This is an optimization exercise on Yosys and OpenROAD, whose aim is a short achievable clock period and few clock cycles, not a production implementation. RTL that was checked went through simulation tests only; none was proved equivalent to the original. Some runs may be left out. An edit can pass the tests and still lose a function that they never use. The RTL of runs 2, 3, 5 and 6 was laid out without a check of its function. The clock port is modelled as an ideal driver; clocking choices that lean on that would not hold on a real chip. No activity file was given, so power comes from the tool's default toggle rates.

[design/flow/design.v]
module ALU
(
    srcA_i,
    srcB_i,
    ALUctrl_i,
    ALUresult_o,
    NZCV_o
);
    input  [32-1:0] srcA_i;       
    input  [32-1:0] srcB_i;       
    input  [ 4-1:0] ALUctrl_i;    
    output [32-1:0] ALUresult_o;  
    output [ 4-1:0] NZCV_o;       
    reg    [33-1:0] result;  
    assign ALUresult_o = result[31:0];  
    assign NZCV_o[3]   = result[31];  
    assign NZCV_o[2]   = ~|result[31:0];  
    assign NZCV_o[1]   = (ALUctrl_i == 4'b0010 || ALUctrl_i == 4'b0110) ? result[32] : 1'b0;  
    assign NZCV_o[0]   = (srcA_i[31] ^ (srcA_i[31] + srcB_i[31])) & (srcB_i[31] ^ (srcA_i[31] + srcB_i[31]));  
    always @(*)
    begin
        case(ALUctrl_i) 
            4'b0000: result = srcA_i & srcB_i;                                    
            4'b0001: result = srcA_i | srcB_i;                                    
            4'b0010: result = srcA_i + srcB_i;                  
            4'b0110: result = srcA_i -{1'b1, srcB_i};                  
            4'b0111: result = ($signed(srcA_i) < $signed(srcB_i)) ? 33'd1:33'd0 ;  
            4'b1100: result = ~(srcA_i | srcB_i);                                    
            4'b1101: result = ~(srcA_i & srcB_i);                                    
            default: result = 33'd0;                               
        endcase
    end
endmodule
module ALU_Conrtoller
(
    funct_i,
    ALUop_i,
    ALUctrl_o
);
    input  [3:0] funct_i;    
    input  [1:0] ALUop_i;    
    output [3:0] ALUctrl_o;  
    reg    [2:0] ALUopcode;  
    assign ALUctrl_o = {1'b0 , ALUopcode};  
    always @(*)
    begin
        case(ALUop_i)  
            2'b00  : ALUopcode = 3'b010;  
            2'b01  : ALUopcode = 3'b110;  
            2'b10  :  
                begin
                    case(funct_i[2:0])
                        3'b000:  ALUopcode = (funct_i[3]) ? 3'b110 : 3'b010;  
                        3'b010:  ALUopcode = 3'b111;  
                        3'b110:  ALUopcode = 3'b001;  
                        3'b111:  ALUopcode = 3'b000;  
                        default: ALUopcode = 3'b000;  
                    endcase
                end
            2'b11  : ALUopcode = 3'b000;        
            default: ALUopcode = 3'b000;  
        endcase
    end
endmodule
module Controller
(
    instr_op_i,
    ALUop_o,
    RegWrite_o,
    MemWrite_o,
    MemtoReg_o,
    MemRead_o,
    ALUSrc_o,
    Branch_o,
    Jal_o,
    Jalr_o
);
    localparam OPC_OP     = 5'b01100;  
    localparam OPC_OP_IMM = 5'b00100;  
    localparam OPC_LOAD   = 5'b00000;  
    localparam OPC_STORE  = 5'b01000;  
    localparam OPC_BRANCH = 5'b11000;  
    localparam OPC_JAL    = 5'b11011;  
    localparam OPC_JALR   = 5'b11001;  
    localparam OPC_LUI    = 5'b01101;  
    localparam OPC_AUIPC  = 5'b00101;  
    localparam F3_ADDSUB = 3'b000;  
    localparam F3_SLT    = 3'b010;  
    localparam F3_SLTU   = 3'b011;  
    localparam F3_XOR    = 3'b100;  
    localparam F3_OR     = 3'b110;  
    localparam F3_AND    = 3'b111;  
    localparam F3_SLL    = 3'b001;  
    localparam F3_SR     = 3'b101;  
    input  wire [7-1:0] instr_op_i;  
    output  reg [2-1:0] ALUop_o;     
    output  reg         RegWrite_o;  
    output  reg         MemWrite_o;  
    output  reg [2-1:0] MemtoReg_o;  
    output  reg         MemRead_o;   
    output  reg         ALUSrc_o;    
    output  reg         Branch_o;    
    output  reg         Jal_o;       
    output  reg         Jalr_o;      
    always @(*)
    begin
        case (instr_op_i[6:2])  
            OPC_LOAD:  
                begin
                    RegWrite_o = 1'b1;
                    ALUSrc_o   = 1'b1;
                    MemWrite_o = 1'b0;
                    MemtoReg_o = 2'b01;
                    MemRead_o  = 1'b1;
                    Branch_o   = 1'b0;
                    Jal_o      = 1'b0;
                    Jalr_o     = 1'b0;
                    ALUop_o    = 2'b00;
                end
            OPC_STORE:  
                begin
                    RegWrite_o = 1'b0;
                    ALUSrc_o   = 1'b1;
                    MemWrite_o = 1'b1;
                    MemtoReg_o = 2'b00;
                    MemRead_o  = 1'b0;
                    Branch_o   = 1'b0;
                    Jal_o      = 1'b0;
                    Jalr_o     = 1'b0;
                    ALUop_o    = 2'b00;
                end
            OPC_BRANCH:  
                begin
                    RegWrite_o = 1'b0;
                    ALUSrc_o   = 1'b0;
                    MemWrite_o = 1'b0;
                    MemtoReg_o = 2'b00;
                    MemRead_o  = 1'b0;
                    Branch_o   = 1'b1;
                    Jal_o      = 1'b0;
                    Jalr_o     = 1'b0;
                    ALUop_o    = 2'b01;
                end
            OPC_OP:  
                begin
                    RegWrite_o = 1'b1;
                    ALUSrc_o   = 1'b0;
                    MemWrite_o = 1'b0;
                    MemtoReg_o = 2'b00;
                    MemRead_o  = 1'b0;
                    Branch_o   = 1'b0;
                    Jal_o      = 1'b0;
                    Jalr_o     = 1'b0;
                    ALUop_o    = 2'b10;
                end
            OPC_OP_IMM:  
                begin
                    RegWrite_o = 1'b1;
                    ALUSrc_o   = 1'b1;
                    MemWrite_o = 1'b0;
                    MemtoReg_o = 2'b00;
                    MemRead_o  = 1'b0;
                    Branch_o   = 1'b0;
                    Jal_o      = 1'b0;
                    Jalr_o     = 1'b0;
                    ALUop_o    = 2'b10;
                end
            OPC_JAL:  
                begin
                    RegWrite_o = 1'b1;
                    ALUSrc_o   = 1'b0;
                    MemWrite_o = 1'b0;
                    MemtoReg_o = 2'b10;
                    MemRead_o  = 1'b0;
                    Branch_o   = 1'b0;
                    Jal_o      = 1'b1;
                    Jalr_o     = 1'b0;
                    ALUop_o    = 2'b00;
                end
            OPC_JALR:  
                begin
                    RegWrite_o = 1'b1;
                    ALUSrc_o   = 1'b0;
                    MemWrite_o = 1'b0;
                    MemtoReg_o = 2'b10;
                    MemRead_o  = 1'b0;
                    Branch_o   = 1'b0;
                    Jal_o      = 1'b0;
                    Jalr_o     = 1'b1;
                    ALUop_o    = 2'b00;
                end
            OPC_AUIPC:  
                begin
                    RegWrite_o = 1'b1;
                    ALUSrc_o   = 1'b0;
                    MemWrite_o = 1'b0;
                    MemtoReg_o = 2'b11;
                    MemRead_o  = 1'b0;
                    Branch_o   = 1'b0;
                    Jal_o      = 1'b0;
                    Jalr_o     = 1'b0;
                    ALUop_o    = 2'b00;
                end
            default:  
                begin
                    RegWrite_o = 1'b0;
                    ALUSrc_o   = 1'b0;
                    MemWrite_o = 1'b0;
                    MemtoReg_o = 2'b00;
                    MemRead_o  = 1'b0;
                    Branch_o   = 1'b0;
                    Jal_o      = 1'b0;
                    Jalr_o     = 1'b0;
                    ALUop_o    = 2'b00;
                end
        endcase
    end
endmodule
module Imm_Gen
(
    instr_data_i,  
    imm_data_o     
);
    localparam OPC_OP_IMM = 5'b00100;  
    localparam OPC_LOAD   = 5'b00000;  
    localparam OPC_STORE  = 5'b01000;  
    localparam OPC_BRANCH = 5'b11000;  
    localparam OPC_JAL    = 5'b11011;  
    localparam OPC_JALR   = 5'b11001;  
    localparam OPC_LUI    = 5'b01101;  
    localparam OPC_AUIPC  = 5'b00101;  
    input      [32-1:0] instr_data_i;  
    output reg [32-1:0] imm_data_o;    
    always @(*)
    begin
        case (instr_data_i[6:2])  
            OPC_LOAD, OPC_OP_IMM, OPC_JALR:  
                imm_data_o = {{20{instr_data_i[31]}}, instr_data_i[31:20]};
            OPC_STORE:  
                imm_data_o = {{20{instr_data_i[31]}}, instr_data_i[31:25], instr_data_i[11:7]};
            OPC_BRANCH:  
                imm_data_o = {{19{instr_data_i[31]}}, instr_data_i[31], instr_data_i[7],
                              instr_data_i[30:25], instr_data_i[11:8], 1'b0};
            OPC_JAL:  
                imm_data_o = {{11{instr_data_i[31]}}, instr_data_i[31], instr_data_i[19:12],
                              instr_data_i[20], instr_data_i[30:21], 1'b0};
            OPC_LUI, OPC_AUIPC:  
                imm_data_o = {instr_data_i[31:12], 12'd0};
            default:  
                imm_data_o = 32'd0;
        endcase
    end
endmodule
module MUX_2to1
(
    select_i,  
    data0_i,   
    data1_i,   
    data_o     
);
    input           select_i;  
    input  [32-1:0] data0_i;   
    input  [32-1:0] data1_i;   
    output [32-1:0] data_o;    
    assign data_o = (select_i) ? data1_i: data0_i;
endmodule
module MUX_4to1
(
    select_i,
    data0_i,
    data1_i,
    data2_i,
    data3_i,
    data_o
);
    input  wire [ 2-1:0] select_i;  
    input  wire [32-1:0] data0_i;   
    input  wire [32-1:0] data1_i;   
    input  wire [32-1:0] data2_i;   
    input  wire [32-1:0] data3_i;   
    output reg  [32-1:0] data_o;    
    always @(*)
    begin
        case (select_i)
            2'b00:   data_o = data0_i;
            2'b01:   data_o = data1_i;
            2'b10:   data_o = data2_i;
            2'b11:   data_o = data3_i;
            default: data_o = 32'd0;  
        endcase 
    end
endmodule
module ProgramCounter
(
    clk_i,   
    rst_n,   
    load_i,  
    count_o  
);
    input  wire          clk_i;    
    input  wire          rst_n;    
    input  wire [32-1:0] load_i;   
    output reg  [32-1:0] count_o;  
    always @(posedge clk_i or negedge rst_n) 
    begin
        if(~rst_n)
            count_o <= 0;
        else
            count_o <= load_i;
    end
endmodule
module Reg_File
(
    clk_i,
    rst_n,
    RegWrite_i,
    rs1_addr_i,
    rs2_addr_i,
    rd_addr_i,
    rd_data_i,
    rs1_data_o,
    rs2_data_o
);
    input           clk_i;       
    input           rst_n;       
    input           RegWrite_i;  
    input  [ 5-1:0] rs1_addr_i;  
    input  [ 5-1:0] rs2_addr_i;  
    input  [ 5-1:0] rd_addr_i;   
    input  [32-1:0] rd_data_i;   
    output [32-1:0] rs1_data_o;  
    output [32-1:0] rs2_data_o;  
    reg signed [31:0] register [0:31];  
    assign rs1_data_o = register[rs1_addr_i];
    assign rs2_data_o = register[rs2_addr_i];
    always @(negedge rst_n or posedge clk_i) 
    begin
        if (~rst_n)  
        begin  
            register[ 0] <= 0; register[ 1] <= 0; register[ 2] <= 0; register[ 3] <= 0;
            register[ 4] <= 0; register[ 5] <= 0; register[ 6] <= 0; register[ 7] <= 0;
            register[ 8] <= 0; register[ 9] <= 0; register[10] <= 0; register[11] <= 0;
            register[12] <= 0; register[13] <= 0; register[14] <= 0; register[15] <= 0;
            register[16] <= 0; register[17] <= 0; register[18] <= 0; register[19] <= 0;
            register[20] <= 0; register[21] <= 0; register[22] <= 0; register[23] <= 0;
            register[24] <= 0; register[25] <= 0; register[26] <= 0; register[27] <= 0;
            register[28] <= 0; register[29] <= 128; register[30] <= 0; register[31] <= 0;
        end
        else
        begin
            if (RegWrite_i)  
            begin
                if(rd_addr_i != 5'd0)  
                    register[rd_addr_i] <= rd_data_i;
            end
            else 
                register[rd_addr_i] <= register[rd_addr_i];
        end
    end
endmodule
module adder
(
    srcA_i,  
    srcB_i,  
    sum_o    
);
    input  [32-1:0] srcA_i;
    input  [32-1:0] srcB_i;
    output [32-1:0] sum_o;
    assign sum_o = srcA_i + srcB_i;
endmodule
module Simple_Single_CPU
(
    clk_i,
    rst_n,
    imem_addr_o,
    imem_rdata_i,
    dmem_addr_o,
    dmem_wdata_o,
    dmem_we_o,
    dmem_re_o,
    dmem_rdata_i
);
    input         clk_i;          
    input         rst_n;          
    output [32-1:0] imem_addr_o;    
    input  [32-1:0] imem_rdata_i;   
    output [32-1:0] dmem_addr_o;    
    output [32-1:0] dmem_wdata_o;   
    output          dmem_we_o;      
    output          dmem_re_o;      
    input  [32-1:0] dmem_rdata_i;   
    wire [32-1:0] PC_next;        
    wire [32-1:0] PC_pres;        
    wire [32-1:0] instr;          
    wire [32-1:0] imm_out;        
    wire [   3:0] funct;          
    wire [   6:0] opcode;         
    wire [ 2-1:0] ALUop;          
    wire          RegWrite;       
    wire          MemWrite;       
    wire [ 2-1:0] MemtoReg;       
    wire          MemRead;        
    wire          ALUSrc;         
    wire          Branch;         
    wire          Jal;            
    wire          Jalr;           
    wire [ 5-1:0] rs1_addr;       
    wire [ 5-1:0] rs2_addr;       
    wire [ 5-1:0] rd_addr;        
    wire [32-1:0] rs1_data;       
    wire [32-1:0] rs2_data;       
    wire [32-1:0] rd_data;        
    wire [32-1:0] ALUsrcA;        
    wire [32-1:0] ALUsrcB;        
    wire [32-1:0] ALUresult;      
    wire [ 4-1:0] NZCV;           
    wire [32-1:0] PC_plusfour;    
    wire [32-1:0] PC_branch;      
    wire [32-1:0] PC_jump;        
    wire [ 4-1:0] ALUctrl;        
    wire [32-1:0] mem_data_wr;    
    wire [32-1:0] mem_data_rd;    
    wire [32-1:0] PC_target;      
    wire          target_sel;     
    ProgramCounter PC
    (
        .clk_i(clk_i),
        .rst_n(rst_n),
        .load_i(PC_next),          
        .count_o(PC_pres)          
    );
    assign imem_addr_o = PC_pres;       
    assign instr       = imem_rdata_i;  
    Imm_Gen ImmGen
    (
        .instr_data_i(instr),    
        .imm_data_o(imm_out)       
    );
    assign opcode = instr[6:0];
    Controller Control
    (
        .instr_op_i(opcode),     
        .ALUop_o(ALUop),        
        .RegWrite_o(RegWrite),     
        .MemWrite_o(MemWrite),     
        .MemtoReg_o(MemtoReg),     
        .MemRead_o(MemRead),      
        .ALUSrc_o(ALUSrc),       
        .Branch_o(Branch),       
        .Jal_o(Jal),          
        .Jalr_o(Jalr)          
    );
    assign rs1_addr = instr[19:15];
    assign rs2_addr = instr[24:20];
    assign rd_addr  = instr[11: 7];
    Reg_File RF
    (
        .clk_i(clk_i),
        .rst_n(rst_n),
        .RegWrite_i(RegWrite),     
        .rs1_addr_i(rs1_addr),     
        .rs2_addr_i(rs2_addr),     
        .rd_addr_i(rd_addr),      
        .rd_data_i(rd_data),      
        .rs1_data_o(rs1_data),     
        .rs2_data_o(rs2_data)      
    );
    MUX_2to1 MUX_ALUSrc
    (
        .data0_i(rs2_data),        
        .data1_i(imm_out),        
        .select_i(ALUSrc),      
        .data_o(ALUsrcB)          
    );
    assign ALUsrcA = rs1_data;
    ALU ALU
    (
        .srcA_i(ALUsrcA),         
        .srcB_i(ALUsrcB),         
        .ALUctrl_i(ALUctrl),      
        .ALUresult_o(ALUresult),    
        .NZCV_o(NZCV)          
    );
    assign funct = {instr[30], instr[14:12]};
    ALU_Conrtoller ALU_Conrtoller
    (
        .funct_i(funct),       
        .ALUop_i(ALUop),       
        .ALUctrl_o(ALUctrl)      
    );
    adder adder_PC_plusfour
    (
        .srcA_i(PC_pres),        
        .srcB_i(32'd4),
        .sum_o(PC_plusfour)          
    );
    assign mem_data_wr = rs2_data;
    assign dmem_addr_o  = ALUresult;     
    assign dmem_wdata_o = mem_data_wr;   
    assign dmem_re_o    = MemRead;       
    assign dmem_we_o    = MemWrite;      
    assign mem_data_rd  = dmem_rdata_i;  
    adder adder_branch_addr
    (
        .srcA_i(PC_pres),        
        .srcB_i(imm_out),        
        .sum_o(PC_branch)          
    );
    MUX_4to1 MUX_Mem_Reg
    (
        .data0_i(ALUresult),       
        .data1_i(mem_data_rd),       
        .data2_i(PC_plusfour),       
        .data3_i(PC_branch),  
        .select_i(MemtoReg),      
        .data_o(rd_data)         
    );
    assign target_sel = (Branch & NZCV[2]) | Jal;
    MUX_2to1 MUX_PC_Source
    (
        .data0_i(PC_plusfour),       
        .data1_i(PC_branch),       
        .select_i(target_sel),      
        .data_o(PC_target)         
    );
    adder adder_jalr_addr
    (
        .srcA_i(rs1_data),        
        .srcB_i(imm_out),        
        .sum_o(PC_jump)          
    );
    MUX_2to1 MUX_PC_Branch
    (
        .data0_i(PC_target),       
        .data1_i(PC_jump),       
        .select_i(Jalr),      
        .data_o(PC_next)         
    );
endmodule
[design/flow/run.sh]
#!/bin/bash
# synth_recipe.tcl (not shown) runs the flow's synth.tcl, then flattens the netlist and writes it again
# the make line also repeats each setting of config.mk as NAME=value (left out here)
make -C /OpenROAD-flow-scripts/flow DESIGN_CONFIG=/design/flow/config.mk WORK_HOME=/design/flow/orfs CLKGATE_MAP_FILE= SYNTH_SCRIPT=/design/flow/synth_recipe.tcl finish
[design/flow/config.mk]
export PLATFORM = sky130hd
export DESIGN_NAME = Simple_Single_CPU
export DESIGN_NICKNAME = Simple_Single_CPU
export VERILOG_FILES = /design/flow/design.v
export SDC_FILE = /design/flow/constraint.sdc
export NUM_CORES = 8
export LEC_CHECK = 0
export ABC_CLOCK_PERIOD_IN_PS = 5000
export CAP_MARGIN = 20
export CORE_MARGIN = 2
export CORE_UTILIZATION = 25
export PLACE_DENSITY = 0.45
export SETUP_SLACK_MARGIN = 5
export SLEW_MARGIN = 20
[design/flow/constraint.sdc]
create_clock -name core_clock -period 11.0 [get_ports {clk_i}]
set_input_delay 2.2000 -clock core_clock [delete_from_list [all_inputs] [get_ports {clk_i}]]
set_output_delay 2.2000 -clock core_clock [all_outputs]
set_load 0.01 [all_outputs]
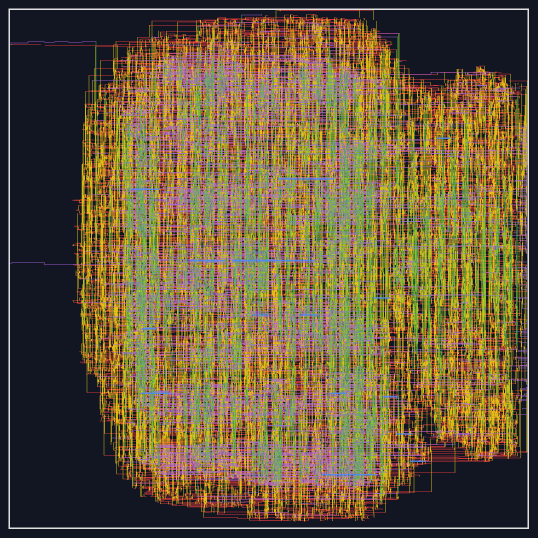
(run_1/metal_stack.png)
Scale: 1 px per um.
layer	color	wire length
met1	red	196 mm
met2	yellow	215 mm
met5	blue	408 um
met3	purple	79.7 mm
met4	green	55.1 mm
wire length per cell: 43.1 um
Total GRT Usage: 38.7%
via count: 85.8k
routed wire length: 546000 um

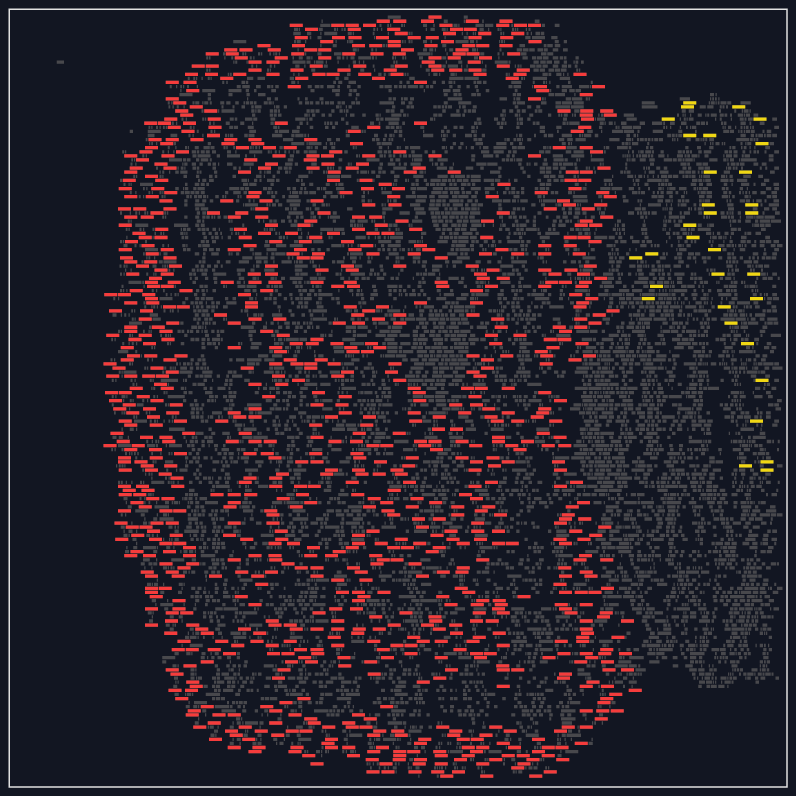
(run_1/hierarchy.png)
Scale: 1.5 px per um. Other cells in gray.
scope	color	flops
RF	red	1024
PC	yellow	32
final design utilization: 37.5%
Post-Layout Cell Count: 12.7k

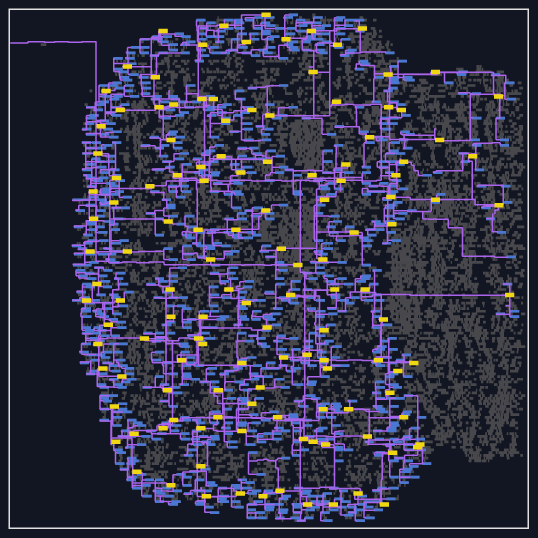
(run_1/clock_map.png)
Scale: 1 px per um.
[cells driving clock nets] yellow | count: 131
[flip-flops] blue | count: 1056
[clock wires] purple | length: 17700 um
routed clock nets	132
Clock Skews: 48.5 ps
clock latency at the later pin of the worst-skew pair: 860 ps

==> notes.md, run 1 <==
* Switching share of power at 41.5%
* Final Setup Violations at 0
* CP arrival at 7420 ps
* Hold Crit Class: reg2reg
* Avg Cell Area, Syn at 8.30 um^2
* Asr flop ratio synth at 100%
* Top-area cell type share of the netlist area at 40.0%
* Die Wd at 518 um
* CP max stage delay at 540 ps
* Register share of total power at 32.3%
* Top-Level Pins at 164
* Largest net degree at the start of global routing at 152
* CTS tree: done
* Die Area at 0.268 mm^2
* Min cycle time layout at 9620 ps
* Register area share after synthesis at 40.1%
* Synth area leaders: dfrtp_1 (40%), a22oi_1 (9.6%), o21ai_0 (8.8%)
* Hold Vio Cnt, Final at 0
* DRT Pass-1 Iters at 15
* Area delta synth->final at 49.1%
* Commonest non-fill, non-tap cell in the layout: nand2_1
* Combinational share of power at 42.8%
* Number of synthesized flops with an enable pin at 0
* Most common flop cell mapped by yosys: dfrtp_1
* Worst vdd ir at 0.000185 V
* Commonest non-fill, non-tap cells in the layout: nand2_1 (1359), dfrtp_1 (1055), a22oi_1 (813), buf_4 (792), o21ai_0 (492)
* Initial Utilization at 25.1%
* Nets at 9225
* Worst Path Buf+Inv at 7
* Crit-path max FO at 5
* Synth Cell Area at 0.0659 mm^2
* Vias/cell at 6.77
* Worst path slowest cell: or4b_4
* Clock Pin Slew Worst Setup and Hold Paths at 60 ps
* Sw Pwr at 7.57 mW
* Part of the power in the clock network at 24.9%
* Max Slew Vio Count at 0
* Netlist cell types at 100
* Site row count at 188
* Detailed-route DRC error count at 0
* Leakage power total at 41.7 nW
* First-pass GRT wire length at 714000 um
* Port Buffers at 161
* Synth Warn # at 8
* H-Tree Depth at 4
* Detail Route Antenna Nets at 0
* #FFs+latches synth at 1056
* Sink Count at 1056
* Leading area contributor after synthesis: dfrtp_1
* Max Clk Rate at 0.104 GHz
* Unrepaired setup endpoints after global routing: true
* Clock Tree Buf Depth at 3
* Crit Path Class: in2out
* CTS root buf: clkbuf_16
* Crit path capture type: primary output
* Pwr Total at 18.2 mW
* Status: no timing/DRC/antenna violations
* Startpoint type of the worst setup path: input pin
* Hold WS at 422 ps
* Initial antenna violation count at 47
* Power Density at 186 mW/mm^2
* Slew Limit Headroom at 17.7%
* Max-Cap Viols at 0
* Num CTS Buffers at 131
* Gpl congestion at 1.04
* Fin crit share at 87.5%
* Die Ht at 518 um
* Starting DRT DRC Count at 14.7k
* Grt total ovfl at 0
* Cell count after synthesis at 7946
* Layout cells sized above 1 at 32.3%
* CP cell instances: buf_12 -> buf_12 -> or3b_4 -> nor2_4 -> buf_12 -> buf_8 -> a22o_1 -> a221oi_2 -> nand3_2 -> nor3_4 -> a21oi_2 -> o21a_4 -> ha_4 -> or4b_4 -> nor2b_4 -> o2111a_2 -> nor3_4 -> o31a_1 -> buf_4 -> buf_6 -> o211ai_1 -> nand3_1 -> a32o_2 -> buf_6
* Critical Path Most Common Cell: buf_12
* Setup TNS Final at 0 ps
* Int Pwr at 10.7 mW
* Vias in the first global route at 77.4k
* WP data required at 8800 ps
* Crit-path leading delay family: compound AO/OA/AOI/OAI gates
* Hpwl dp at 332000 um
* Core footprint at 0.262 mm^2
* Worst Tran Pin Value at 1230 ps
Testbench counts for the RTL of run 1, summed over its fixed seeds: cycles 30,188.
==> run 1: what timing repair did <==
item	in CTS	in global routing
resized for setup	1553	733
setup endpoints to repair	1090	1089
cloned	78	16
pin swaps	350	234
hold buffers	0	0
buffers inserted	485	136
==> run 1: power by group through the flow <==
stage,combinational [mW],sequential (mW),clock (mW)
2_1_floorplan,2.81,5.34,0
3_3_place_gp,5.16,5.85,0
3_5_place_dp,5.20,5.84,0
4_1_cts,6.90,5.79,4.55
5_1_grt,8.10,5.93,4.70
6_report,7.80,5.90,4.54
==> run 1: registers in the layout (all words and copies together), names as in the netlist <==
| signal | cells |
|---|---|
| RF.register | 1024 |
| PC.count_o | 32 |
==> run 1: area by class of cell <==
type | instances | area (um^2)
fill | 26300 | 164000
multi-input combinational | 5993 | 42900
sequential | 1056 | 26400
timing repair buffer | 1657 | 19500
tap | 3515 | 4400
clock buffer | 176 | 3640
clock inverter | 56 | 658
inverter | 157 | 617
antenna | 59 | 148
==> run 1: cell families (layout without fill, tap and decap cells) <==
| kind of cell | after synthesis | in the layout | synth area share (%) |
|---|---|---|---|
| adders and majority gates | 163 | 163 | 3.14 |
| xor gates and xnor gates | 77 | 77 | 1.02 |
| buffers and inverters | 908 | 2046 | 5.31 |
| AOI/OAI and AO/OA | 3310 | 3319 | 33.9 |
| and+or+nand+nor | 2400 | 2402 | 16.0 |
| muxes | 32 | 32 | 0.512 |
| other | 0 | 59 | 0 |
| DFF | 1056 | 1056 | 40.1 |
==> run 1: stage by stage <==
| step | instance area (um^2) | cells | worst slack (ps) | util, % |
|---|---|---|---|---|
| 2_1_floorplan | 68200 | 7946 | 2690 | - |
| 3_3_place_gp | 78500 | 11700 | 173 | 29.9 |
| 3_5_place_dp | 78500 | 11700 | 139 | 29.9 |
| 4_1_cts | 94200 | 12500 | 1630 | 35.9 |
| 5_1_grt | 98100 | 12600 | 1420 | 37.4 |
| 6_report | 98300 | 12700 | 1380 | 37.5 |
==> run 1: cells in the mapped netlist (all sizes together), types with 26 or more instances <==
cell,n
nor2b,26
a222oi,32
o221ai,34
xnor2,40
a221oi,305
mux2i,27
nor2,330
clkbuf,677
nand2,1421
nand3,121
o22ai,27
o21a,53
nand4,176
a22o,304
a21oi,281
xor2,37
nor3,101
buf,74
dfrtp,1055
nor4,51
a22oi,840
a211oi,28
ha,159
a21o,36
nand2b,35
o21ai,1160
inv,157
==> run 1: routing by layer <==
metal,vias to the layer above,routed length (um),track usage [%]
met2,8407,215000,53.5
met4,30,55100,30.1
li1,32200,-,-
met5,-,407,0.693
met3,3057,79700,18.5
met1,42100,196000,45.5
==> run 1: path summary, 6_finish.rpt <==
check,from,to,slack (ps),depth (start not counted)
min in group asynchronous,rst_n,RF.register[28][10],1450,1
worst max register to register,RF.register[10][1],PC.count_o[14],3540,43
worst min-delay path,RF.register[0][27],RF.register[0][27],420,0
worst max-delay path,imem_rdata_i[21],dmem_addr_o[30],1380,24
max in group asynchronous,rst_n,RF.register[26][29],7240,3
worst min register to register,RF.register[0][27],RF.register[0][27],420,0
==> run_1/final_clocks.png <==
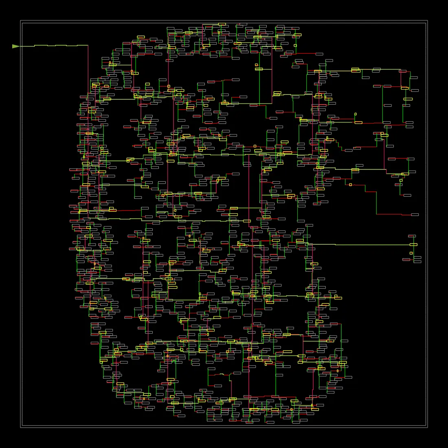

## Run 2: files that changed since run 1, shown whole
==> design/flow/design.v <==
module Simple_Single_CPU
(
    input         clk_i,
    input         rst_n,
    output [31:0] imem_addr_o,
    input  [31:0] imem_rdata_i,
    output [31:0] dmem_addr_o,
    output [31:0] dmem_wdata_o,
    output        dmem_we_o,
    output        dmem_re_o,
    input  [31:0] dmem_rdata_i
);
    localparam NB = 4;    
    reg  [31:0] pcF;
    reg         fwE;      
    reg         ldE;      
    reg         rdmE;     
    reg         stE;      
    reg         brE, jalE, jalrE;
    reg         predE;    
    reg         rpE;      
    reg  [NB-1:0] hitE;
    reg  [4:0]  rdE;
    reg  [31:0] A, B, R2, IMM, pcE, pc4E;
    reg         subE, sltE, orE, andE, auiE, lnkE;
    reg         wM, ldM, weM, reM;
    reg  [4:0]  rdM;
    reg  [31:0] resM, sdM;
    reg  [31:0] rf [0:31];
    reg  [31:1] rfv;
    reg  [NB-1:0] bv;
    reg  [31:0] btag [0:NB-1];
    reg  [31:0] btgt [0:NB-1];
    reg  [1:0]  bptr;
    assign imem_addr_o = pcF;
    wire [31:0] I   = imem_rdata_i;
    wire [4:0]  op  = I[6:2];
    wire [4:0]  rd  = I[11:7];
    wire [4:0]  rs1 = I[19:15];
    wire [4:0]  rs2 = I[24:20];
    wire [2:0]  f3  = I[14:12];
    wire dOP   = (op == 5'b01100);
    wire dIMM  = (op == 5'b00100);
    wire dLD   = (op == 5'b00000);
    wire dST   = (op == 5'b01000);
    wire dBR   = (op == 5'b11000);
    wire dJAL  = (op == 5'b11011);
    wire dJALR = (op == 5'b11001);
    wire dAUI  = (op == 5'b00101);
    wire rdnz   = (rd != 5'd0);
    wire dWen   = (dOP | dIMM | dLD | dJAL | dJALR | dAUI) & rdnz;
    wire useRs1 = dOP | dIMM | dLD | dST | dBR | dJALR;
    wire useRs2 = dOP | dST | dBR;
    wire [31:0] immI = {{20{I[31]}}, I[31:20]};
    wire [31:0] immS = {{20{I[31]}}, I[31:25], I[11:7]};
    wire [31:0] immB = {{20{I[31]}}, I[7], I[30:25], I[11:8], 1'b0};
    wire [31:0] immJ = {{12{I[31]}}, I[19:12], I[20], I[30:21], 1'b0};
    wire [31:0] immU = {I[31:12], 12'd0};
    wire arith = dOP | dIMM;
    wire aSub  = arith & (((f3 == 3'b000) & I[30]) | (f3 == 3'b010));
    wire aSlt  = arith & (f3 == 3'b010);
    wire aOr   = arith & (f3 == 3'b110);
    wire aAnd  = arith & ~((f3 == 3'b000) | (f3 == 3'b010) | (f3 == 3'b110));
    wire [31:0] rfe [0:31];
    assign rfe[0] = 32'd0;
    genvar g;
    generate
        for (g = 1; g < 32; g = g + 1) begin : rfeff
            assign rfe[g] = rfv[g] ? rf[g] : ((g == 29) ? 32'd128 : 32'd0);
        end
    endgenerate
    wire [31:0] resE;
    wire [31:0] mval = ldM ? dmem_rdata_i : resM;
    wire fE1 = fwE & (rdE == rs1);
    wire fE2 = fwE & (rdE == rs2);
    wire fM1 = wM & (rdM == rs1);
    wire fM2 = wM & (rdM == rs2);
    wire [31:0] r1v = fE1 ? resE : fM1 ? mval : rfe[rs1];
    wire [31:0] r2v = fE2 ? resE : fM2 ? mval : rfe[rs2];
    wire lduse = ldE & (((rdE == rs1) & useRs1) | ((rdE == rs2) & useRs2));
    wire [NB-1:0] hit;
    reg  [31:0] pTgt;
    integer k;
    generate
        for (g = 0; g < NB; g = g + 1) begin : bl
            assign hit[g] = bv[g] & (btag[g] == pcF);
        end
    endgenerate
    always @(*) begin
        pTgt = 32'd0;
        for (k = 0; k < NB; k = k + 1)
            pTgt = pTgt | (btgt[k] & {32{hit[k]}});
    end
    wire pHit = |hit;
    wire [31:0] pc4F = pcF + 32'd4;
    wire [31:0] sum  = subE ? (A - B) : (A + B);
    wire        slt  = (A[31] ^ B[31]) ? A[31] : sum[31];
    wire [31:0] alu  = sltE ? {31'd0, slt} : orE ? (A | B) : andE ? (A & B) : sum;
    wire [31:0] pcSum = pcE + IMM;
    assign resE = auiE ? pcSum : lnkE ? pc4E : alu;
    wire eq     = (A == R2);
    wire takenE = jalE | jalrE | (brE & eq);
    wire mispE  = rpE | jalrE | (takenE ^ predE);
    wire [31:0] rtgt = rpE ? pcE : jalrE ? sum : takenE ? pcSum : pc4E;
    wire vF = ~mispE & ~lduse;    
    always @(posedge clk_i or negedge rst_n) begin
        if (!rst_n) begin
            pcF   <= 32'd0;
            fwE   <= 1'b0; ldE <= 1'b0; rdmE <= 1'b0; stE <= 1'b0;
            brE   <= 1'b0; jalE <= 1'b0; jalrE <= 1'b0; predE <= 1'b0; rpE <= 1'b0;
            wM    <= 1'b0; weM <= 1'b0; reM <= 1'b0;
            bv    <= {NB{1'b0}};
            bptr  <= 2'd0;
            rfv   <= 31'd0;
        end else begin
            pcF   <= mispE ? rtgt : pHit ? pTgt : pc4F;
            fwE   <= vF & dWen;
            ldE   <= vF & dLD & rdnz;
            rdmE  <= vF & dLD;
            stE   <= vF & dST;
            brE   <= vF & dBR;
            jalE  <= vF & dJAL;
            jalrE <= vF & dJALR;
            predE <= vF & pHit;
            rpE   <= ~mispE & lduse;
            wM    <= fwE;
            weM   <= stE;
            reM   <= rdmE;
            if (mispE & takenE & ~jalrE) begin
                bv[bptr] <= 1'b1;
                bptr     <= bptr + 2'd1;
            end else if (mispE & predE & ~takenE) begin
                bv <= bv & ~hitE;
            end
            if (wM) rfv[rdM] <= 1'b1;
        end
    end
    always @(posedge clk_i) begin
        rdE  <= rd;
        A    <= r1v;
        B    <= (dIMM | dLD | dJALR) ? immI : dST ? immS : r2v;
        R2   <= r2v;
        IMM  <= dBR ? immB : dJAL ? immJ : immU;
        pcE  <= pcF;
        pc4E <= pc4F;
        hitE <= hit;
        subE <= aSub;
        sltE <= aSlt;
        orE  <= aOr;
        andE <= aAnd;
        auiE <= dAUI;
        lnkE <= dJAL | dJALR;
        ldM  <= rdmE;
        rdM  <= rdE;
        resM <= resE;
        sdM  <= R2;
        if (wM) rf[rdM] <= mval;
        if (mispE & takenE & ~jalrE) begin
            btag[bptr] <= pcE;
            btgt[bptr] <= pcSum;
        end
    end
    assign dmem_addr_o  = resM;
    assign dmem_wdata_o = sdM;
    assign dmem_we_o    = weM;
    assign dmem_re_o    = reM;
endmodule
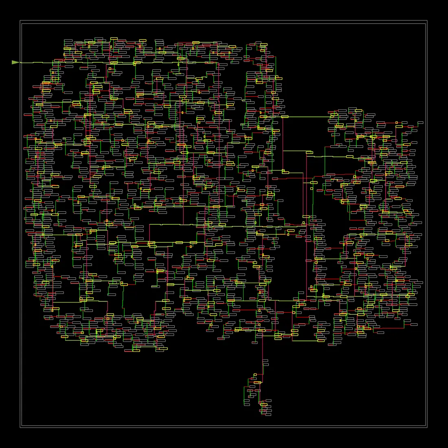
(run_2/final_clocks.png)
Seq cells: 1599
Sink Count: 1599
clock buffer count: 251
clock latency at the later pin of the worst-skew pair: 920 ps

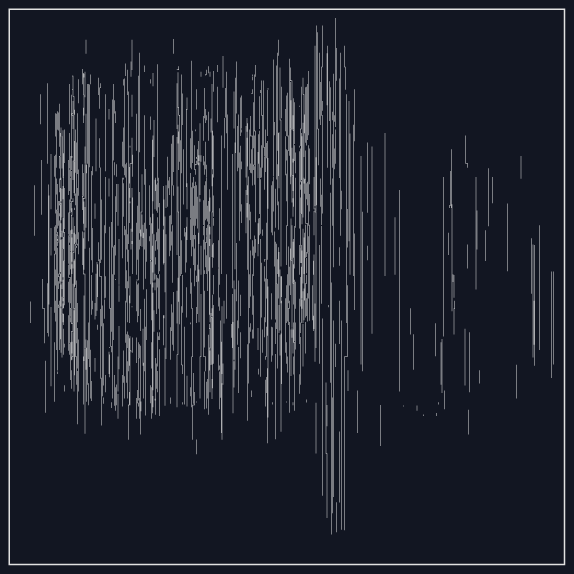
(run_2/met4.png)
Scale: 1 px per um.
wire length on this layer	39.2 mm
main direction	vertical
share of all routed wire	8.2%
via count: 71.4k
routed wire length: 475000 um

==> run 2 against run 1 <==
Effect of this change: still clean; first-iteration DRC count shrank 11%; synthesized cell count shrank 13%; critical path depth shrank 12; sequential share of layout area grew 23 points; synthesized area grew 15%; via count shrank 17%; largest power group is now sequential cells.
==> notes.md, run 2 <==
* Synth Cell Area at 0.0756 mm^2
* Top-Level Pins at 164
* Netlist cell types at 100
* Gpl congestion at 0.999
* Vias in the first global route at 65.9k
* Max Slew Vio Count at 0
* Clock Tree Buf Depth at 4
* Post-CTS Hold Fix Bufs at 0
* Max-Cap Viols at 0
* Top flop regs: rf: 992 flops, btag: 128 flops, btgt: 124 flops
* Register area share after synthesis at 59.4%
* Setup TNS Final at 0 ps
* Vias/cell at 6.37
* Initial antenna violation count at 65
* Top-area cell type share of the netlist area at 49.4%
* Synth area leaders: edfxtp_1 (49%), dfxtp_1 (7.3%), nand3_1 (7.3%)
* Most frequent cells after synthesis: edfxtp_1 (1244), nand3_1 (1096), nand2_1 (573)
* WP data required at 11770 ps
* DRT Pass-1 Iters at 8
* Core footprint at 0.300 mm^2
* Worst vdd ir at 0.000114 V
* Min cycle time layout at 6280 ps
* Hold Crit Class: reg2reg
* Number of synthesized flops with an enable pin at 1244
* Avg Cell Area, Syn at 10.9 um^2
* Worst path slowest cell: nor2_4
* CTS tree: done
* Port Buffers at 161
* Crit path capture type: register
* Status: no timing/DRC/antenna violations
* Reg with most FFs: rf
* Pwr Total at 19.6 mW
* CP max stage delay at 720 ps
* Clock Skews at 101 ps
* H-Tree Depth at 4
* Fill count at 31.0k
* Crit-path leading delay family: simple AND/OR/NAND/NOR gates
* Leakage power total at 29.9 nW
* Most common flop cell mapped by yosys: edfxtp_1
* Die Wd at 554 um
* Unrepaired setup endpoints after global routing: true
* Largest net degree at the start of global routing at 70
* Commonest non-fill, non-tap cell in the layout: edfxtp_1
* Detail Route Antenna Nets at 0
* Worst Tran Pin Value at 1330 ps
* Largest register FFs at 992
* Leading area contributor after synthesis: edfxtp_1
* CTS root buf: clkbuf_16
* Synth Warn # at 1
* Final design utilization at 29.9%
* Site row count at 201
* #FFs+latches synth at 1599
* Starting DRT DRC Count at 13.1k
* Die Ht at 554 um
* Hold Vio Cnt, Final at 0
* First-pass GRT wire length at 617000 um
* Asr flop ratio synth at 5.07%
* Initial Utilization at 25.2%
* Power Density at 218 mW/mm^2
* Final Setup Violations at 0
* Startpoint type of the worst setup path: input pin
* Detailed-route DRC error count at 0
* Hpwl dp at 305000 um
* Nets at 7198
* Cell count after synthesis at 6909
* Slew Limit Headroom at 10.8%
* Commonest non-fill, non-tap cells in the layout: edfxtp_1 (1244), nand3_1 (1093), nand2_1 (562), buf_4 (305), dfxtp_1 (271)
* Die Area at 0.307 mm^2
* CP cell instances: clkdlybuf4s50_1 -> buf_4 -> or3b_1 -> nor2_4 -> buf_4 -> nand3_1 -> nand4_1 -> nor4_1 -> a31oi_2 -> o21ai_1 -> o21ai_1 -> mux2_2
* Area delta synth->final at 18.7%
* Layout cells sized above 1 at 12.2%
* Num CTS Buffers at 194
* CP arrival at 7040 ps
* Fin crit share at 57.1%
* Crit Path Class: in2reg
* Grt total ovfl at 0
* Most frequent cell after synthesis: edfxtp_1
* Crit-path max FO at 15
* Clock Pin Slew Worst Setup and Hold Paths at 60 ps
* Max Clk Rate at 0.159 GHz
* Worst Path Buf+Inv at 3
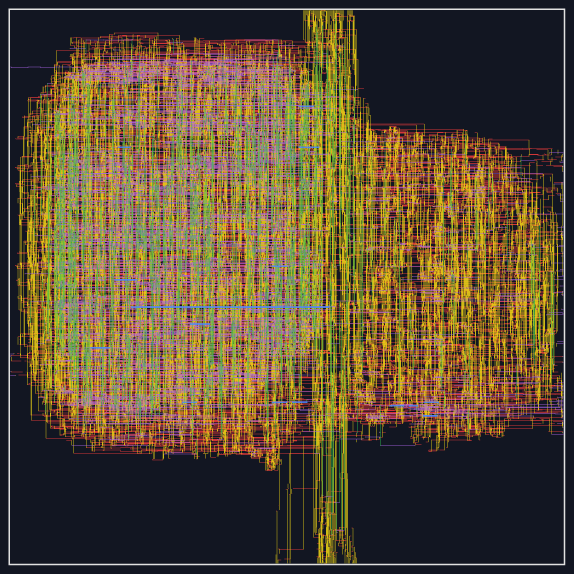
(run_2/metal_stack.png)
Scale: 1 px per um.
layer	color	wire length
met4	green	39.2 mm
met1	red	170 mm
met2	yellow	201 mm
met3	purple	63.8 mm
met5	blue	401 um
wire length per cell: 42.4 um
Total GRT Usage: 29.8%

## run 2: cell count changes after synthesis, moves of 288 or more
cell,delta
nand2_1,-848
dfrtp_1,-974
a221oi_1,-288
nand3_1,+975
edfxtp_1,+1244
o21ai_0,-1030
a22o_1,-293
a22oi_1,-761
## run 2: final cells by class
| cell class | count | area (um^2) | area share (%) |
|---|---|---|---|
| Multi-Input combinational cell | 4676 | 29100 | 32.4 |
| Clock inverter | 95 | 853 | 0.951 |
| Antenna cell | 57 | 143 | 0.159 |
| Timing Repair Buffer | 472 | 4010 | 4.47 |
| Inverter | 101 | 379 | 0.423 |
| Sequential cell | 1599 | 44900 | 50.1 |
| Clock buffer | 251 | 5370 | 5.99 |
| Tap cell | 3958 | 4950 | 5.52 |
## run 2: per-layer routing
metal | vias up | GRT usage [%] | wire [um]
li1 | 27000 | - | -
met1 | 35600 | 35.3 | 170000
met2 | 6760 | 44.2 | 201000
met3 | 1995 | 11.6 | 63800
met4 | 30 | 20.4 | 39200
met5 | - | 0 | 401
## run 2: timing repair
action,4_1_cts,5_1_grt
setup endpoints to repair,180,10
pin swaps,0,1
buffers inserted,0,1
gates resized for setup,14,5
## run 2: worst paths after layout
check | from | to | slack, ps | cells past startpoint
max | imem_rdata_i[20] | B[8] | 4720 | 12
min | stE | weM | 350 | 0
max reg2reg | R2[12] | btgt[2][25] | 5210 | 13
min reg2reg | stE | weM | 350 | 0
max in group asynchronous | rst_n | rfv[16] | 8460 | 2
min in group asynchronous | rst_n | weM | 1320 | 1
## run 2: cells by family after synthesis
logic type               after synthesis  share of synthesized area (%)
buffers and inverters                634                           3.32
multiplexers                          84                           1.17
adder cells (fa/ha/maj)               88                           1.48
AO/OA/AOI/OAI                       1359                           12.3
flip-flops                          1599                           59.4
AND/OR/NAND/NOR                     2853                           18.9
XOR/XNOR                             292                           3.40
## run 2: power breakdown
group | internal, mW | switching, mW | total, mW
sequential | 7.47 | 0.720 | 8.19
clock | 3.74 | 2.74 | 6.48
combinational | 1.27 | 3.61 | 4.88
## run 2: metrics by stage
| stage | instances | worst slack [ps] | instance area [um^2] | hold WS (ps) |
|---|---|---|---|---|
| final | 11200 | 4720 | 89700 | 355 |
| after global placement | 10800 | 3310 | 83100 | 338 |
| after detailed placement | 10800 | 3500 | 83100 | 343 |
| after CTS | 11100 | 5050 | 89400 | 358 |
| after floorplan | 6909 | 6580 | 75600 | 331 |
| after global routing | 11200 | 4960 | 89600 | 375 |
==> run_2/clock_map.png <==
Scale: 1 px per um.
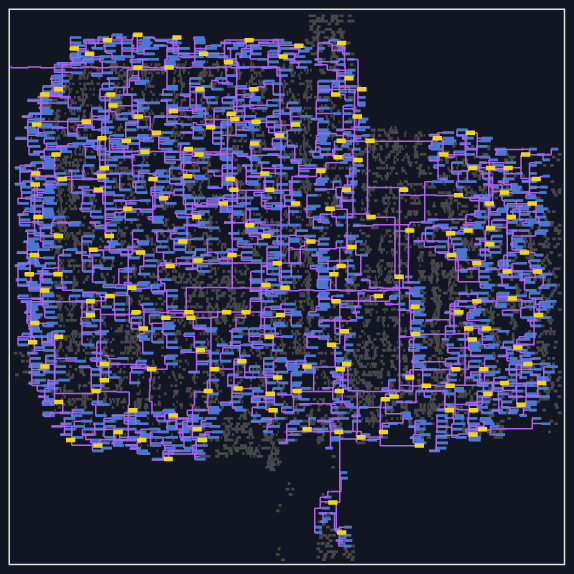

## Run 3: what changed since run 2
==> design/flow/flow/run.sh (new file) <==
#!/bin/bash
# Standard layout, with timing repair aiming well below the 11 ns clock.
set -euo pipefail
bash standard.sh SETUP_SLACK_MARGIN=7.5 finish > standard_make.log 2>&1
==> design/flow/standard.sh (new file) <==
#!/bin/bash
# synth_recipe.tcl (not shown) runs the flow's synth.tcl, then flattens the netlist and writes it again
# the make line also repeats each setting of config.mk as NAME=value (left out here)
make -C /OpenROAD-flow-scripts/flow DESIGN_CONFIG=/design/flow/config.mk WORK_HOME=/design/flow/orfs CLKGATE_MAP_FILE= SYNTH_SCRIPT=/design/flow/synth_recipe.tcl "${@:-finish}"
removed: design/flow/run.sh
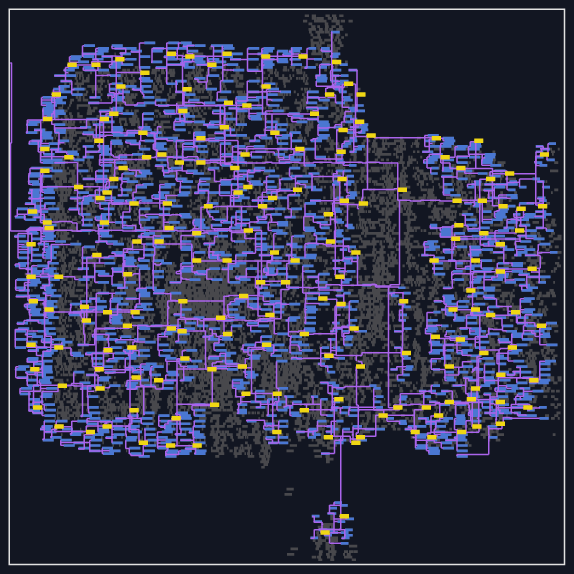
(run_3/clock_map.png)
Scale: 1 px per um.
[flip-flops] blue | count: 1599
[clock wires] purple | length: 23.1 mm
[cells driving clock nets] yellow | count: 189
routed clock nets	190
Clock Skews: 118 ps
Clk. pwr: 6.51 mW

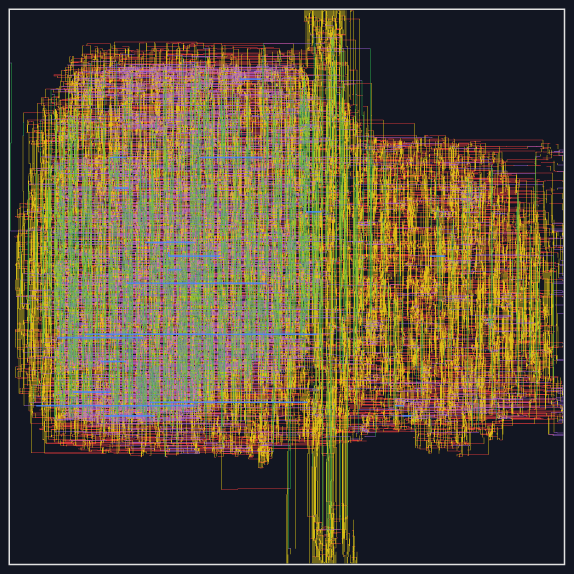
(run_3/metal_stack.png)
Scale: 1 px per um.
layer	color	wire length
met3	purple	76.2 mm
met1	red	174 mm
met2	yellow	207 mm
met4	green	52.9 mm
met5	blue	1140 um
via count: 77.6k
Total GRT Usage: 31.6%
routed wire length: 511000 um
wire length per cell: 42.4 um

==> run 3 against run 2 <==
Effect of this change: setup slack better by 1900 ps; worst hold slack worse by 1.3 ps; routed wire length up 7.6%; first-iteration DRC count up 11%; synthesized cell count unchanged; design area up 18%; core utilization up 5.5 points; clock-buffer cell count down 23; highest routed layer unchanged.
==> notes.md, run 3 <==
* Grt total ovfl at 0
* Cell count after synthesis at 6909
* Port Buffers at 161
* Commonest non-fill, non-tap cell in the layout: edfxtp_1
* Gpl congestion at 0.994
* Status: no timing/DRC/antenna violations
* Synth area leaders: edfxtp_1 (49%), dfxtp_1 (7.3%), nand3_1 (7.3%)
* Die Area at 0.307 mm^2
* Core footprint at 0.300 mm^2
* Initial antenna violation count at 67
* Detail Route Antenna Nets at 0
* CP cell instances: buf_12 -> buf_16 -> nand3b_1 -> buf_4 -> buf_4 -> nor2_2 -> buf_12 -> nand3_1 -> nand4_1 -> or4_4 -> nor4_4 -> o221ai_2 -> o21a_1
* Top-Level Pins at 164
* Register area share after synthesis at 59.4%
* Power Density at 197 mW/mm^2
* Placed cell count at 10.8k
* WP data required at 11730 ps
* Max Slew Vio Count at 0
* Nets at 8016
* Post-CTS Hold Fix Bufs at 0
* Crit path capture type: register
* Most frequent cell after synthesis: edfxtp_1
* Number of synthesized flops with an enable pin at 1244
* Leakage power total at 36.9 nW
* Detailed-route DRC error count at 0
* Vias in the first global route at 69.1k
* Worst path slowest cell: nor4_4
* Post-Layout Cell Count at 12.0k
* Sink Count at 1599
* CTS root buf: clkbuf_16
* Asr flop ratio synth at 5.07%
* Hold WS at 354 ps
* Layout cells sized above 1 at 32.4%
* Final Setup Violations at 0
* Footprint of the multi-input gates at 0.0345 mm^2
* Min cycle time layout at 4340 ps
* Reg with most FFs: rf
* Largest register FFs at 992
* Max Clk Rate at 0.230 GHz
* Die Ht at 554 um
* Unrepaired setup endpoints after global routing: true
* Vias/cell at 6.45
* Worst vdd ir at 0.000127 V
* Most frequent cells after synthesis: edfxtp_1 (1244), nand3_1 (1096), nand2_1 (573)
* Fin crit share at 39.5%
* Clock Pin Slew Worst Setup and Hold Paths at 60 ps
* CTS tree: done
* Slew Limit Headroom at 9.61%
* Netlist cell types at 100
* Fill count at 29.6k
* Starting DRT DRC Count at 14.5k
* #FFs+latches synth at 1599
* Startpoint type of the worst setup path: input pin
* Max-Cap Viols at 0
* Synth Cell Area at 0.0756 mm^2
* Top-area cell type share of the netlist area at 49.4%
* CP max stage delay at 660 ps
* CP arrival at 5080 ps
* Worst Tran Pin Value at 1360 ps
* Area delta synth->final at 40.5%
* Pwr Total at 20.9 mW
* First-pass GRT wire length at 652000 um
* Synth Warn # at 1
* Setup TNS Final at 0 ps
* Leading area contributor after synthesis: edfxtp_1
* H-Tree Depth at 4
* Hold Crit Class: reg2reg
* Sequential cell area at 0.0452 mm^2
* Top flop regs: rf: 992 flops, btag: 128 flops, btgt: 124 flops
* Avg Cell Area, Syn at 10.9 um^2
* Hold Vio Cnt, Final at 0
* Commonest non-fill, non-tap cells in the layout: edfxtp_1 (1244), nand3_1 (1013), buf_4 (658), nand2_1 (521), buf_6 (260)
* Largest net degree at the start of global routing at 60
* Crit Path Class: in2reg
* Most common flop cell mapped by yosys: edfxtp_1
* Crit-path max FO at 20
* Die Wd at 554 um
* Initial Utilization at 25.2%
* DRT Pass-1 Iters at 9
* Hpwl dp at 298000 um
* Clock Tree Buf Depth at 4
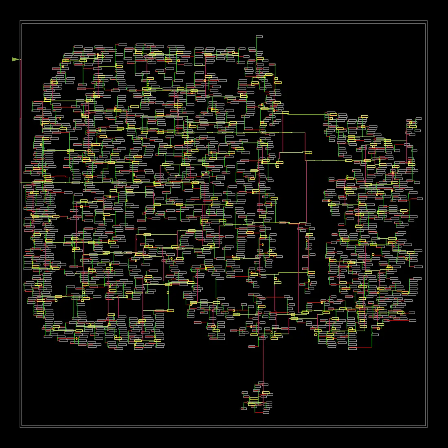
(run_3/final_clocks.png)
clock latency at the later pin of the worst-skew pair: 960 ps
Num CTS Buffers: 189
clock buffer count: 228

==> run 3: cell count changes in the layout (fill, tap and decap cells not counted), moves of 41 or more <==
cell	previous run	this run
dfxtp_1	271	175
clkdlybuf4s50_1	159	52
nand3_1	1093	1013
nand2_1	562	521
nand3_2	3	70
o21ai_0	122	80
buf_12	3	214
buf_4	305	658
nor4_1	110	67
buf_6	2	260
o22ai_1	245	204
dfxtp_2	3	69
==> run 3: power breakdown <==
group / internal (mW) / switching, mW
sequential: 7.51 / 0.702
clock: 3.75 / 2.76
combinational: 1.97 / 4.24
==> run 3: worst max-delay path: cells and delay by family <==
kind                   cells  cell delay, ps
buffers and inverters      5             730
AO/OA/AOI/OAI              2             330
AND/OR/NAND/NOR            6            1740
==> run 3: path summary, 6_finish.rpt <==
| check | startpoint | depth (start not counted) | slack [ps] | to |
|---|---|---|---|---|
| max reg2reg | B[5] | 17 | 6770 | A[28] |
| min | R2[14] | 0 | 350 | sdM[14] |
| min in group asynchronous | rst_n | 1 | 1320 | weM |
| min reg2reg | R2[14] | 0 | 350 | sdM[14] |
| max in group asynchronous | rst_n | 2 | 8490 | rfv[15] |
| max | imem_rdata_i[16] | 13 | 6660 | A[25] |
==> run 3: logic make-up (layout without fill, tap and decap cells) <==
family                     Yosys count  after routing  share of synthesized area [%]
other                                0             72                              0
and+or+nand+nor                   2853           2857                           18.9
DFF                               1599           1599                           59.4
adders and majority gates           88             88                           1.48
muxes                               84             84                           1.17
buffers and inverters              634           1734                           3.32
xor gates and xnor gates           292            292                           3.40
AOI/OAI and AO/OA                 1359           1359                           12.3
==> run 3: timing repair <==
action                                   CTS  global route
pin swaps                                353           293
endpoints found under the setup margin   987           695
gates resized for setup                 1868           469
gates cloned                              31            19
buffers inserted                         558           228
==> run 3: layout make-up <==
cell class	instances	share of cell area, %
diodes	72	0.170
clock buffers	228	4.71
clock inverters	114	1.11
inverters	101	0.394
multi-input cells	4680	32.5
flip-flops and latches	1599	42.5
well taps	3958	4.66
repair buffers	1283	13.8
repair inverters	8	0.0519
==> run 3: routing by layer <==
layer / GRT usage, % / share of wire [%] / wire length (um) / vias up
li1: - / - / - / 28700
met1: 36.3 / 34 / 174000 / 38200
met2: 44.7 / 40 / 207000 / 8035
met3: 14.9 / 15 / 76200 / 2668
met4: 24.8 / 10 / 52900 / 38
met5: 0.969 / 0.22 / 1140 / -
==> run 3: stage by stage <==
stage	util (%)	worst slack (ps)	cell area [um^2]
finish	35.4	6660	106000
global route	35.3	6670	106000
CTS	33.7	6830	101000
detailed placement	27.8	3880	83600
global placement	27.8	3460	83500
floorplan	-	6730	77100
==> run_3/met4.png <==
Scale: 1 px per um.
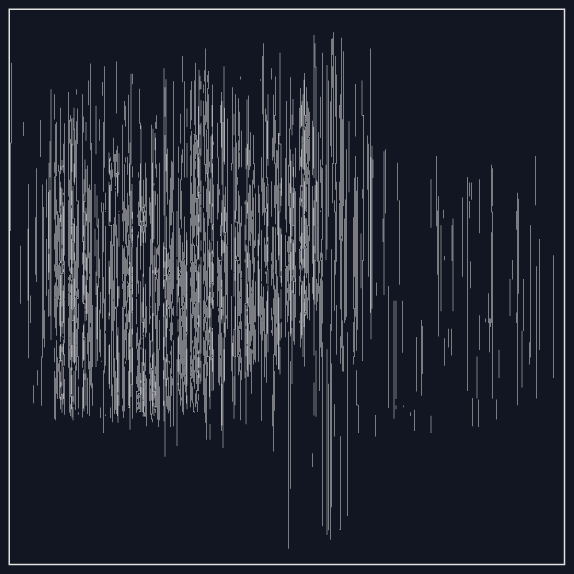

## Run 4: files that changed since run 3, shown whole
==> design/flow/design.v <==
module Simple_Single_CPU
(
    input         clk_i,
    input         rst_n,
    output [31:0] imem_addr_o,
    input  [31:0] imem_rdata_i,
    output [31:0] dmem_addr_o,
    output [31:0] dmem_wdata_o,
    output        dmem_we_o,
    output        dmem_re_o,
    input  [31:0] dmem_rdata_i
);
    reg  [31:0] pcF;
    reg         fwE;      
    reg         fastE;    
    reg         lateE;    
    reg         rdmE;     
    reg         stE;      
    reg         brE;      
    reg         jalrE;    
    reg         auiE;     
    reg         x1E;      
    reg  [4:0]  rdE;
    reg  [31:0] A, B, R2, pcE, tgtE, valE;
    reg         mSum, mOr, mAnd, mVal, slowE, sltE;
    reg         wM, ldM, weM, reM;
    reg         x1M;      
    reg  [4:0]  rdM;
    reg  [31:0] resM, sdM;
    reg  [31:0] baseJ;
    reg  [31:0] rf [0:31];
    reg  [31:1] rfv;
    reg  [31:1] zf;
    assign imem_addr_o = pcF;
    wire [31:0] I   = imem_rdata_i;
    wire [4:0]  op  = I[6:2];
    wire [4:0]  rd  = I[11:7];
    wire [4:0]  rs1 = I[19:15];
    wire [4:0]  rs2 = I[24:20];
    wire [2:0]  f3  = I[14:12];
    wire dOP   = (op == 5'b01100);
    wire dIMM  = (op == 5'b00100);
    wire dLD   = (op == 5'b00000);
    wire dST   = (op == 5'b01000);
    wire dBR   = (op == 5'b11000);
    wire dJAL  = (op == 5'b11011);
    wire dJALR = (op == 5'b11001);
    wire dAUI  = (op == 5'b00101);
    wire rdnz   = (rd != 5'd0);
    wire dWen   = (dOP | dIMM | dLD | dJAL | dJALR | dAUI) & rdnz;
    wire useRs1 = dOP | dIMM | dLD | dST | dBR | dJALR;
    wire useRs2 = dOP | dST | dBR;
    wire useImm = dIMM | dLD | dST | dJALR;
    wire [31:0] immI = {{20{I[31]}}, I[31:20]};
    wire [31:0] immS = {{20{I[31]}}, I[31:25], I[11:7]};
    wire [31:0] immB = {{20{I[31]}}, I[7], I[30:25], I[11:8], 1'b0};
    wire [31:0] immJ = {{12{I[31]}}, I[19:12], I[20], I[30:21], 1'b0};
    wire arith = dOP | dIMM;
    wire aSub  = arith & (f3 == 3'b000) & I[30];
    wire aSlt  = arith & (f3 == 3'b010);
    wire aOr   = arith & (f3 == 3'b110);
    wire aAnd  = arith & ~(f3 == 3'b000) & ~(f3 == 3'b010) & ~(f3 == 3'b110);
    wire aSlow = aSub | aSlt;
    wire dVal  = dAUI | dJAL | dJALR;
    wire [1023:0] rfflat;
    wire [31:0]   zfe;
    assign rfflat[31:0] = 32'd0;
    assign zfe[0] = 1'b1;
    genvar g;
    generate
        for (g = 1; g < 32; g = g + 1) begin : rfeff
            assign rfflat[32*g +: 32] = rfv[g] ? rf[g] : ((g == 29) ? 32'd128 : 32'd0);
            assign zfe[g] = zf[g];
        end
    endgenerate
    wire [31:0] oh1, oh2, rf1, rf2;
    cpu_dec5   u_oh1 (.a(rs1), .y(oh1));
    cpu_dec5   u_oh2 (.a(rs2), .y(oh2));
    cpu_rfread u_rd1 (.regs(rfflat), .oh(oh1), .y(rf1));
    cpu_rfread u_rd2 (.regs(rfflat), .oh(oh2), .y(rf2));
    wire [31:0] resE;
    wire [31:0] mval;
    cpu_mux2 #(32) u_mval (.s(ldM), .a(dmem_rdata_i), .b(resM), .y(mval));
    wire fE1 = fastE & (rdE == rs1);
    wire fE2 = fastE & (rdE == rs2);
    wire fM1 = wM & (rdM == rs1);
    wire fM2 = wM & (rdM == rs2);
    wire [31:0] r1o, r2o, r1v, r2v, b0, Bn;
    cpu_mux2 #(32) u_r1o (.s(fM1), .a(mval), .b(rf1), .y(r1o));
    cpu_mux2 #(32) u_r2o (.s(fM2), .a(mval), .b(rf2), .y(r2o));
    cpu_mux2 #(32) u_r1v (.s(fE1), .a(resE), .b(r1o), .y(r1v));
    cpu_mux2 #(32) u_r2v (.s(fE2), .a(resE), .b(r2o), .y(r2v));
    cpu_mux2 #(32) u_b0  (.s(useImm), .a(dST ? immS : immI), .b(r2o), .y(b0));
    cpu_mux2 #(32) u_bn  (.s(fE2 & ~useImm), .a(resE), .b(b0), .y(Bn));
    wire lduse = lateE & (((rdE == rs1) & useRs1) | ((rdE == rs2) & useRs2));
    wire zr1, zr2;
    cpu_zsel u_zs1 (.oh(oh1), .z(zfe), .y(zr1));
    cpu_zsel u_zs2 (.oh(oh2), .z(zfe), .y(zr2));
    wire kz = ~(fwE & ((rdE == rs1) | (rdE == rs2))) &
              ~(wM & ((rdM == rs1) | (rdM == rs2)));
    wire off4   = (immB == 32'd4);
    wire sameBR = (rs1 == rs2);
    wire brT    = dBR & ~off4 & (sameBR | (kz & zr1 & zr2));     
    wire brN    = dBR & (off4 | (~sameBR & kz & (zr1 ^ zr2)));   
    wire [31:0] pc4F;
    wire [18:0] pcH13p, pcH13m, tB0, tB1;
    wire [10:0] pcH21p, pcH21m, tJ0, tJ1;
    wire [19:0] bjHp, bjHm, tR0, tR1;
    cpu_inc4 u_pc4 (.a(pcF), .y(pc4F));
    cpu_incdec #(19) u_h13 (.a(pcF[31:13]), .p(pcH13p), .m(pcH13m));
    cpu_incdec #(11) u_h21 (.a(pcF[31:21]), .p(pcH21p), .m(pcH21m));
    cpu_incdec #(20) u_bjh (.a(baseJ[31:12]), .p(bjHp), .m(bjHm));
    cpu_hipre #(19) u_pb (.sg(I[31]), .h(pcF[31:13]), .hp(pcH13p), .hm(pcH13m), .y0(tB0), .y1(tB1));
    cpu_hipre #(11) u_pj (.sg(I[31]), .h(pcF[31:21]), .hp(pcH21p), .hm(pcH21m), .y0(tJ0), .y1(tJ1));
    cpu_hipre #(20) u_pr (.sg(I[31]), .h(baseJ[31:12]), .hp(bjHp), .hm(bjHm), .y0(tR0), .y1(tR1));
    wire [12:0] tBl; wire cB;
    wire [20:0] tJl; wire cJ;
    wire [11:0] tRl; wire cR;
    cpu_add #(13) u_tbl (.a(pcF[12:0]), .b(immB[12:0]), .s(tBl), .co(cB));
    cpu_add #(21) u_tjl (.a(pcF[20:0]), .b(immJ[20:0]), .s(tJl), .co(cJ));
    cpu_add #(12) u_trl (.a(baseJ[11:0]), .b(I[31:20]), .s(tRl), .co(cR));
    wire [18:0] tBh;
    wire [10:0] tJh;
    wire [19:0] tRh;
    cpu_mux2 #(19) u_tbh (.s(cB), .a(tB1), .b(tB0), .y(tBh));
    cpu_mux2 #(11) u_tjh (.s(cJ), .a(tJ1), .b(tJ0), .y(tJh));
    cpu_mux2 #(20) u_trh (.s(cR), .a(tR1), .b(tR0), .y(tRh));
    wire [31:0] tB = {tBh, tBl};
    wire [31:0] tJ = {tJh, tJl};
    wire [31:0] tR = {tRh, tRl};
    wire [19:0] auiH; wire auiC;
    cpu_add #(20) u_aui (.a(pcF[31:12]), .b(I[31:12]), .s(auiH), .co(auiC));
    wire [31:0] auiF = {auiH, pcF[11:0]};
    wire jalrF = auiE ? (rs1 == rdE) : ((rs1 == 5'd1) & ~x1E & ~(x1M & ldM));
    wire jmpF  = dJAL | (dJALR & jalrF);
    wire [31:0] sum; wire sumc;
    cpu_add #(32) u_sum (.a(A), .b(B), .s(sum), .co(sumc));
    cpu_ressel u_res (.a(A), .b(B), .sum(sum), .val(valE),
                      .mSum(mSum), .mOr(mOr), .mAnd(mAnd), .mVal(mVal), .y(resE));
    wire [31:0] dif = A - B;
    wire        slt = (A[31] ^ B[31]) ? A[31] : dif[31];
    wire [31:0] resMn = slowE ? (sltE ? {31'd0, slt} : dif) : resE;
    wire eq;
    cpu_eq u_eq (.a(A), .b(R2), .eq(eq));
    wire mispE  = jalrE | (brE & eq);
    wire [31:0] rtgt = jalrE ? sum : tgtE;
    wire go = ~mispE & ~lduse;
    wire [31:0] pcN;
    cpu_pcnext u_pcn (
        .sE(mispE), .sR(go & dJALR & jalrF), .sJ(go & dJAL), .sB(go & brT),
        .s4(go & ~jmpF & ~brT), .sH(~mispE & lduse),
        .e(rtgt), .r(tR), .j(tJ), .b(tB), .p4(pc4F), .h(pcF), .y(pcN));
    wire vF = go;    
    wire        x1w  = wM & x1M;
    wire [31:0] x1M1 = x1w ? mval : rfflat[63:32];
    wire [31:0] x1n  = x1E ? resMn : x1M1;
    always @(posedge clk_i or negedge rst_n) begin
        if (!rst_n) begin
            pcF   <= 32'd0;
            fwE   <= 1'b0; fastE <= 1'b0; lateE <= 1'b0; rdmE <= 1'b0; stE <= 1'b0;
            brE   <= 1'b0; jalrE <= 1'b0; auiE <= 1'b0; x1E <= 1'b0;
            wM    <= 1'b0; weM <= 1'b0; reM <= 1'b0;
            rfv   <= 31'd0;
            zf    <= ~(31'd1 << 28);    
        end else begin
            pcF   <= pcN;
            fwE   <= vF & dWen;
            fastE <= vF & dWen & ~dLD & ~aSlow;
            lateE <= vF & dWen & (dLD | aSlow);
            rdmE  <= vF & dLD;
            stE   <= vF & dST;
            brE   <= vF & dBR & ~brT & ~brN;
            jalrE <= vF & dJALR & ~jalrF;
            auiE  <= vF & dAUI & rdnz;
            x1E   <= vF & dWen & (rd == 5'd1);
            wM    <= fwE;
            weM   <= stE;
            reM   <= rdmE;
            if (wM) begin
                rfv[rdM] <= 1'b1;
                zf[rdM]  <= (mval == 32'd0);
            end
        end
    end
    always @(posedge clk_i) begin
        rdE   <= rd;
        A     <= r1v;
        B     <= Bn;
        R2    <= r2v;
        pcE   <= pcF;
        tgtE  <= tB;
        valE  <= dAUI ? auiF : pc4F;
        mVal  <= dVal;
        mOr   <= aOr;
        mAnd  <= aAnd;
        mSum  <= ~dVal & ~aOr & ~aAnd;
        slowE <= aSlow;
        sltE  <= aSlt;
        baseJ <= (vF & dAUI & rdnz) ? auiF : x1n;
        ldM   <= rdmE;
        x1M   <= x1E;
        rdM   <= rdE;
        resM  <= resMn;
        sdM   <= R2;
        if (wM) rf[rdM] <= mval;
    end
    assign dmem_addr_o  = resM;
    assign dmem_wdata_o = sdM;
    assign dmem_we_o    = weM;
    assign dmem_re_o    = reM;
endmodule
module cpu_add #(parameter W = 32)
(
    input  [W-1:0] a,
    input  [W-1:0] b,
    output [W-1:0] s,
    output         co
);
    localparam L = (W > 16) ? 5 : (W > 8) ? 4 : (W > 4) ? 3 : (W > 2) ? 2 : 1;
    wire [W-1:0] gg [0:L];
    wire [W-1:0] pp [0:L];
    assign gg[0] = a & b;
    assign pp[0] = a ^ b;
    genvar k, i;
    generate
        for (k = 0; k < L; k = k + 1) begin : lvl
            for (i = 0; i < W; i = i + 1) begin : bit_
                if (i >= (1 << k)) begin : comb
                    assign gg[k+1][i] = gg[k][i] | (pp[k][i] & gg[k][i - (1 << k)]);
                    assign pp[k+1][i] = pp[k][i] & pp[k][i - (1 << k)];
                end else begin : pass
                    assign gg[k+1][i] = gg[k][i];
                    assign pp[k+1][i] = pp[k][i];
                end
            end
        end
    endgenerate
    assign s  = pp[0] ^ {gg[L][W-2:0], 1'b0};
    assign co = gg[L][W-1];
endmodule
module cpu_incdec #(parameter W = 20)
(
    input  [W-1:0] a,
    output [W-1:0] p,
    output [W-1:0] m
);
    assign p = a + 1'b1;
    assign m = a - 1'b1;
endmodule
module cpu_inc4
(
    input  [31:0] a,
    output [31:0] y
);
    assign y = a + 32'd4;
endmodule
module cpu_hipre #(parameter W = 20)
(
    input          sg,
    input  [W-1:0] h,
    input  [W-1:0] hp,
    input  [W-1:0] hm,
    output [W-1:0] y0,
    output [W-1:0] y1
);
    assign y0 = sg ? hm : h;
    assign y1 = sg ? h : hp;
endmodule
module cpu_mux2 #(parameter W = 32)
(
    input          s,
    input  [W-1:0] a,
    input  [W-1:0] b,
    output [W-1:0] y
);
    assign y = s ? a : b;
endmodule
module cpu_dec5
(
    input  [4:0]  a,
    output [31:0] y
);
    genvar i;
    generate
        for (i = 0; i < 32; i = i + 1) begin : d
            assign y[i] = (a == i);
        end
    endgenerate
endmodule
module cpu_rfread
(
    input  [1023:0] regs,
    input  [31:0]   oh,
    output [31:0]   y
);
    reg [31:0] acc;
    integer i;
    always @(*) begin
        acc = 32'd0;
        for (i = 0; i < 32; i = i + 1)
            acc = acc | (regs[32*i +: 32] & {32{oh[i]}});
    end
    assign y = acc;
endmodule
module cpu_zsel
(
    input  [31:0] oh,
    input  [31:0] z,
    output        y
);
    assign y = |(oh & z);
endmodule
module cpu_eq
(
    input  [31:0] a,
    input  [31:0] b,
    output        eq
);
    assign eq = (a == b);
endmodule
module cpu_ressel
(
    input  [31:0] a,
    input  [31:0] b,
    input  [31:0] sum,
    input  [31:0] val,
    input         mSum,
    input         mOr,
    input         mAnd,
    input         mVal,
    output [31:0] y
);
    assign y = ({32{mSum}} & sum) | ({32{mOr}} & (a | b)) |
               ({32{mAnd}} & (a & b)) | ({32{mVal}} & val);
endmodule
module cpu_pcnext
(
    input         sE,
    input         sR,
    input         sJ,
    input         sB,
    input         s4,
    input         sH,
    input  [31:0] e,
    input  [31:0] r,
    input  [31:0] j,
    input  [31:0] b,
    input  [31:0] p4,
    input  [31:0] h,
    output [31:0] y
);
    assign y = ({32{sE}} & e) | ({32{sR}} & r) | ({32{sJ}} & j) |
               ({32{sB}} & b) | ({32{s4}} & p4) | ({32{sH}} & h);
endmodule
==> design/flow/flow/run.sh <==
#!/bin/bash
# The standard layout (standard.sh, its synthesis unchanged), with two
# changes to how the layout is optimised:
#  - timing repair aims at a slack well above the 11 ns clock's, so that it keeps
#    shortening the critical paths;
#  - the port buffers are buf_8 cells rather than the resizer's default choice.
# make's full output goes to standard_make.log; each ORFS step also keeps its own
# log under orfs/logs/.
set -euo pipefail
bash standard.sh SETUP_SLACK_MARGIN=7.0 \
    "BUFFER_PORTS_ARGS=-buffer_cell sky130_fd_sc_hd__buf_8" \
    finish > standard_make.log 2>&1
==> design/flow/config.mk <==
export PLATFORM = sky130hd
export DESIGN_NAME = Simple_Single_CPU
export DESIGN_NICKNAME = Simple_Single_CPU
export VERILOG_FILES = /design/flow/design.v
export SDC_FILE = /design/flow/constraint.sdc
export NUM_CORES = 8
export LEC_CHECK = 0
export ABC_CLOCK_PERIOD_IN_PS = 5000
export CAP_MARGIN = 20
export CORE_MARGIN = 2
export CORE_UTILIZATION = 25
export PLACE_DENSITY = 0.45
export SETUP_SLACK_MARGIN = 5
export SLEW_MARGIN = 20
export SYNTH_HIERARCHICAL = 1
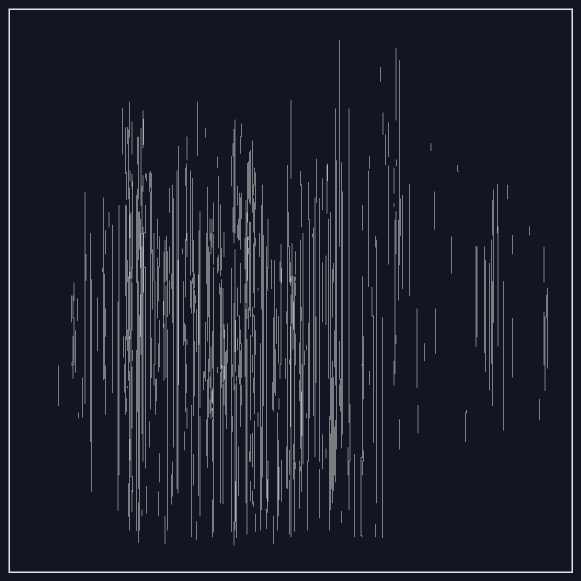
(run_4/met4.png)
Scale: 1 px per um.
share of all routed wire	7.4%
wire length on this layer	30.5 mm
main direction	vertical
longest straight run	324 um
routed wire length: 413000 um
via count: 66.4k

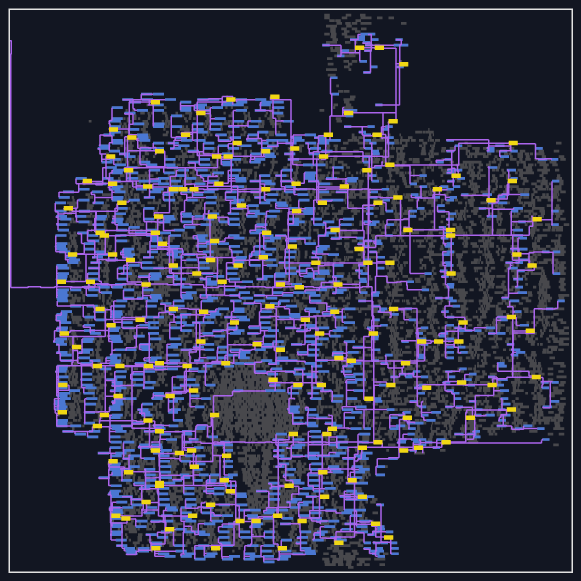
(run_4/clock_map.png)
Scale: 1 px per um.
[clock wires] purple | length: 22.3 mm
[cells driving clock nets] yellow | count: 177
[flip-flops] blue | count: 1372
routed clock nets	178
Clock Skews: 116 ps
Clk. pwr: 5.77 mW

==> run 4 against run 3 <==
Effect of this change: still clean; sequential power is 16% lower; final cell count is 2.4% lower; combinational power is 1% lower; power is 10% lower; design area is 4.8% lower; maximum frequency is 7.7% lower; sequential cell count is 227 lower; routed wire length is 19% lower; die area is 2.8% higher; global-route usage is 6.7 points lower; largest cell class is now multi-input gates.
==> notes.md, run 4 <==
* Commonest non-fill, non-tap cells in the layout: and2_1 (998), edfxtp_1 (992), a22oi_1 (884), buf_4 (362), nand4_1 (312)
* Wire length per cell at 35.1 um
* Layout cells sized above 1 at 30.7%
* WHS Endpoint: weM
* Post-Place Cell Area at 0.0849 mm^2
* CP Depth at 12
* Vias/cell at 5.65
* Hold Crit Start: stE
* Worst Tran Pin Value at 1090 ps
* Gpl congestion at 0.953
* Sink Count at 1372
* Crit Path Class: in2reg
* Total GRT Usage at 24.9%
* Largest register FFs at 992
* H-Tree Depth at 4
* Worst Path Buf+Inv at 4
* Crit-path leading delay family: simple AND/OR/NAND/NOR gates
* Pwr Total at 18.8 mW
* Nets at 7698
* Final Setup Violations at 0
* Grt total ovfl at 0
* Unrepaired setup endpoints after global routing: true
* Core footprint at 0.309 mm^2
* Part of the power in the clock network at 30.7%
* CP arrival at 5450 ps
* CTS tree: done
* CP cell instances: buf_16 -> nand2b_4 -> buf_12 -> nor2_4 -> buf_12 -> buf_6 -> a22oi_2 -> nand4_1 -> or4_4 -> mux2_4 -> mux2_4 -> mux2_4
* Clock latency at the later pin of the worst-skew pair at 960 ps
* Crit-path max FO at 7
* Die Wd at 561 um
* Die Area at 0.315 mm^2
* Site row count at 204
* Max Clk Rate at 0.213 GHz
* Int Pwr at 12.0 mW
* Commonest non-fill, non-tap cell in the layout: and2_1
* Combinational share of power at 32.6%
* Hpwl dp at 236000 um
* Reg2reg path depth at 13
* Critical Path Most Common Cell: mux2_4
* Detail Route Antenna Nets at 0
* R2R Path Start: A[0]
* Reg with most FFs: rf
* Max Slew Vio Count at 0
* Initial Utilization at 25.1%
* Sw Pwr at 6.83 mW
* First-pass GRT wire length at 544000 um
* Power Density at 186 mW/mm^2
* Port Buffers at 161
* Cell count after synthesis at 6838
* Min cycle time layout at 4700 ps
* Worst path slowest cell: or4_4
* Die Ht at 561 um
* Initial antenna violation count at 41
* Switching share of power at 36.3%
* Slew Limit Headroom at 27.2%
* Synth Warn # at 13
* Flop2flop setup slack at 7030 ps
* Register share of total power at 36.7%
* Hold Vio Cnt, Final at 0
* Fin crit share at 42.8%
* Hold Crit Class: reg2reg
* Status: no timing/DRC/antenna violations
* Startpoint type of the worst setup path: input pin
* CP max stage delay at 850 ps
* Crit path capture type: register
* Area delta synth->final at 30.2%
* Detailed-route DRC error count at 0
* Vias in the first global route at 62.0k
* Starting DRT DRC Count at 9448
* Setup TNS Final at 0 ps
* Clock Pin Slew Worst Setup and Hold Paths at 60 ps
* Worst Setup SP: imem_rdata_i[24]
* Avg Cell Area, Syn at 11.4 um^2
* Synth Cell Area at 0.0777 mm^2
* DRT Pass-1 Iters at 7
* Worst vdd ir at 0.000132 V
* Top-Level Pins at 164
* Leakage power total at 36.0 nW
* CTS root buf: clkbuf_16
* WP data required at 11750 ps
* Final design utilization at 32.7%
* Max-Cap Viols at 0
* Final instance area at 0.101 mm^2
* Clock Tree Buf Depth at 4
* Largest net degree at the start of global routing at 66
* Reg2reg end: baseJ[20]
* Hold depth at 0
Testbench counts for the RTL of run 4, summed over its fixed seeds: cycles 30,932.
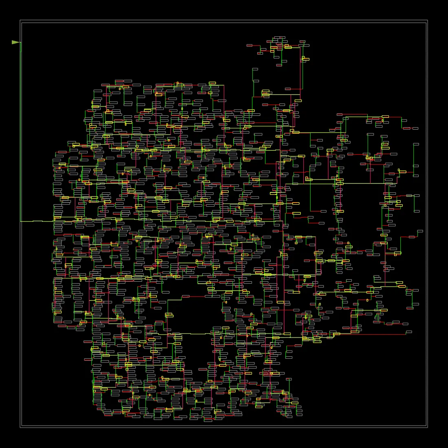
(run_4/final_clocks.png)
clock buffer count: 236
Seq cells: 1372
Num CTS Buffers: 177

run 4: cell type report:
type	count	area, um^2
repair buffers	855	11700
clock inverters	77	648
diodes	20	50.0
inverters	105	414
clock buffers	236	4920
fillers	30700	208000
well taps	4120	5150
multi-input cells	4966	40200
flip-flops and latches	1372	38000
run 4: metal layers:
metal  track usage (%)  up-vias  wire (um)
li1                  -    27500          -
met5                 0        -         76
met2              38.2     4181     179000
met4              15.1       10      30500
met1              31.9    33700     161000
met3              5.49      996      41500
run 4: metrics by stage:
| step | instances | worst slack [ps] | hold WS [ps] |
|---|---|---|---|
| final | 11800 | 6300 | 351 |
| after CTS | 11600 | 6520 | 353 |
| after global routing | 11700 | 6390 | 361 |
| after detailed placement | 10900 | 4510 | 340 |
| after global placement | 10900 | 4510 | 340 |
| after floorplan | 6904 | 6640 | 331 |
run 4: what timing repair did:
action                     in CTS  in global routing
cloned                         71                 11
setup buffers                 291                136
hold buffers                    0                  0
gates resized for setup       727                266
pin swaps                     251                250
setup endpoints to repair     233                209
run 4: worst max-delay path by stage:
stage          endpoint
6_report          B[27]
3_3_place_gp      B[27]
2_1_floorplan   pcF[12]
5_1_grt           B[18]
3_5_place_dp      B[27]
4_1_cts            B[4]
run 4: power by group through the flow:
stage	combinational [mW]	clock, mW	sequential (mW)
2_1_floorplan	3.32	0	6.66
3_3_place_gp	5.50	0	6.97
3_5_place_dp	5.53	0	6.97
4_1_cts	5.86	5.84	6.88
5_1_grt	6.43	6.04	6.92
6_report	6.13	5.77	6.89
==> run_4/metal_stack.png <==
Scale: 1 px per um.
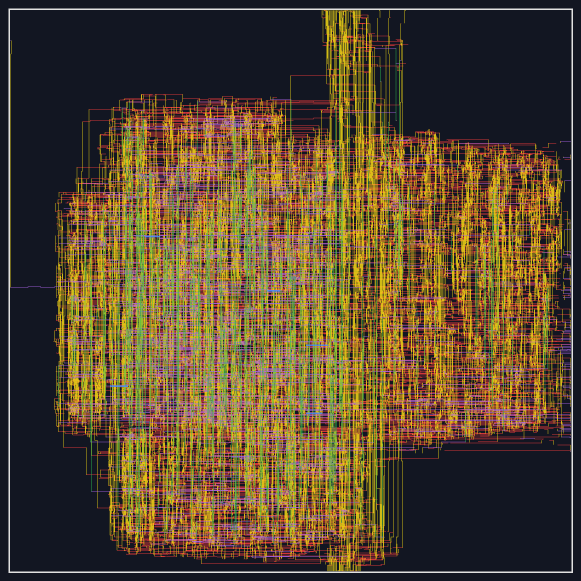

--- run 5: outline of the changes from run 4 ---
design/flow/design.v: 354 -> 608 lines; modules unchanged: 8
  Simple_Single_CPU: edited, 211 -> 239 lines
  cpu_rdport: new, 29 lines
  cpu_fwd3: new, 19 lines
  cpu_fwd4: new, 21 lines
  g_aoi22: new, 3 lines
  g_nand4: new, 3 lines
  g_and2: new, 3 lines
  g_a21o: new, 3 lines
  cpu_addg: new, 52 lines
  g_nand2: new, 3 lines
  g_nor2: new, 3 lines
  g_xor2: new, 3 lines
  g_xnor2: new, 3 lines
  g_inv: new, 3 lines
  g_oai21: new, 3 lines
  g_aoi21: new, 3 lines
  cpu_zselg: new, 22 lines
  cpu_pcsel: new, 73 lines
  g_nand3: new, 3 lines
  cpu_pass: new, 7 lines
  g_a31o: new, 3 lines
  g_a31oi: new, 3 lines
  g_and2b: new, 3 lines
  removed: cpu_rfread, cpu_zsel, cpu_pcnext
==> module g_and2 as of run 5 <==
module g_and2 (input a, input b, output y);
    assign y = a & b;
endmodule
==> module g_a31o as of run 5 <==
module g_a31o (input a, input b, input c, input d, output y);
    assign y = (a & b & c) | d;
endmodule
==> module cpu_fwd4 as of run 5 <==
module cpu_fwd4
(
    input  [31:0] d0,
    input         s0,
    input  [31:0] d1,
    input         s1,
    input  [31:0] d2,
    input         s2,
    input  [31:0] d3,
    input         s3,
    output [31:0] p,
    output [31:0] q
);
    genvar b;
    generate
        for (b = 0; b < 32; b = b + 1) begin : bit_
            g_aoi22 g1 (.a(d0[b]), .b(s0), .c(d1[b]), .d(s1), .y(p[b]));
            g_aoi22 g2 (.a(d2[b]), .b(s2), .c(d3[b]), .d(s3), .y(q[b]));
        end
    endgenerate
endmodule
==> module g_xor2 as of run 5 <==
module g_xor2 (input a, input b, output y);
    assign y = a ^ b;
endmodule
==> module g_a31oi as of run 5 <==
module g_a31oi (input a, input b, input c, input d, output y);
    assign y = ~((a & b & c) | d);
endmodule
==> module cpu_pass as of run 5 <==
module cpu_pass #(parameter W = 32)
(
    input  [W-1:0] a,
    output [W-1:0] y
);
    assign y = a;
endmodule
==> module g_and2b as of run 5 <==
module g_and2b (input an, input b, output y);
    assign y = ~an & b;
endmodule
==> module cpu_addg as of run 5 <==
module cpu_addg #(parameter W = 21)
(
    input  [W-1:0] a,
    input  [W-1:0] b,
    output [W-1:0] s,
    output         co,
    output         con
);
    localparam L = (W > 16) ? 5 : (W > 8) ? 4 : (W > 4) ? 3 : (W > 2) ? 2 : 1;
    wire [W-1:0] gg [0:L];
    wire [W-1:0] tt [0:L];
    wire [W-1:0] x;
    genvar k, i;
    generate
        for (i = 0; i < W; i = i + 1) begin : l0
            g_nand2 gn (.a(a[i]), .b(b[i]), .y(gg[0][i]));
            g_nor2  tn (.a(a[i]), .b(b[i]), .y(tt[0][i]));
            g_xor2  xx (.a(a[i]), .b(b[i]), .y(x[i]));
        end
        for (k = 1; k <= L; k = k + 1) begin : lvl
            for (i = 0; i < W; i = i + 1) begin : bit_
                if (i >= (1 << (k - 1))) begin : comb
                    if (k % 2 == 1) begin : odd
                        g_oai21 g (.a(tt[k-1][i]), .b(gg[k-1][i - (1 << (k - 1))]), .c(gg[k-1][i]), .y(gg[k][i]));
                        g_nor2  t (.a(tt[k-1][i]), .b(tt[k-1][i - (1 << (k - 1))]), .y(tt[k][i]));
                    end else begin : even
                        g_aoi21 g (.a(tt[k-1][i]), .b(gg[k-1][i - (1 << (k - 1))]), .c(gg[k-1][i]), .y(gg[k][i]));
                        g_nand2 t (.a(tt[k-1][i]), .b(tt[k-1][i - (1 << (k - 1))]), .y(tt[k][i]));
                    end
                end else begin : pass
                    g_inv g (.a(gg[k-1][i]), .y(gg[k][i]));
                    g_inv t (.a(tt[k-1][i]), .y(tt[k][i]));
                end
            end
        end
        assign s[0] = x[0];
        for (i = 1; i < W; i = i + 1) begin : sm
            if (L % 2 == 1) begin : t_
                g_xor2  g (.a(x[i]), .b(gg[L][i-1]), .y(s[i]));
            end else begin : n_
                g_xnor2 g (.a(x[i]), .b(gg[L][i-1]), .y(s[i]));
            end
        end
        if (L % 2 == 1) begin : cot
            assign co = gg[L][W-1];
            g_inv g (.a(gg[L][W-1]), .y(con));
        end else begin : cof
            g_inv g (.a(gg[L][W-1]), .y(co));
            assign con = gg[L][W-1];
        end
    endgenerate
endmodule
==> module g_aoi22 as of run 5 <==
module g_aoi22 (input a, input b, input c, input d, output y);
    assign y = ~((a & b) | (c & d));
endmodule
==> module cpu_rdport as of run 5 <==
module cpu_rdport
(
    input  [1023:0] regs,
    input  [31:0]   oh,
    input           fw,
    input  [31:0]   p,
    input  [31:0]   q,
    output [31:0]   y
);
    genvar b, j;
    generate
        for (b = 0; b < 32; b = b + 1) begin : bit_
            wire [15:0] t;
            wire [3:0]  u;
            wire [1:0]  v;
            wire        x;
            for (j = 0; j < 16; j = j + 1) begin : l1
                g_aoi22 g (.a(oh[2*j]), .b(regs[32*(2*j) + b]), .c(oh[2*j+1]), .d(regs[32*(2*j+1) + b]), .y(t[j]));
            end
            for (j = 0; j < 4; j = j + 1) begin : l2
                g_nand4 g (.a(t[4*j]), .b(t[4*j+1]), .c(t[4*j+2]), .d(t[4*j+3]), .y(u[j]));
            end
            g_nor2  g3a (.a(u[0]), .b(u[1]), .y(v[0]));
            g_nor2  g3b (.a(u[2]), .b(u[3]), .y(v[1]));
            g_a21o  g4  (.a(v[0]), .b(v[1]), .c(fw), .y(x));
            g_nand3 g5  (.a(x), .b(p[b]), .c(q[b]), .y(y[b]));
        end
    endgenerate
endmodule
==> module g_oai21 as of run 5 <==
module g_oai21 (input a, input b, input c, output y);
    assign y = ~((a | b) & c);
endmodule
==> module g_nand2 as of run 5 <==
module g_nand2 (input a, input b, output y);
    assign y = ~(a & b);
endmodule
==> module g_nand4 as of run 5 <==
module g_nand4 (input a, input b, input c, input d, output y);
    assign y = ~(a & b & c & d);
endmodule
==> module g_inv as of run 5 <==
module g_inv (input a, output y);
    assign y = ~a;
endmodule
==> module g_xnor2 as of run 5 <==
module g_xnor2 (input a, input b, output y);
    assign y = ~(a ^ b);
endmodule
==> module cpu_pcsel as of run 5 <==
module cpu_pcsel
(
    input         sE,      
    input         e4n,     
    input         eBz,     
    input         eBs,     
    input         zk1,
    input         zk2,
    input         cB,
    input         cBn,
    input         eJ,      
    input         cJ,
    input         eR,      
    input         cR,
    input  [31:0] e,
    input  [31:0] p4,
    input  [11:0] rl,
    input  [19:0] r1,
    input  [19:0] r0,
    input  [20:0] jl,
    input  [10:0] j1,
    input  [10:0] j0,
    input  [12:0] bl,
    input  [18:0] b1,
    input  [18:0] b0,
    output [31:0] y
);
    genvar g, k;
    generate
        for (g = 0; g < 4; g = g + 1) begin : grp
            wire s4, sB, sBi, sBc, sBn, sJc, sJn, sRc, sRn;
            g_a31oi gs4 (.a(eBz), .b(zk1), .c(zk2), .d(e4n), .y(s4));
            if (g < 2) begin : lob
                g_a31o  gsb (.a(eBz), .b(zk1), .c(zk2), .d(eBs), .y(sB));
            end
            if (g > 0) begin : hib
                g_a31oi gsi (.a(eBz), .b(zk1), .c(zk2), .d(eBs), .y(sBi));
                g_nor2  gbc (.a(sBi), .b(cBn), .y(sBc));
                g_nor2  gbn (.a(sBi), .b(cB), .y(sBn));
                g_and2  grc (.a(eR), .b(cR), .y(sRc));
                g_and2b grn (.an(cR), .b(eR), .y(sRn));
            end
            if (g > 1) begin : hij
                g_and2  gjc (.a(eJ), .b(cJ), .y(sJc));
                g_and2b gjn (.an(cJ), .b(eJ), .y(sJn));
            end
            for (k = 0; k < 8; k = k + 1) begin : bit_
                localparam integer i = 8 * g + k;
                wire p, q, r, u;
                g_aoi22 ga (.a(e[i]), .b(sE), .c(p4[i]), .d(s4), .y(p));
                if (i < 12) begin : lo
                    g_aoi22 gb (.a(rl[i]), .b(eR), .c(jl[i]), .d(eJ), .y(q));
                    g_nand2 gc (.a(bl[i]), .b(sB), .y(r));
                    g_nand3 gy (.a(p), .b(q), .c(r), .y(y[i]));
                end else if (i < 13) begin : b12
                    g_aoi22 gb (.a(r1[i-12]), .b(sRc), .c(r0[i-12]), .d(sRn), .y(q));
                    g_aoi22 gc (.a(jl[i]), .b(eJ), .c(bl[i]), .d(sB), .y(r));
                    g_nand3 gy (.a(p), .b(q), .c(r), .y(y[i]));
                end else if (i < 21) begin : mid
                    g_aoi22 gb (.a(r1[i-12]), .b(sRc), .c(r0[i-12]), .d(sRn), .y(q));
                    g_aoi22 gc (.a(b1[i-13]), .b(sBc), .c(b0[i-13]), .d(sBn), .y(r));
                    g_nand2 gd (.a(jl[i]), .b(eJ), .y(u));
                    g_nand4 gy (.a(p), .b(q), .c(r), .d(u), .y(y[i]));
                end else begin : hi
                    g_aoi22 gb (.a(r1[i-12]), .b(sRc), .c(r0[i-12]), .d(sRn), .y(q));
                    g_aoi22 gc (.a(b1[i-13]), .b(sBc), .c(b0[i-13]), .d(sBn), .y(r));
                    g_aoi22 gd (.a(j1[i-21]), .b(sJc), .c(j0[i-21]), .d(sJn), .y(u));
                    g_nand4 gy (.a(p), .b(q), .c(r), .d(u), .y(y[i]));
                end
            end
        end
    endgenerate
endmodule
==> module g_a21o as of run 5 <==
module g_a21o (input a, input b, input c, output y);
    assign y = (a & b) | c;
endmodule
==> module g_aoi21 as of run 5 <==
module g_aoi21 (input a, input b, input c, output y);
    assign y = ~((a & b) | c);
endmodule
==> module cpu_zselg as of run 5 <==
module cpu_zselg
(
    input  [31:0] oh,
    input  [31:0] z,
    output        y
);
    wire [15:0] t;
    wire [3:0]  u;
    wire [1:0]  v;
    genvar j;
    generate
        for (j = 0; j < 16; j = j + 1) begin : l1
            g_aoi22 g (.a(oh[2*j]), .b(z[2*j]), .c(oh[2*j+1]), .d(z[2*j+1]), .y(t[j]));
        end
        for (j = 0; j < 4; j = j + 1) begin : l2
            g_nand4 g (.a(t[4*j]), .b(t[4*j+1]), .c(t[4*j+2]), .d(t[4*j+3]), .y(u[j]));
        end
    endgenerate
    g_nor2  g3a (.a(u[0]), .b(u[1]), .y(v[0]));
    g_nor2  g3b (.a(u[2]), .b(u[3]), .y(v[1]));
    g_nand2 g4  (.a(v[0]), .b(v[1]), .y(y));
endmodule
==> module g_nand3 as of run 5 <==
module g_nand3 (input a, input b, input c, output y);
    assign y = ~(a & b & c);
endmodule
==> module cpu_fwd3 as of run 5 <==
module cpu_fwd3
(
    input  [31:0] d0,
    input         s0,
    input  [31:0] d1,
    input         s1,
    input  [31:0] d2,
    input         s2,
    output [31:0] p,
    output [31:0] q
);
    genvar b;
    generate
        for (b = 0; b < 32; b = b + 1) begin : bit_
            g_aoi22 g1 (.a(d0[b]), .b(s0), .c(d1[b]), .d(s1), .y(p[b]));
            g_nand2 g2 (.a(d2[b]), .b(s2), .y(q[b]));
        end
    endgenerate
endmodule
==> module g_nor2 as of run 5 <==
module g_nor2 (input a, input b, output y);
    assign y = ~(a | b);
endmodule
==> design/flow/flow/run.sh (replaced) <==
#!/bin/bash
# The standard layout (standard.sh, its synthesis unchanged), with these
# changes to how the layout is optimised:
#  - timing repair aims at a slack well above the 11 ns clock's, so that it keeps
#    shortening the critical paths;
#  - the port buffers are buf_8 cells rather than the resizer's default choice;
#  - extra timing repair passes after CTS (flow/post_cts.tcl) and after global
#    routing (flow/post_grt.tcl), through ORFS's step hooks.
# make's full output goes to standard_make.log; each ORFS step also keeps its own
# log under orfs/logs/.
set -euo pipefail
F=$(pwd)/flow
bash standard.sh SETUP_SLACK_MARGIN=7.6 \
    "BUFFER_PORTS_ARGS=-buffer_cell sky130_fd_sc_hd__buf_8" \
    POST_CTS_TCL=$F/post_cts.tcl POST_GLOBAL_ROUTE_TCL=$F/post_grt.tcl \
    finish > standard_make.log 2>&1
==> design/flow/flow/post_cts.tcl (new file) <==
# Run after CTS's own timing repair: one more repair pass from the legalized
# placement, then legalize again.
estimate_parasitics -placement
repair_timing_helper
detailed_placement
check_placement -verbose
estimate_parasitics -placement
report_worst_slack -max
==> design/flow/flow/post_grt.tcl (new file) <==
# Run after global routing's own repair: more timing repair passes with global
# routing parasitics, each followed by legalization and incremental rerouting of
# the changed nets, as global_route.tcl does after its repair.
for {set pass 0} {$pass < 2} {incr pass} {
  estimate_parasitics -global_routing
  repair_timing_helper
  global_route -start_incremental
  detailed_placement
  global_route -end_incremental
}
estimate_parasitics -global_routing
report_worst_slack -max
write_guides $::env(RESULTS_DIR)/route.guide
--- a/design/flow/config.mk
+++ b/design/flow/config.mk
@@ -9,6 +9,6 @@
 export CAP_MARGIN = 20
 export CORE_MARGIN = 2
-export CORE_UTILIZATION = 25
-export PLACE_DENSITY = 0.45
+export CORE_UTILIZATION = 50
+export PLACE_DENSITY = 0.65
 export SETUP_SLACK_MARGIN = 5
 export SLEW_MARGIN = 20
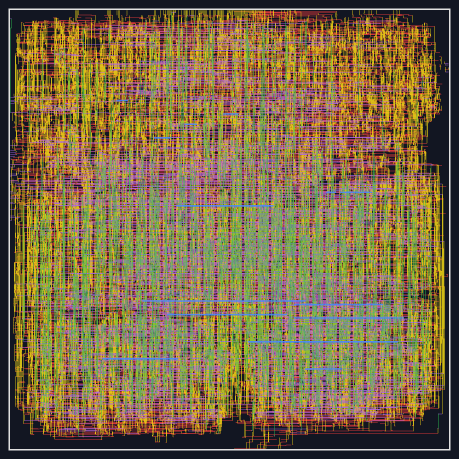
(run_5/metal_stack.png)
Scale: 1 px per um.
wire length per cell: 42.1 um
Total GRT Usage: 49.1%
via count: 90.6k
routed wire length: 509000 um

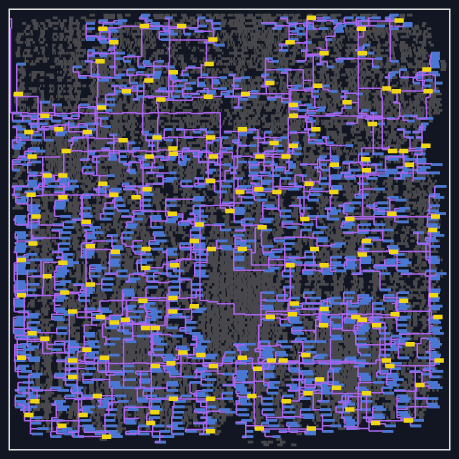
(run_5/clock_map.png)
Scale: 1 px per um.
[cells driving clock nets] yellow | count: 169
[clock wires] purple | length: 20.5 mm
[flip-flops] blue | count: 1470
routed clock nets	170
Clock Skews: 43.1 ps
part of the power in the clock network: 27.6%
Clk. pwr: 5.93 mW
clock latency at the later pin of the worst-skew pair: 920 ps

==> run 5 against run 4 <==
Effect of this change: still clean; setup slack better by 290 ps; combinational power increased by 25%; clock-buffer cell count is 9 lower; final cell count up 2.9%; non-clock buffer count is 212 higher; sequential cell count is 98 higher; synthesized cell count rose by 23%; largest cell class unchanged; largest power group unchanged; highest routed layer unchanged.
==> notes.md, run 5 <==
* Status: no timing/DRC/antenna violations
* Grt total ovfl at 0
* Switching share of power at 39.3%
* Max Clk Rate at 0.226 GHz
* Worst vdd ir at 0.000143 V
* Max-Cap Viols at 0
* R2R Path Start: R2[5]
* CP max stage delay at 910 ps
* Reg2reg path depth at 15
* Leakage power total at 41.8 nW
* GRT met2 Usage at 66.6%
* GR peak layer: met2
* Sink Count at 1470
* Int Pwr at 13.1 mW
* Final Setup Violations at 0
* CTS tree: done
* Top-Level Pins at 164
* Commonest non-fill, non-tap cells in the layout: a22oi_2 (1837), and2_1 (999), edfxtp_1 (992), nand4_1 (454), nand2_1 (396)
* Initial Utilization at 50.4%
* Cell count after synthesis at 8384
* Hpwl dp at 269000 um
* Sw Pwr at 8.45 mW
* Synth Cell Area at 0.0946 mm^2
* Final instance area at 0.124 mm^2
* Reg with most FFs: rf
* Die Wd at 439 um
* Crit Path Class: in2reg
* Worst Setup SP: imem_rdata_i[20]
* Grt met3 use at 24.4%
* Starting DRT DRC Count at 16.3k
* Core footprint at 0.188 mm^2
* Gpl congestion at 1.04
* Met1 usage at 59.5%
* Post-Place Cell Area at 0.102 mm^2
* Setup TNS Final at 0 ps
* Worst Tran Pin Value at 1270 ps
* Detail Route Antenna Nets at 0
* DRT Pass-1 Iters at 9
* Avg Cell Area, Syn at 11.3 um^2
* Vias/cell at 7.49
* Site row count at 159
* Hold Vio Cnt, Final at 0
* Initial antenna violation count at 31
* Worst Setup EP: R2[7]
* Hold Crit Class: reg2reg
* Fill count at 13.7k
* Crit-path leading delay family: simple AND/OR/NAND/NOR gates
* CP Depth at 10
* Final design utilization at 66.3%
* Die Area at 0.193 mm^2
* Min cycle time layout at 4420 ps
* Power Density at 173 mW/mm^2
* Detailed-route DRC error count at 0
* Flop2flop setup slack at 7180 ps
* Worst path slowest cell: nand4_1
* CP cell instances: buf_16 -> nand3b_1 -> buf_4 -> nor2_4 -> buf_16 -> a22oi_2 -> nand4_1 -> nor2_4 -> a21o_1 -> nand3_1
* Worst Path Buf+Inv at 3
* Commonest non-fill, non-tap cell in the layout: a22oi_2
* Startpoint type of the worst setup path: input pin
* Area delta synth->final at 31.5%
* Die Ht at 439 um
* Combinational share of power at 35.5%
* Slew Limit Headroom at 15.0%
* Largest net degree at the start of global routing at 78
* Layout cells sized above 1 at 46.7%
* Port Buffers at 161
* Crit path capture type: register
* Nets at 9599
* Largest register FFs at 992
* Reg2reg end: pcO[29]
* Max Slew Vio Count at 0
* Vias in the first global route at 81.1k
* Crit-path max FO at 17
* Register share of total power at 36.9%
* Clock Pin Slew Worst Setup and Hold Paths at 60 ps
* Fin crit share at 40.1%
* Pwr Total at 21.5 mW
* Synth Warn # at 12
* First-pass GRT wire length at 658000 um
* CP arrival at 5190 ps
* WP data required at 11780 ps
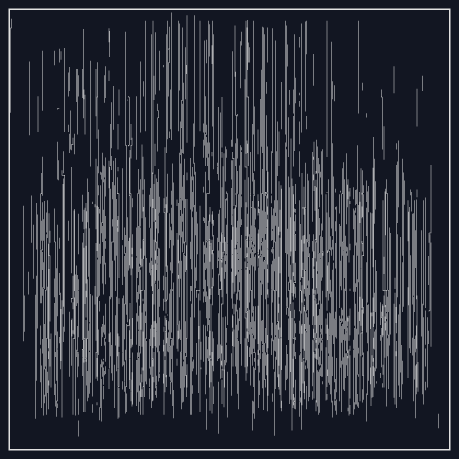
(run_5/met4.png)
Scale: 1 px per um.

run 5: how the worst min path moves through the flow:
stage	start	slack (ps)	end	cells past startpoint
6_report	stE	360	weM	0
3_5_place_dp	stE	340	weM	0
3_3_place_gp	stE	350	weM	0
2_1_floorplan	stE	330	weM	0
run 5: per-layer routing:
metal | part of all wire [%] | up-vias
met2 | 38 | 8883
met1 | 34 | 44400
met4 | 11 | 28
li1 | - | 34700
met5 | 0.18 | -
met3 | 17 | 2622
run 5: power groups by stage:
| stage | sequential [mW] | clock [mW] | combinational (mW) |
|---|---|---|---|
| floorplan | 7.34 | 0 | 4.16 |
| global placement | 7.84 | 0 | 6.03 |
| detailed placement | 7.86 | 0 | 6.11 |
| finish | 7.95 | 5.93 | 7.64 |
run 5: through the flow:
step	setup WS, ps	hold slack (ps)	cells
after detailed placement	5580	336	11000
after global placement	5610	349	11000
final	6580	362	12100
after floorplan	6660	331	8485
run 5: final cells by class:
class | instances | area [um^2] | share of cell area, %
antenna | 25 | 62.6 | 0.0503
clock buffer | 227 | 4790 | 3.85
clock inverter | 86 | 867 | 0.697
inverter | 181 | 692 | 0.556
multi-input combinational | 6537 | 59000 | 47.4
sequential | 1470 | 40400 | 32.4
tap | 2495 | 3120 | 2.51
timing repair buffer | 1067 | 15600 | 12.5
==> run_5/final_clocks.png <==
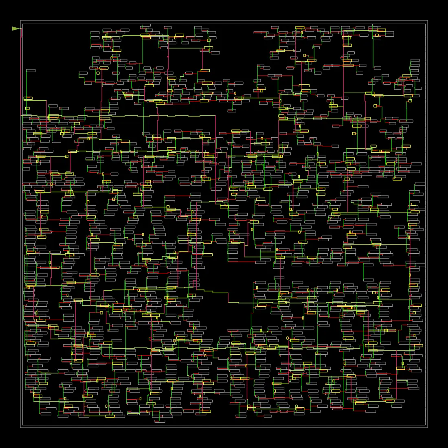

## Run 6: what changed since run 5
--- a/design/flow/design.v
+++ b/design/flow/design.v
@@ -77,12 +77,11 @@
             assign zfe[g] = zf[g];
         end
     endgenerate
-    wire [31:0] oh1, oh2, ohb, ohz1, ohz2;
-    cpu_dec5   u_oh1 (.a(rs1), .y(oh1));
-    cpu_dec5   u_oh2 (.a(rs2), .y(oh2));
-    cpu_dec5   u_ohb (.a(rs2), .y(ohb));
-    cpu_dec5   u_oz1 (.a(rs1), .y(ohz1));
-    cpu_dec5   u_oz2 (.a(rs2), .y(ohz2));
+    wire [31:0] oh1, oh2, ohz1, ohz2;
+    cpu_dec5g  u_oh1 (.a(rs1), .y(oh1));
+    cpu_dec5g  u_oh2 (.a(rs2), .y(oh2));
+    cpu_dec5g  u_oz1 (.a(rs1), .y(ohz1));
+    cpu_dec5g  u_oz2 (.a(rs2), .y(ohz2));
     wire [31:0] resE;
     wire [31:0] mval;
     cpu_mux2 #(32) u_mval (.s(ldM), .a(dmem_rdata_i), .b(resM), .y(mval));
@@ -100,10 +99,13 @@
     cpu_fwd3 u_fwr (.d0(resE), .s0(fE2), .d1(dmem_rdata_i), .s1(fMl2), .d2(resM), .s2(fMr2), .p(pR), .q(qR));
     cpu_fwd4 u_fwb (.d0(resE), .s0(fEb), .d1(dmem_rdata_i), .s1(fMlb), .d2(resM), .s2(fMrb),
                     .d3(imB), .s3(useImm), .p(pB), .q(qB));
+    wire [31:0] v10, v11, v20, v21;
+    cpu_rdtree u_rt1 (.regs(rfflat), .oh(oh1), .v0(v10), .v1(v11));
+    cpu_rdtree u_rt2 (.regs(rfflat), .oh(oh2), .v0(v20), .v1(v21));
     wire [31:0] r1v, r2v, Bn;
-    cpu_rdport u_opa (.regs(rfflat), .oh(oh1), .fw(fE1 | fM1), .p(pA), .q(qA), .y(r1v));
-    cpu_rdport u_opr (.regs(rfflat), .oh(oh2), .fw(fE2 | fM2), .p(pR), .q(qR), .y(r2v));
-    cpu_rdport u_opb (.regs(rfflat), .oh(ohb), .fw(fEb | fMlb | fMrb | useImm), .p(pB), .q(qB), .y(Bn));
+    cpu_opfin u_opa (.v0(v10), .v1(v11), .fw(fE1 | fM1), .p(pA), .q(qA), .y(r1v));
+    cpu_opfin u_opr (.v0(v20), .v1(v21), .fw(fE2 | fM2), .p(pR), .q(qR), .y(r2v));
+    cpu_opfin u_opb (.v0(v20), .v1(v21), .fw(fEb | fMlb | fMrb | useImm), .p(pB), .q(qB), .y(Bn));
     wire lduse = lateE & (((rdE == rs1) & useRs1) | ((rdE == rs2) & useRs2));
     wire [31:0] ohE, ohM;
     cpu_dec5 u_ohe (.a(rdE), .y(ohE));
@@ -158,16 +160,13 @@
     cpu_eq u_eq (.a(A), .b(R2), .eq(eq));
     wire mispE  = rpE | jalrE | (brE & eq);
     wire [31:0] rtgt = rpE ? pcE : jalrE ? sum : tgtE;
-    wire nm  = ~mispE;
-    wire eJ  = nm & dJAL;
-    wire eR  = nm & dJALR & jalrF;
-    wire eBs = nm & dBR & ~off4 & sameBR;     
-    wire eBz = nm & dBR & ~off4;              
-    wire e4  = nm & ~jmpF & ~eBs;             
+    wire dR  = dJALR & jalrF;
+    wire bS  = dBR & sameBR;                  
+    wire j4n = jmpF | bS;                     
     wire [31:0] pcN, pcNo;
     cpu_pcsel u_pcn (
-        .sE(mispE), .e4n(~e4), .eBz(eBz), .eBs(eBs), .zk1(zk1), .zk2(zk2),
-        .cB(cB), .cBn(cBn), .eJ(eJ), .cJ(cJ), .eR(eR), .cR(cR),
+        .sE(mispE), .j4n(j4n), .bZ(dBR), .bS(bS), .zk1(zk1), .zk2(zk2),
+        .cB(cB), .cBn(cBn), .dJ(dJAL), .cJ(cJ), .dR(dR), .cR(cR),
         .e(rtgt), .p4(pc4F),
         .rl(tRl), .r1(tR1), .r0(tR0), .jl(tJl), .j1(tJ1), .j0(tJ0),
         .bl(tBl), .b1(tB1), .b0(tB0), .y(pcN));
@@ -338,32 +337,44 @@
     assign y = ({32{mSum}} & sum) | ({32{mOr}} & (a | b)) |
                ({32{mAnd}} & (a & b)) | ({32{mVal}} & val);
 endmodule
-module cpu_rdport
+module cpu_rdtree
 (
     input  [1023:0] regs,
     input  [31:0]   oh,
-    input           fw,
-    input  [31:0]   p,
-    input  [31:0]   q,
-    output [31:0]   y
+    output [31:0]   v0,
+    output [31:0]   v1
 );
     genvar b, j;
     generate
         for (b = 0; b < 32; b = b + 1) begin : bit_
             wire [15:0] t;
             wire [3:0]  u;
-            wire [1:0]  v;
-            wire        x;
             for (j = 0; j < 16; j = j + 1) begin : l1
                 g_aoi22 g (.a(oh[2*j]), .b(regs[32*(2*j) + b]), .c(oh[2*j+1]), .d(regs[32*(2*j+1) + b]), .y(t[j]));
             end
             for (j = 0; j < 4; j = j + 1) begin : l2
                 g_nand4 g (.a(t[4*j]), .b(t[4*j+1]), .c(t[4*j+2]), .d(t[4*j+3]), .y(u[j]));
             end
-            g_nor2  g3a (.a(u[0]), .b(u[1]), .y(v[0]));
-            g_nor2  g3b (.a(u[2]), .b(u[3]), .y(v[1]));
-            g_a21o  g4  (.a(v[0]), .b(v[1]), .c(fw), .y(x));
-            g_nand3 g5  (.a(x), .b(p[b]), .c(q[b]), .y(y[b]));
+            g_nor2  g3a (.a(u[0]), .b(u[1]), .y(v0[b]));
+            g_nor2  g3b (.a(u[2]), .b(u[3]), .y(v1[b]));
+        end
+    endgenerate
+endmodule
+module cpu_opfin
+(
+    input  [31:0] v0,
+    input  [31:0] v1,
+    input         fw,
+    input  [31:0] p,
+    input  [31:0] q,
+    output [31:0] y
+);
+    genvar b;
+    generate
+        for (b = 0; b < 32; b = b + 1) begin : bit_
+            wire x;
+            g_a21o  g4 (.a(v0[b]), .b(v1[b]), .c(fw), .y(x));
+            g_nand3 g5 (.a(x), .b(p[b]), .c(q[b]), .y(y[b]));
         end
     endgenerate
 endmodule
@@ -492,6 +503,30 @@
 module g_aoi21 (input a, input b, input c, output y);
     assign y = ~((a & b) | c);
 endmodule
+module cpu_dec5g
+(
+    input  [4:0]  a,
+    output [31:0] y
+);
+    wire [4:0] an;
+    wire [3:0] nl;
+    wire [7:0] nh;
+    genvar i;
+    generate
+        for (i = 0; i < 5; i = i + 1) begin : iv
+            g_inv g (.a(a[i]), .y(an[i]));
+        end
+        for (i = 0; i < 4; i = i + 1) begin : lo
+            g_nand2 g (.a(((i / 2) % 2) ? a[1] : an[1]), .b((i % 2) ? a[0] : an[0]), .y(nl[i]));
+        end
+        for (i = 0; i < 8; i = i + 1) begin : hi
+            g_nand3 g (.a(((i / 4) % 2) ? a[4] : an[4]), .b(((i / 2) % 2) ? a[3] : an[3]), .c((i % 2) ? a[2] : an[2]), .y(nh[i]));
+        end
+        for (i = 0; i < 32; i = i + 1) begin : ln
+            g_nor2 g (.a(nl[i % 4]), .b(nh[i / 4]), .y(y[i]));
+        end
+    endgenerate
+endmodule
 module cpu_zselg
 (
     input  [31:0] oh,
@@ -517,16 +552,16 @@
 module cpu_pcsel
 (
     input         sE,      
-    input         e4n,     
-    input         eBz,     
-    input         eBs,     
+    input         j4n,     
+    input         bZ,      
+    input         bS,      
     input         zk1,
     input         zk2,
     input         cB,
     input         cBn,
-    input         eJ,      
+    input         dJ,      
     input         cJ,
-    input         eR,      
+    input         dR,      
     input         cR,
     input  [31:0] e,
     input  [31:0] p4,
@@ -541,41 +576,50 @@
     input  [18:0] b0,
     output [31:0] y
 );
+    wire nm;
+    g_inv gnm (.a(sE), .y(nm));
     genvar g, k;
     generate
         for (g = 0; g < 4; g = g + 1) begin : grp
-            wire s4, sB, sBi, sBc, sBn, sJc, sJn, sRc, sRn;
-            g_a31oi gs4 (.a(eBz), .b(zk1), .c(zk2), .d(e4n), .y(s4));
+            wire s4, sJ, sR, nbS, nbZ, nbSc, nbSn, sB, sBc, sBn, sJc, sJn, sRc, sRn;
+            g_a311oi gs4 (.a(bZ), .b(zk1), .c(zk2), .d(sE), .e(j4n), .y(s4));
+            g_and2   gbs (.a(nm), .b(bS), .y(nbS));
             if (g < 2) begin : lob
-                g_a31o  gsb (.a(eBz), .b(zk1), .c(zk2), .d(eBs), .y(sB));
+                g_a41o  gsb (.a(nm), .b(bZ), .c(zk1), .d(zk2), .e(nbS), .y(sB));
+                g_and2  gsr (.a(nm), .b(dR), .y(sR));
+            end
+            if (g < 3) begin : loj
+                g_and2  gsj (.a(nm), .b(dJ), .y(sJ));
             end
             if (g > 0) begin : hib
-                g_a31oi gsi (.a(eBz), .b(zk1), .c(zk2), .d(eBs), .y(sBi));
-                g_nor2  gbc (.a(sBi), .b(cBn), .y(sBc));
-                g_nor2  gbn (.a(sBi), .b(cB), .y(sBn));
-                g_and2  grc (.a(eR), .b(cR), .y(sRc));
-                g_and2b grn (.an(cR), .b(eR), .y(sRn));
+                g_and2  gbz (.a(nm), .b(bZ), .y(nbZ));
+                g_and3  gsc (.a(nm), .b(bS), .c(cB), .y(nbSc));
+                g_and3b gsn (.an(cB), .b(nm), .c(bS), .y(nbSn));
+                g_a41o  gbc (.a(zk1), .b(zk2), .c(cB), .d(nbZ), .e(nbSc), .y(sBc));
+                g_a41o  gbn (.a(zk1), .b(zk2), .c(cBn), .d(nbZ), .e(nbSn), .y(sBn));
+                g_and3  grc (.a(nm), .b(dR), .c(cR), .y(sRc));
+                g_and3b grn (.an(cR), .b(nm), .c(dR), .y(sRn));
             end
             if (g > 1) begin : hij
-                g_and2  gjc (.a(eJ), .b(cJ), .y(sJc));
-                g_and2b gjn (.an(cJ), .b(eJ), .y(sJn));
+                g_and3  gjc (.a(nm), .b(dJ), .c(cJ), .y(sJc));
+                g_and3b gjn (.an(cJ), .b(nm), .c(dJ), .y(sJn));
             end
             for (k = 0; k < 8; k = k + 1) begin : bit_
                 localparam integer i = 8 * g + k;
                 wire p, q, r, u;
                 g_aoi22 ga (.a(e[i]), .b(sE), .c(p4[i]), .d(s4), .y(p));
                 if (i < 12) begin : lo
-                    g_aoi22 gb (.a(rl[i]), .b(eR), .c(jl[i]), .d(eJ), .y(q));
+                    g_aoi22 gb (.a(rl[i]), .b(sR), .c(jl[i]), .d(sJ), .y(q));
                     g_nand2 gc (.a(bl[i]), .b(sB), .y(r));
                     g_nand3 gy (.a(p), .b(q), .c(r), .y(y[i]));
                 end else if (i < 13) begin : b12
                     g_aoi22 gb (.a(r1[i-12]), .b(sRc), .c(r0[i-12]), .d(sRn), .y(q));
-                    g_aoi22 gc (.a(jl[i]), .b(eJ), .c(bl[i]), .d(sB), .y(r));
+                    g_aoi22 gc (.a(jl[i]), .b(sJ), .c(bl[i]), .d(sB), .y(r));
                     g_nand3 gy (.a(p), .b(q), .c(r), .y(y[i]));
                 end else if (i < 21) begin : mid
                     g_aoi22 gb (.a(r1[i-12]), .b(sRc), .c(r0[i-12]), .d(sRn), .y(q));
                     g_aoi22 gc (.a(b1[i-13]), .b(sBc), .c(b0[i-13]), .d(sBn), .y(r));
-                    g_nand2 gd (.a(jl[i]), .b(eJ), .y(u));
+                    g_nand2 gd (.a(jl[i]), .b(sJ), .y(u));
                     g_nand4 gy (.a(p), .b(q), .c(r), .d(u), .y(y[i]));
                 end else begin : hi
                     g_aoi22 gb (.a(r1[i-12]), .b(sRc), .c(r0[i-12]), .d(sRn), .y(q));
@@ -587,6 +631,18 @@
         end
     endgenerate
 endmodule
+module g_a311oi (input a, input b, input c, input d, input e, output y);
+    assign y = ~((a & b & c) | d | e);
+endmodule
+module g_a41o (input a, input b, input c, input d, input e, output y);
+    assign y = (a & b & c & d) | e;
+endmodule
+module g_and3 (input a, input b, input c, output y);
+    assign y = a & b & c;
+endmodule
+module g_and3b (input an, input b, input c, output y);
+    assign y = ~an & b & c;
+endmodule
 module g_nand3 (input a, input b, input c, output y);
     assign y = ~(a & b & c);
 endmodule
==> design/flow/flow/run.sh (replaced) <==
#!/bin/bash
# The standard layout (standard.sh, its synthesis unchanged), with these
# changes to how the layout is optimised:
#  - timing repair aims at a slack well above the 11 ns clock's, so that it keeps
#    shortening the critical paths;
#  - the port buffers are buf_8 cells rather than the resizer's default choice;
#  - an extra timing repair pass after CTS (flow/post_cts.tcl), through ORFS's
#    step hook.
# make's full output goes to standard_make.log; each ORFS step also keeps its own
# log under orfs/logs/.
set -euo pipefail
F=$(pwd)/flow
bash standard.sh SETUP_SLACK_MARGIN=7.6 \
    "BUFFER_PORTS_ARGS=-buffer_cell sky130_fd_sc_hd__buf_8" \
    POST_CTS_TCL=$F/post_cts.tcl \
    finish > standard_make.log 2>&1
--- a/design/flow/config.mk
+++ b/design/flow/config.mk
@@ -8,8 +8,8 @@
 export ABC_CLOCK_PERIOD_IN_PS = 5000
 export CAP_MARGIN = 20
 export CORE_MARGIN = 2
-export CORE_UTILIZATION = 50
-export PLACE_DENSITY = 0.65
+export CORE_UTILIZATION = 35
+export PLACE_DENSITY = 0.5
 export SETUP_SLACK_MARGIN = 5
 export SLEW_MARGIN = 20
 export SYNTH_HIERARCHICAL = 1
removed: design/flow/flow/post_grt.tcl
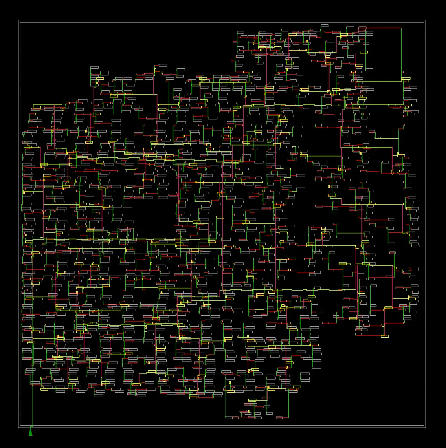
(run_6/final_clocks.png)
clock latency at the later pin of the worst-skew pair: 880 ps
Seq cells: 1470
Clk. pwr: 5.84 mW
Sink Count: 1470
clock buffer count: 233

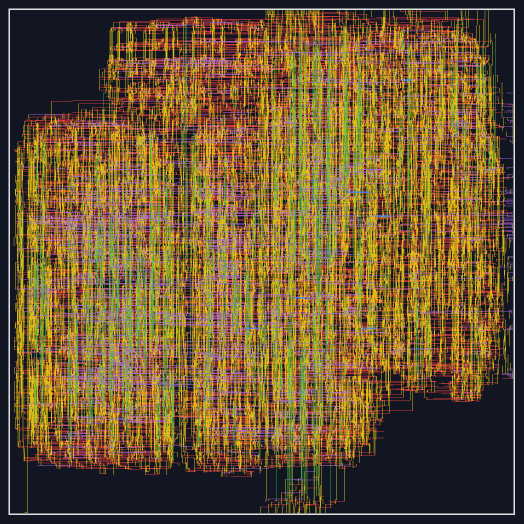
(run_6/metal_stack.png)
Scale: 1 px per um.
wire length per cell: 35.9 um
Total GRT Usage: 32.8%

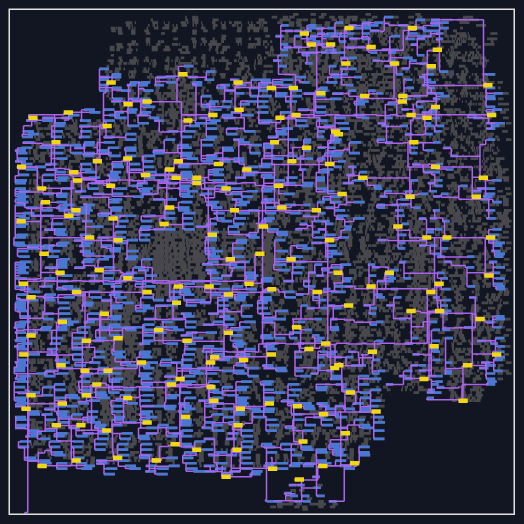
(run_6/clock_map.png)
Scale: 1 px per um.
Clock Skews: 39.6 ps
part of the power in the clock network: 28.7%

==> run 6 against run 5 <==
Effect of this change: still clean on timing, DRC and antenna; register-to-register slack gained 100 ps; critical path type unchanged; critical path depth grew 2; routed wire length shrank 16%; die area grew 32%; critical endpoint is now A[13]; final cell count shrank 1.4%; non-clock buffer count shrank 211.
==> notes.md, run 6 <==
* Status: no timing/DRC/antenna violations
* Fill count at 22.5k
* Final Setup Violations at 0
* Reg with most FFs: rf
* Hpwl dp at 243000 um
* Register share of total power at 37.4%
* Top-Level Pins at 164
* Synth Warn # at 12
* Largest register FFs at 992
* Startpoint type of the worst setup path: input pin
* Area delta synth->final at 29.1%
* Crit path capture type: register
* Max Slew Vio Count at 0
* CP cell instances: buf_16 -> buf_12 -> buf_8 -> nand3_4 -> buf_12 -> nor2_4 -> buf_12 -> a22oi_2 -> nand4_1 -> nor2_4 -> a21o_1 -> nand3_1
* Sequential cell area at 0.0403 mm^2
* Nets at 8594
* Commonest non-fill, non-tap cell in the layout: a22oi_2
* Leakage power total at 38.9 nW
* Core footprint at 0.248 mm^2
* Die Area at 0.254 mm^2
* Crit Path Class: in2reg
* Pre-CTS setup slack at 5260 ps
* CTS tree: done
* Initial Utilization at 35.2%
* Crit-path max FO at 6
* Footprint of the multi-input gates at 0.0493 mm^2
* Power Density at 180 mW/mm^2
* Die Wd at 504 um
* Worst path slowest cell: nand4_1
* Commonest non-fill, non-tap cells in the layout: a22oi_2 (1322), and2_1 (1006), edfxtp_1 (992), nand2_1 (351), nor2_1 (325)
* Gpl congestion at 0.935
* Die Ht at 504 um
* Vias/cell at 6.11
* Placed cell count at 11.0k
* Max-Cap Viols at 0
* Largest net degree at the start of global routing at 75
* Int Pwr at 12.7 mW
* Detailed-route DRC error count at 0
* Worst setup margin at 7040 ps
* Fin crit share at 36.0%
* Vias in the first global route at 69.8k
* Combinational share of power at 33.8%
* Max Clk Rate at 0.253 GHz
* Clock Pin Slew Worst Setup and Hold Paths at 60 ps
* Synth Cell Area at 0.0874 mm^2
* CP arrival at 4700 ps
* Routed wire length at 428000 um
* Avg Cell Area, Syn at 11.5 um^2
* First-pass GRT wire length at 576000 um
* Worst vdd ir at 0.000126 V
* Sw Pwr at 7.62 mW
* Detail Route Antenna Nets at 0
* Hold Vio Cnt, Final at 0
* Port Buffers at 161
* Site row count at 183
* Layout cells sized above 1 at 40.8%
* Critical Path Most Common Cell: buf_12
* Cell count after synthesis at 7601
* CP max stage delay at 650 ps
* Hold Crit Class: reg2reg
* Post-Layout Cell Count at 11.9k
* Setup TNS Final at 0 ps
* Worst Tran Pin Value at 1140 ps
* Starting DRT DRC Count at 8019
* Switching share of power at 37.5%
* WP data required at 11740 ps
* Unrepaired setup endpoints after global routing: true
* Min cycle time layout at 3960 ps
* Slew Limit Headroom at 23.9%
* Grt total ovfl at 0
* Initial antenna violation count at 36
* DRT Pass-1 Iters at 8
* Via count at 72.8k
## run 6: per-layer routing
metal	track usage, %	vias up	part of all wire (%)
li1	-	30700	-
met1	41.3	36900	39
met2	50.9	4085	44
met3	8.09	1023	9.7
met4	19.4	12	6.8
met5	0	-	0.019
## run 6: area by class of cell
type	count	share of cell area, %
clock buffers	233	4.28
well taps	3330	3.69
inverters	213	0.784
clock inverters	91	0.706
repair buffers	856	11.0
flip-flops and latches	1470	35.7
multi-input cells	5704	43.7
diodes	16	0.0355
## run 6: path summary, 6_finish.rpt
| check | startpoint | end | slack [ps] | depth (start not counted) |
|---|---|---|---|---|
| worst max-delay path | imem_rdata_i[17] | A[13] | 7040 | 12 |
| worst min-delay path | stE | weM | 350 | 0 |
| worst max register to register | R2[5] | pcO[18] | 7280 | 10 |
| worst min register to register | stE | weM | 350 | 0 |
| max in group asynchronous | rst_n | rfv[16] | 8550 | 2 |
| min in group asynchronous | rst_n | pcF[16] | 1320 | 1 |
## run 6: worst max-delay path: cells and delay by family
kind	cells	cell delay, ps
simple gates	5	1390
buf+inv	5	680
compound gates	2	350
## run 6: stage by stage
step	instance area, um^2	utilization, %	total power [mW]	hold WS (ps)
finish	113000	45.4	20.3	353
detailed placement	95400	38.4	13.6	343
global placement	95400	38.4	13.5	340
floorplan	88900	-	11.2	331
global route	113000	45.4	21.0	358
## run 6: power groups by stage
| stage | registers (mW) | logic, mW | clock network [mW] |
|---|---|---|---|
| final | 7.62 | 6.88 | 5.84 |
| after global placement | 7.64 | 5.89 | 0 |
| after floorplan | 7.31 | 3.86 | 0 |
| after detailed placement | 7.64 | 5.92 | 0 |
| after global routing | 7.64 | 7.18 | 6.13 |

-- afterwards: timing with drivers on the ports --
No port has a modelled driver above. Below, the same layouts with a new extraction and two added sets of constraints.
Step 1 (the two cells are an assumption about what drives the block):
set clk [get_ports {clk_i}]
set_driving_cell -lib_cell sky130_fd_sc_hd__clkbuf_16 $clk
set_driving_cell -lib_cell sky130_fd_sc_hd__buf_2 [delete_from_list [all_inputs] $clk]
Step 2, shift: input delay + t, output delay - t, t = (earliest + latest rising clock arrival at the registers) / 2. This alone moves slack from input paths to output paths.
Slacks: ideal / step 1 / step 2; pairs: ideal / step 1.
run	shift t [ns]	setup slack, ns	clock arrival spread, ns	worst register clock-pin slew, ns	pins driven straight from the clock port
run 1	0.953	1.380 / 1.266 / 0.906	0.048 / 0.048	0.08 / 0.08	1
run 2	0.983	4.721 / 4.810 / 3.827	0.108 / 0.108	0.07 / 0.07	1
run 3	1.008	6.659 / 6.649 / 5.641	0.118 / 0.118	0.07 / 0.07	1
run 4	0.984	6.297 / 6.069 / 5.085	0.125 / 0.124	0.07 / 0.07	1
run 5	0.987	6.584 / 6.384 / 5.397	0.052 / 0.052	0.07 / 0.07	1
run 6	0.950	7.042 / 6.843 / 5.893	0.047 / 0.047	0.07 / 0.07	1
After both steps every run listed still meets setup and hold. The setup slack of run 4, which loses most, moves by -0.228 ns with the drivers and by -1.212 ns with both steps.
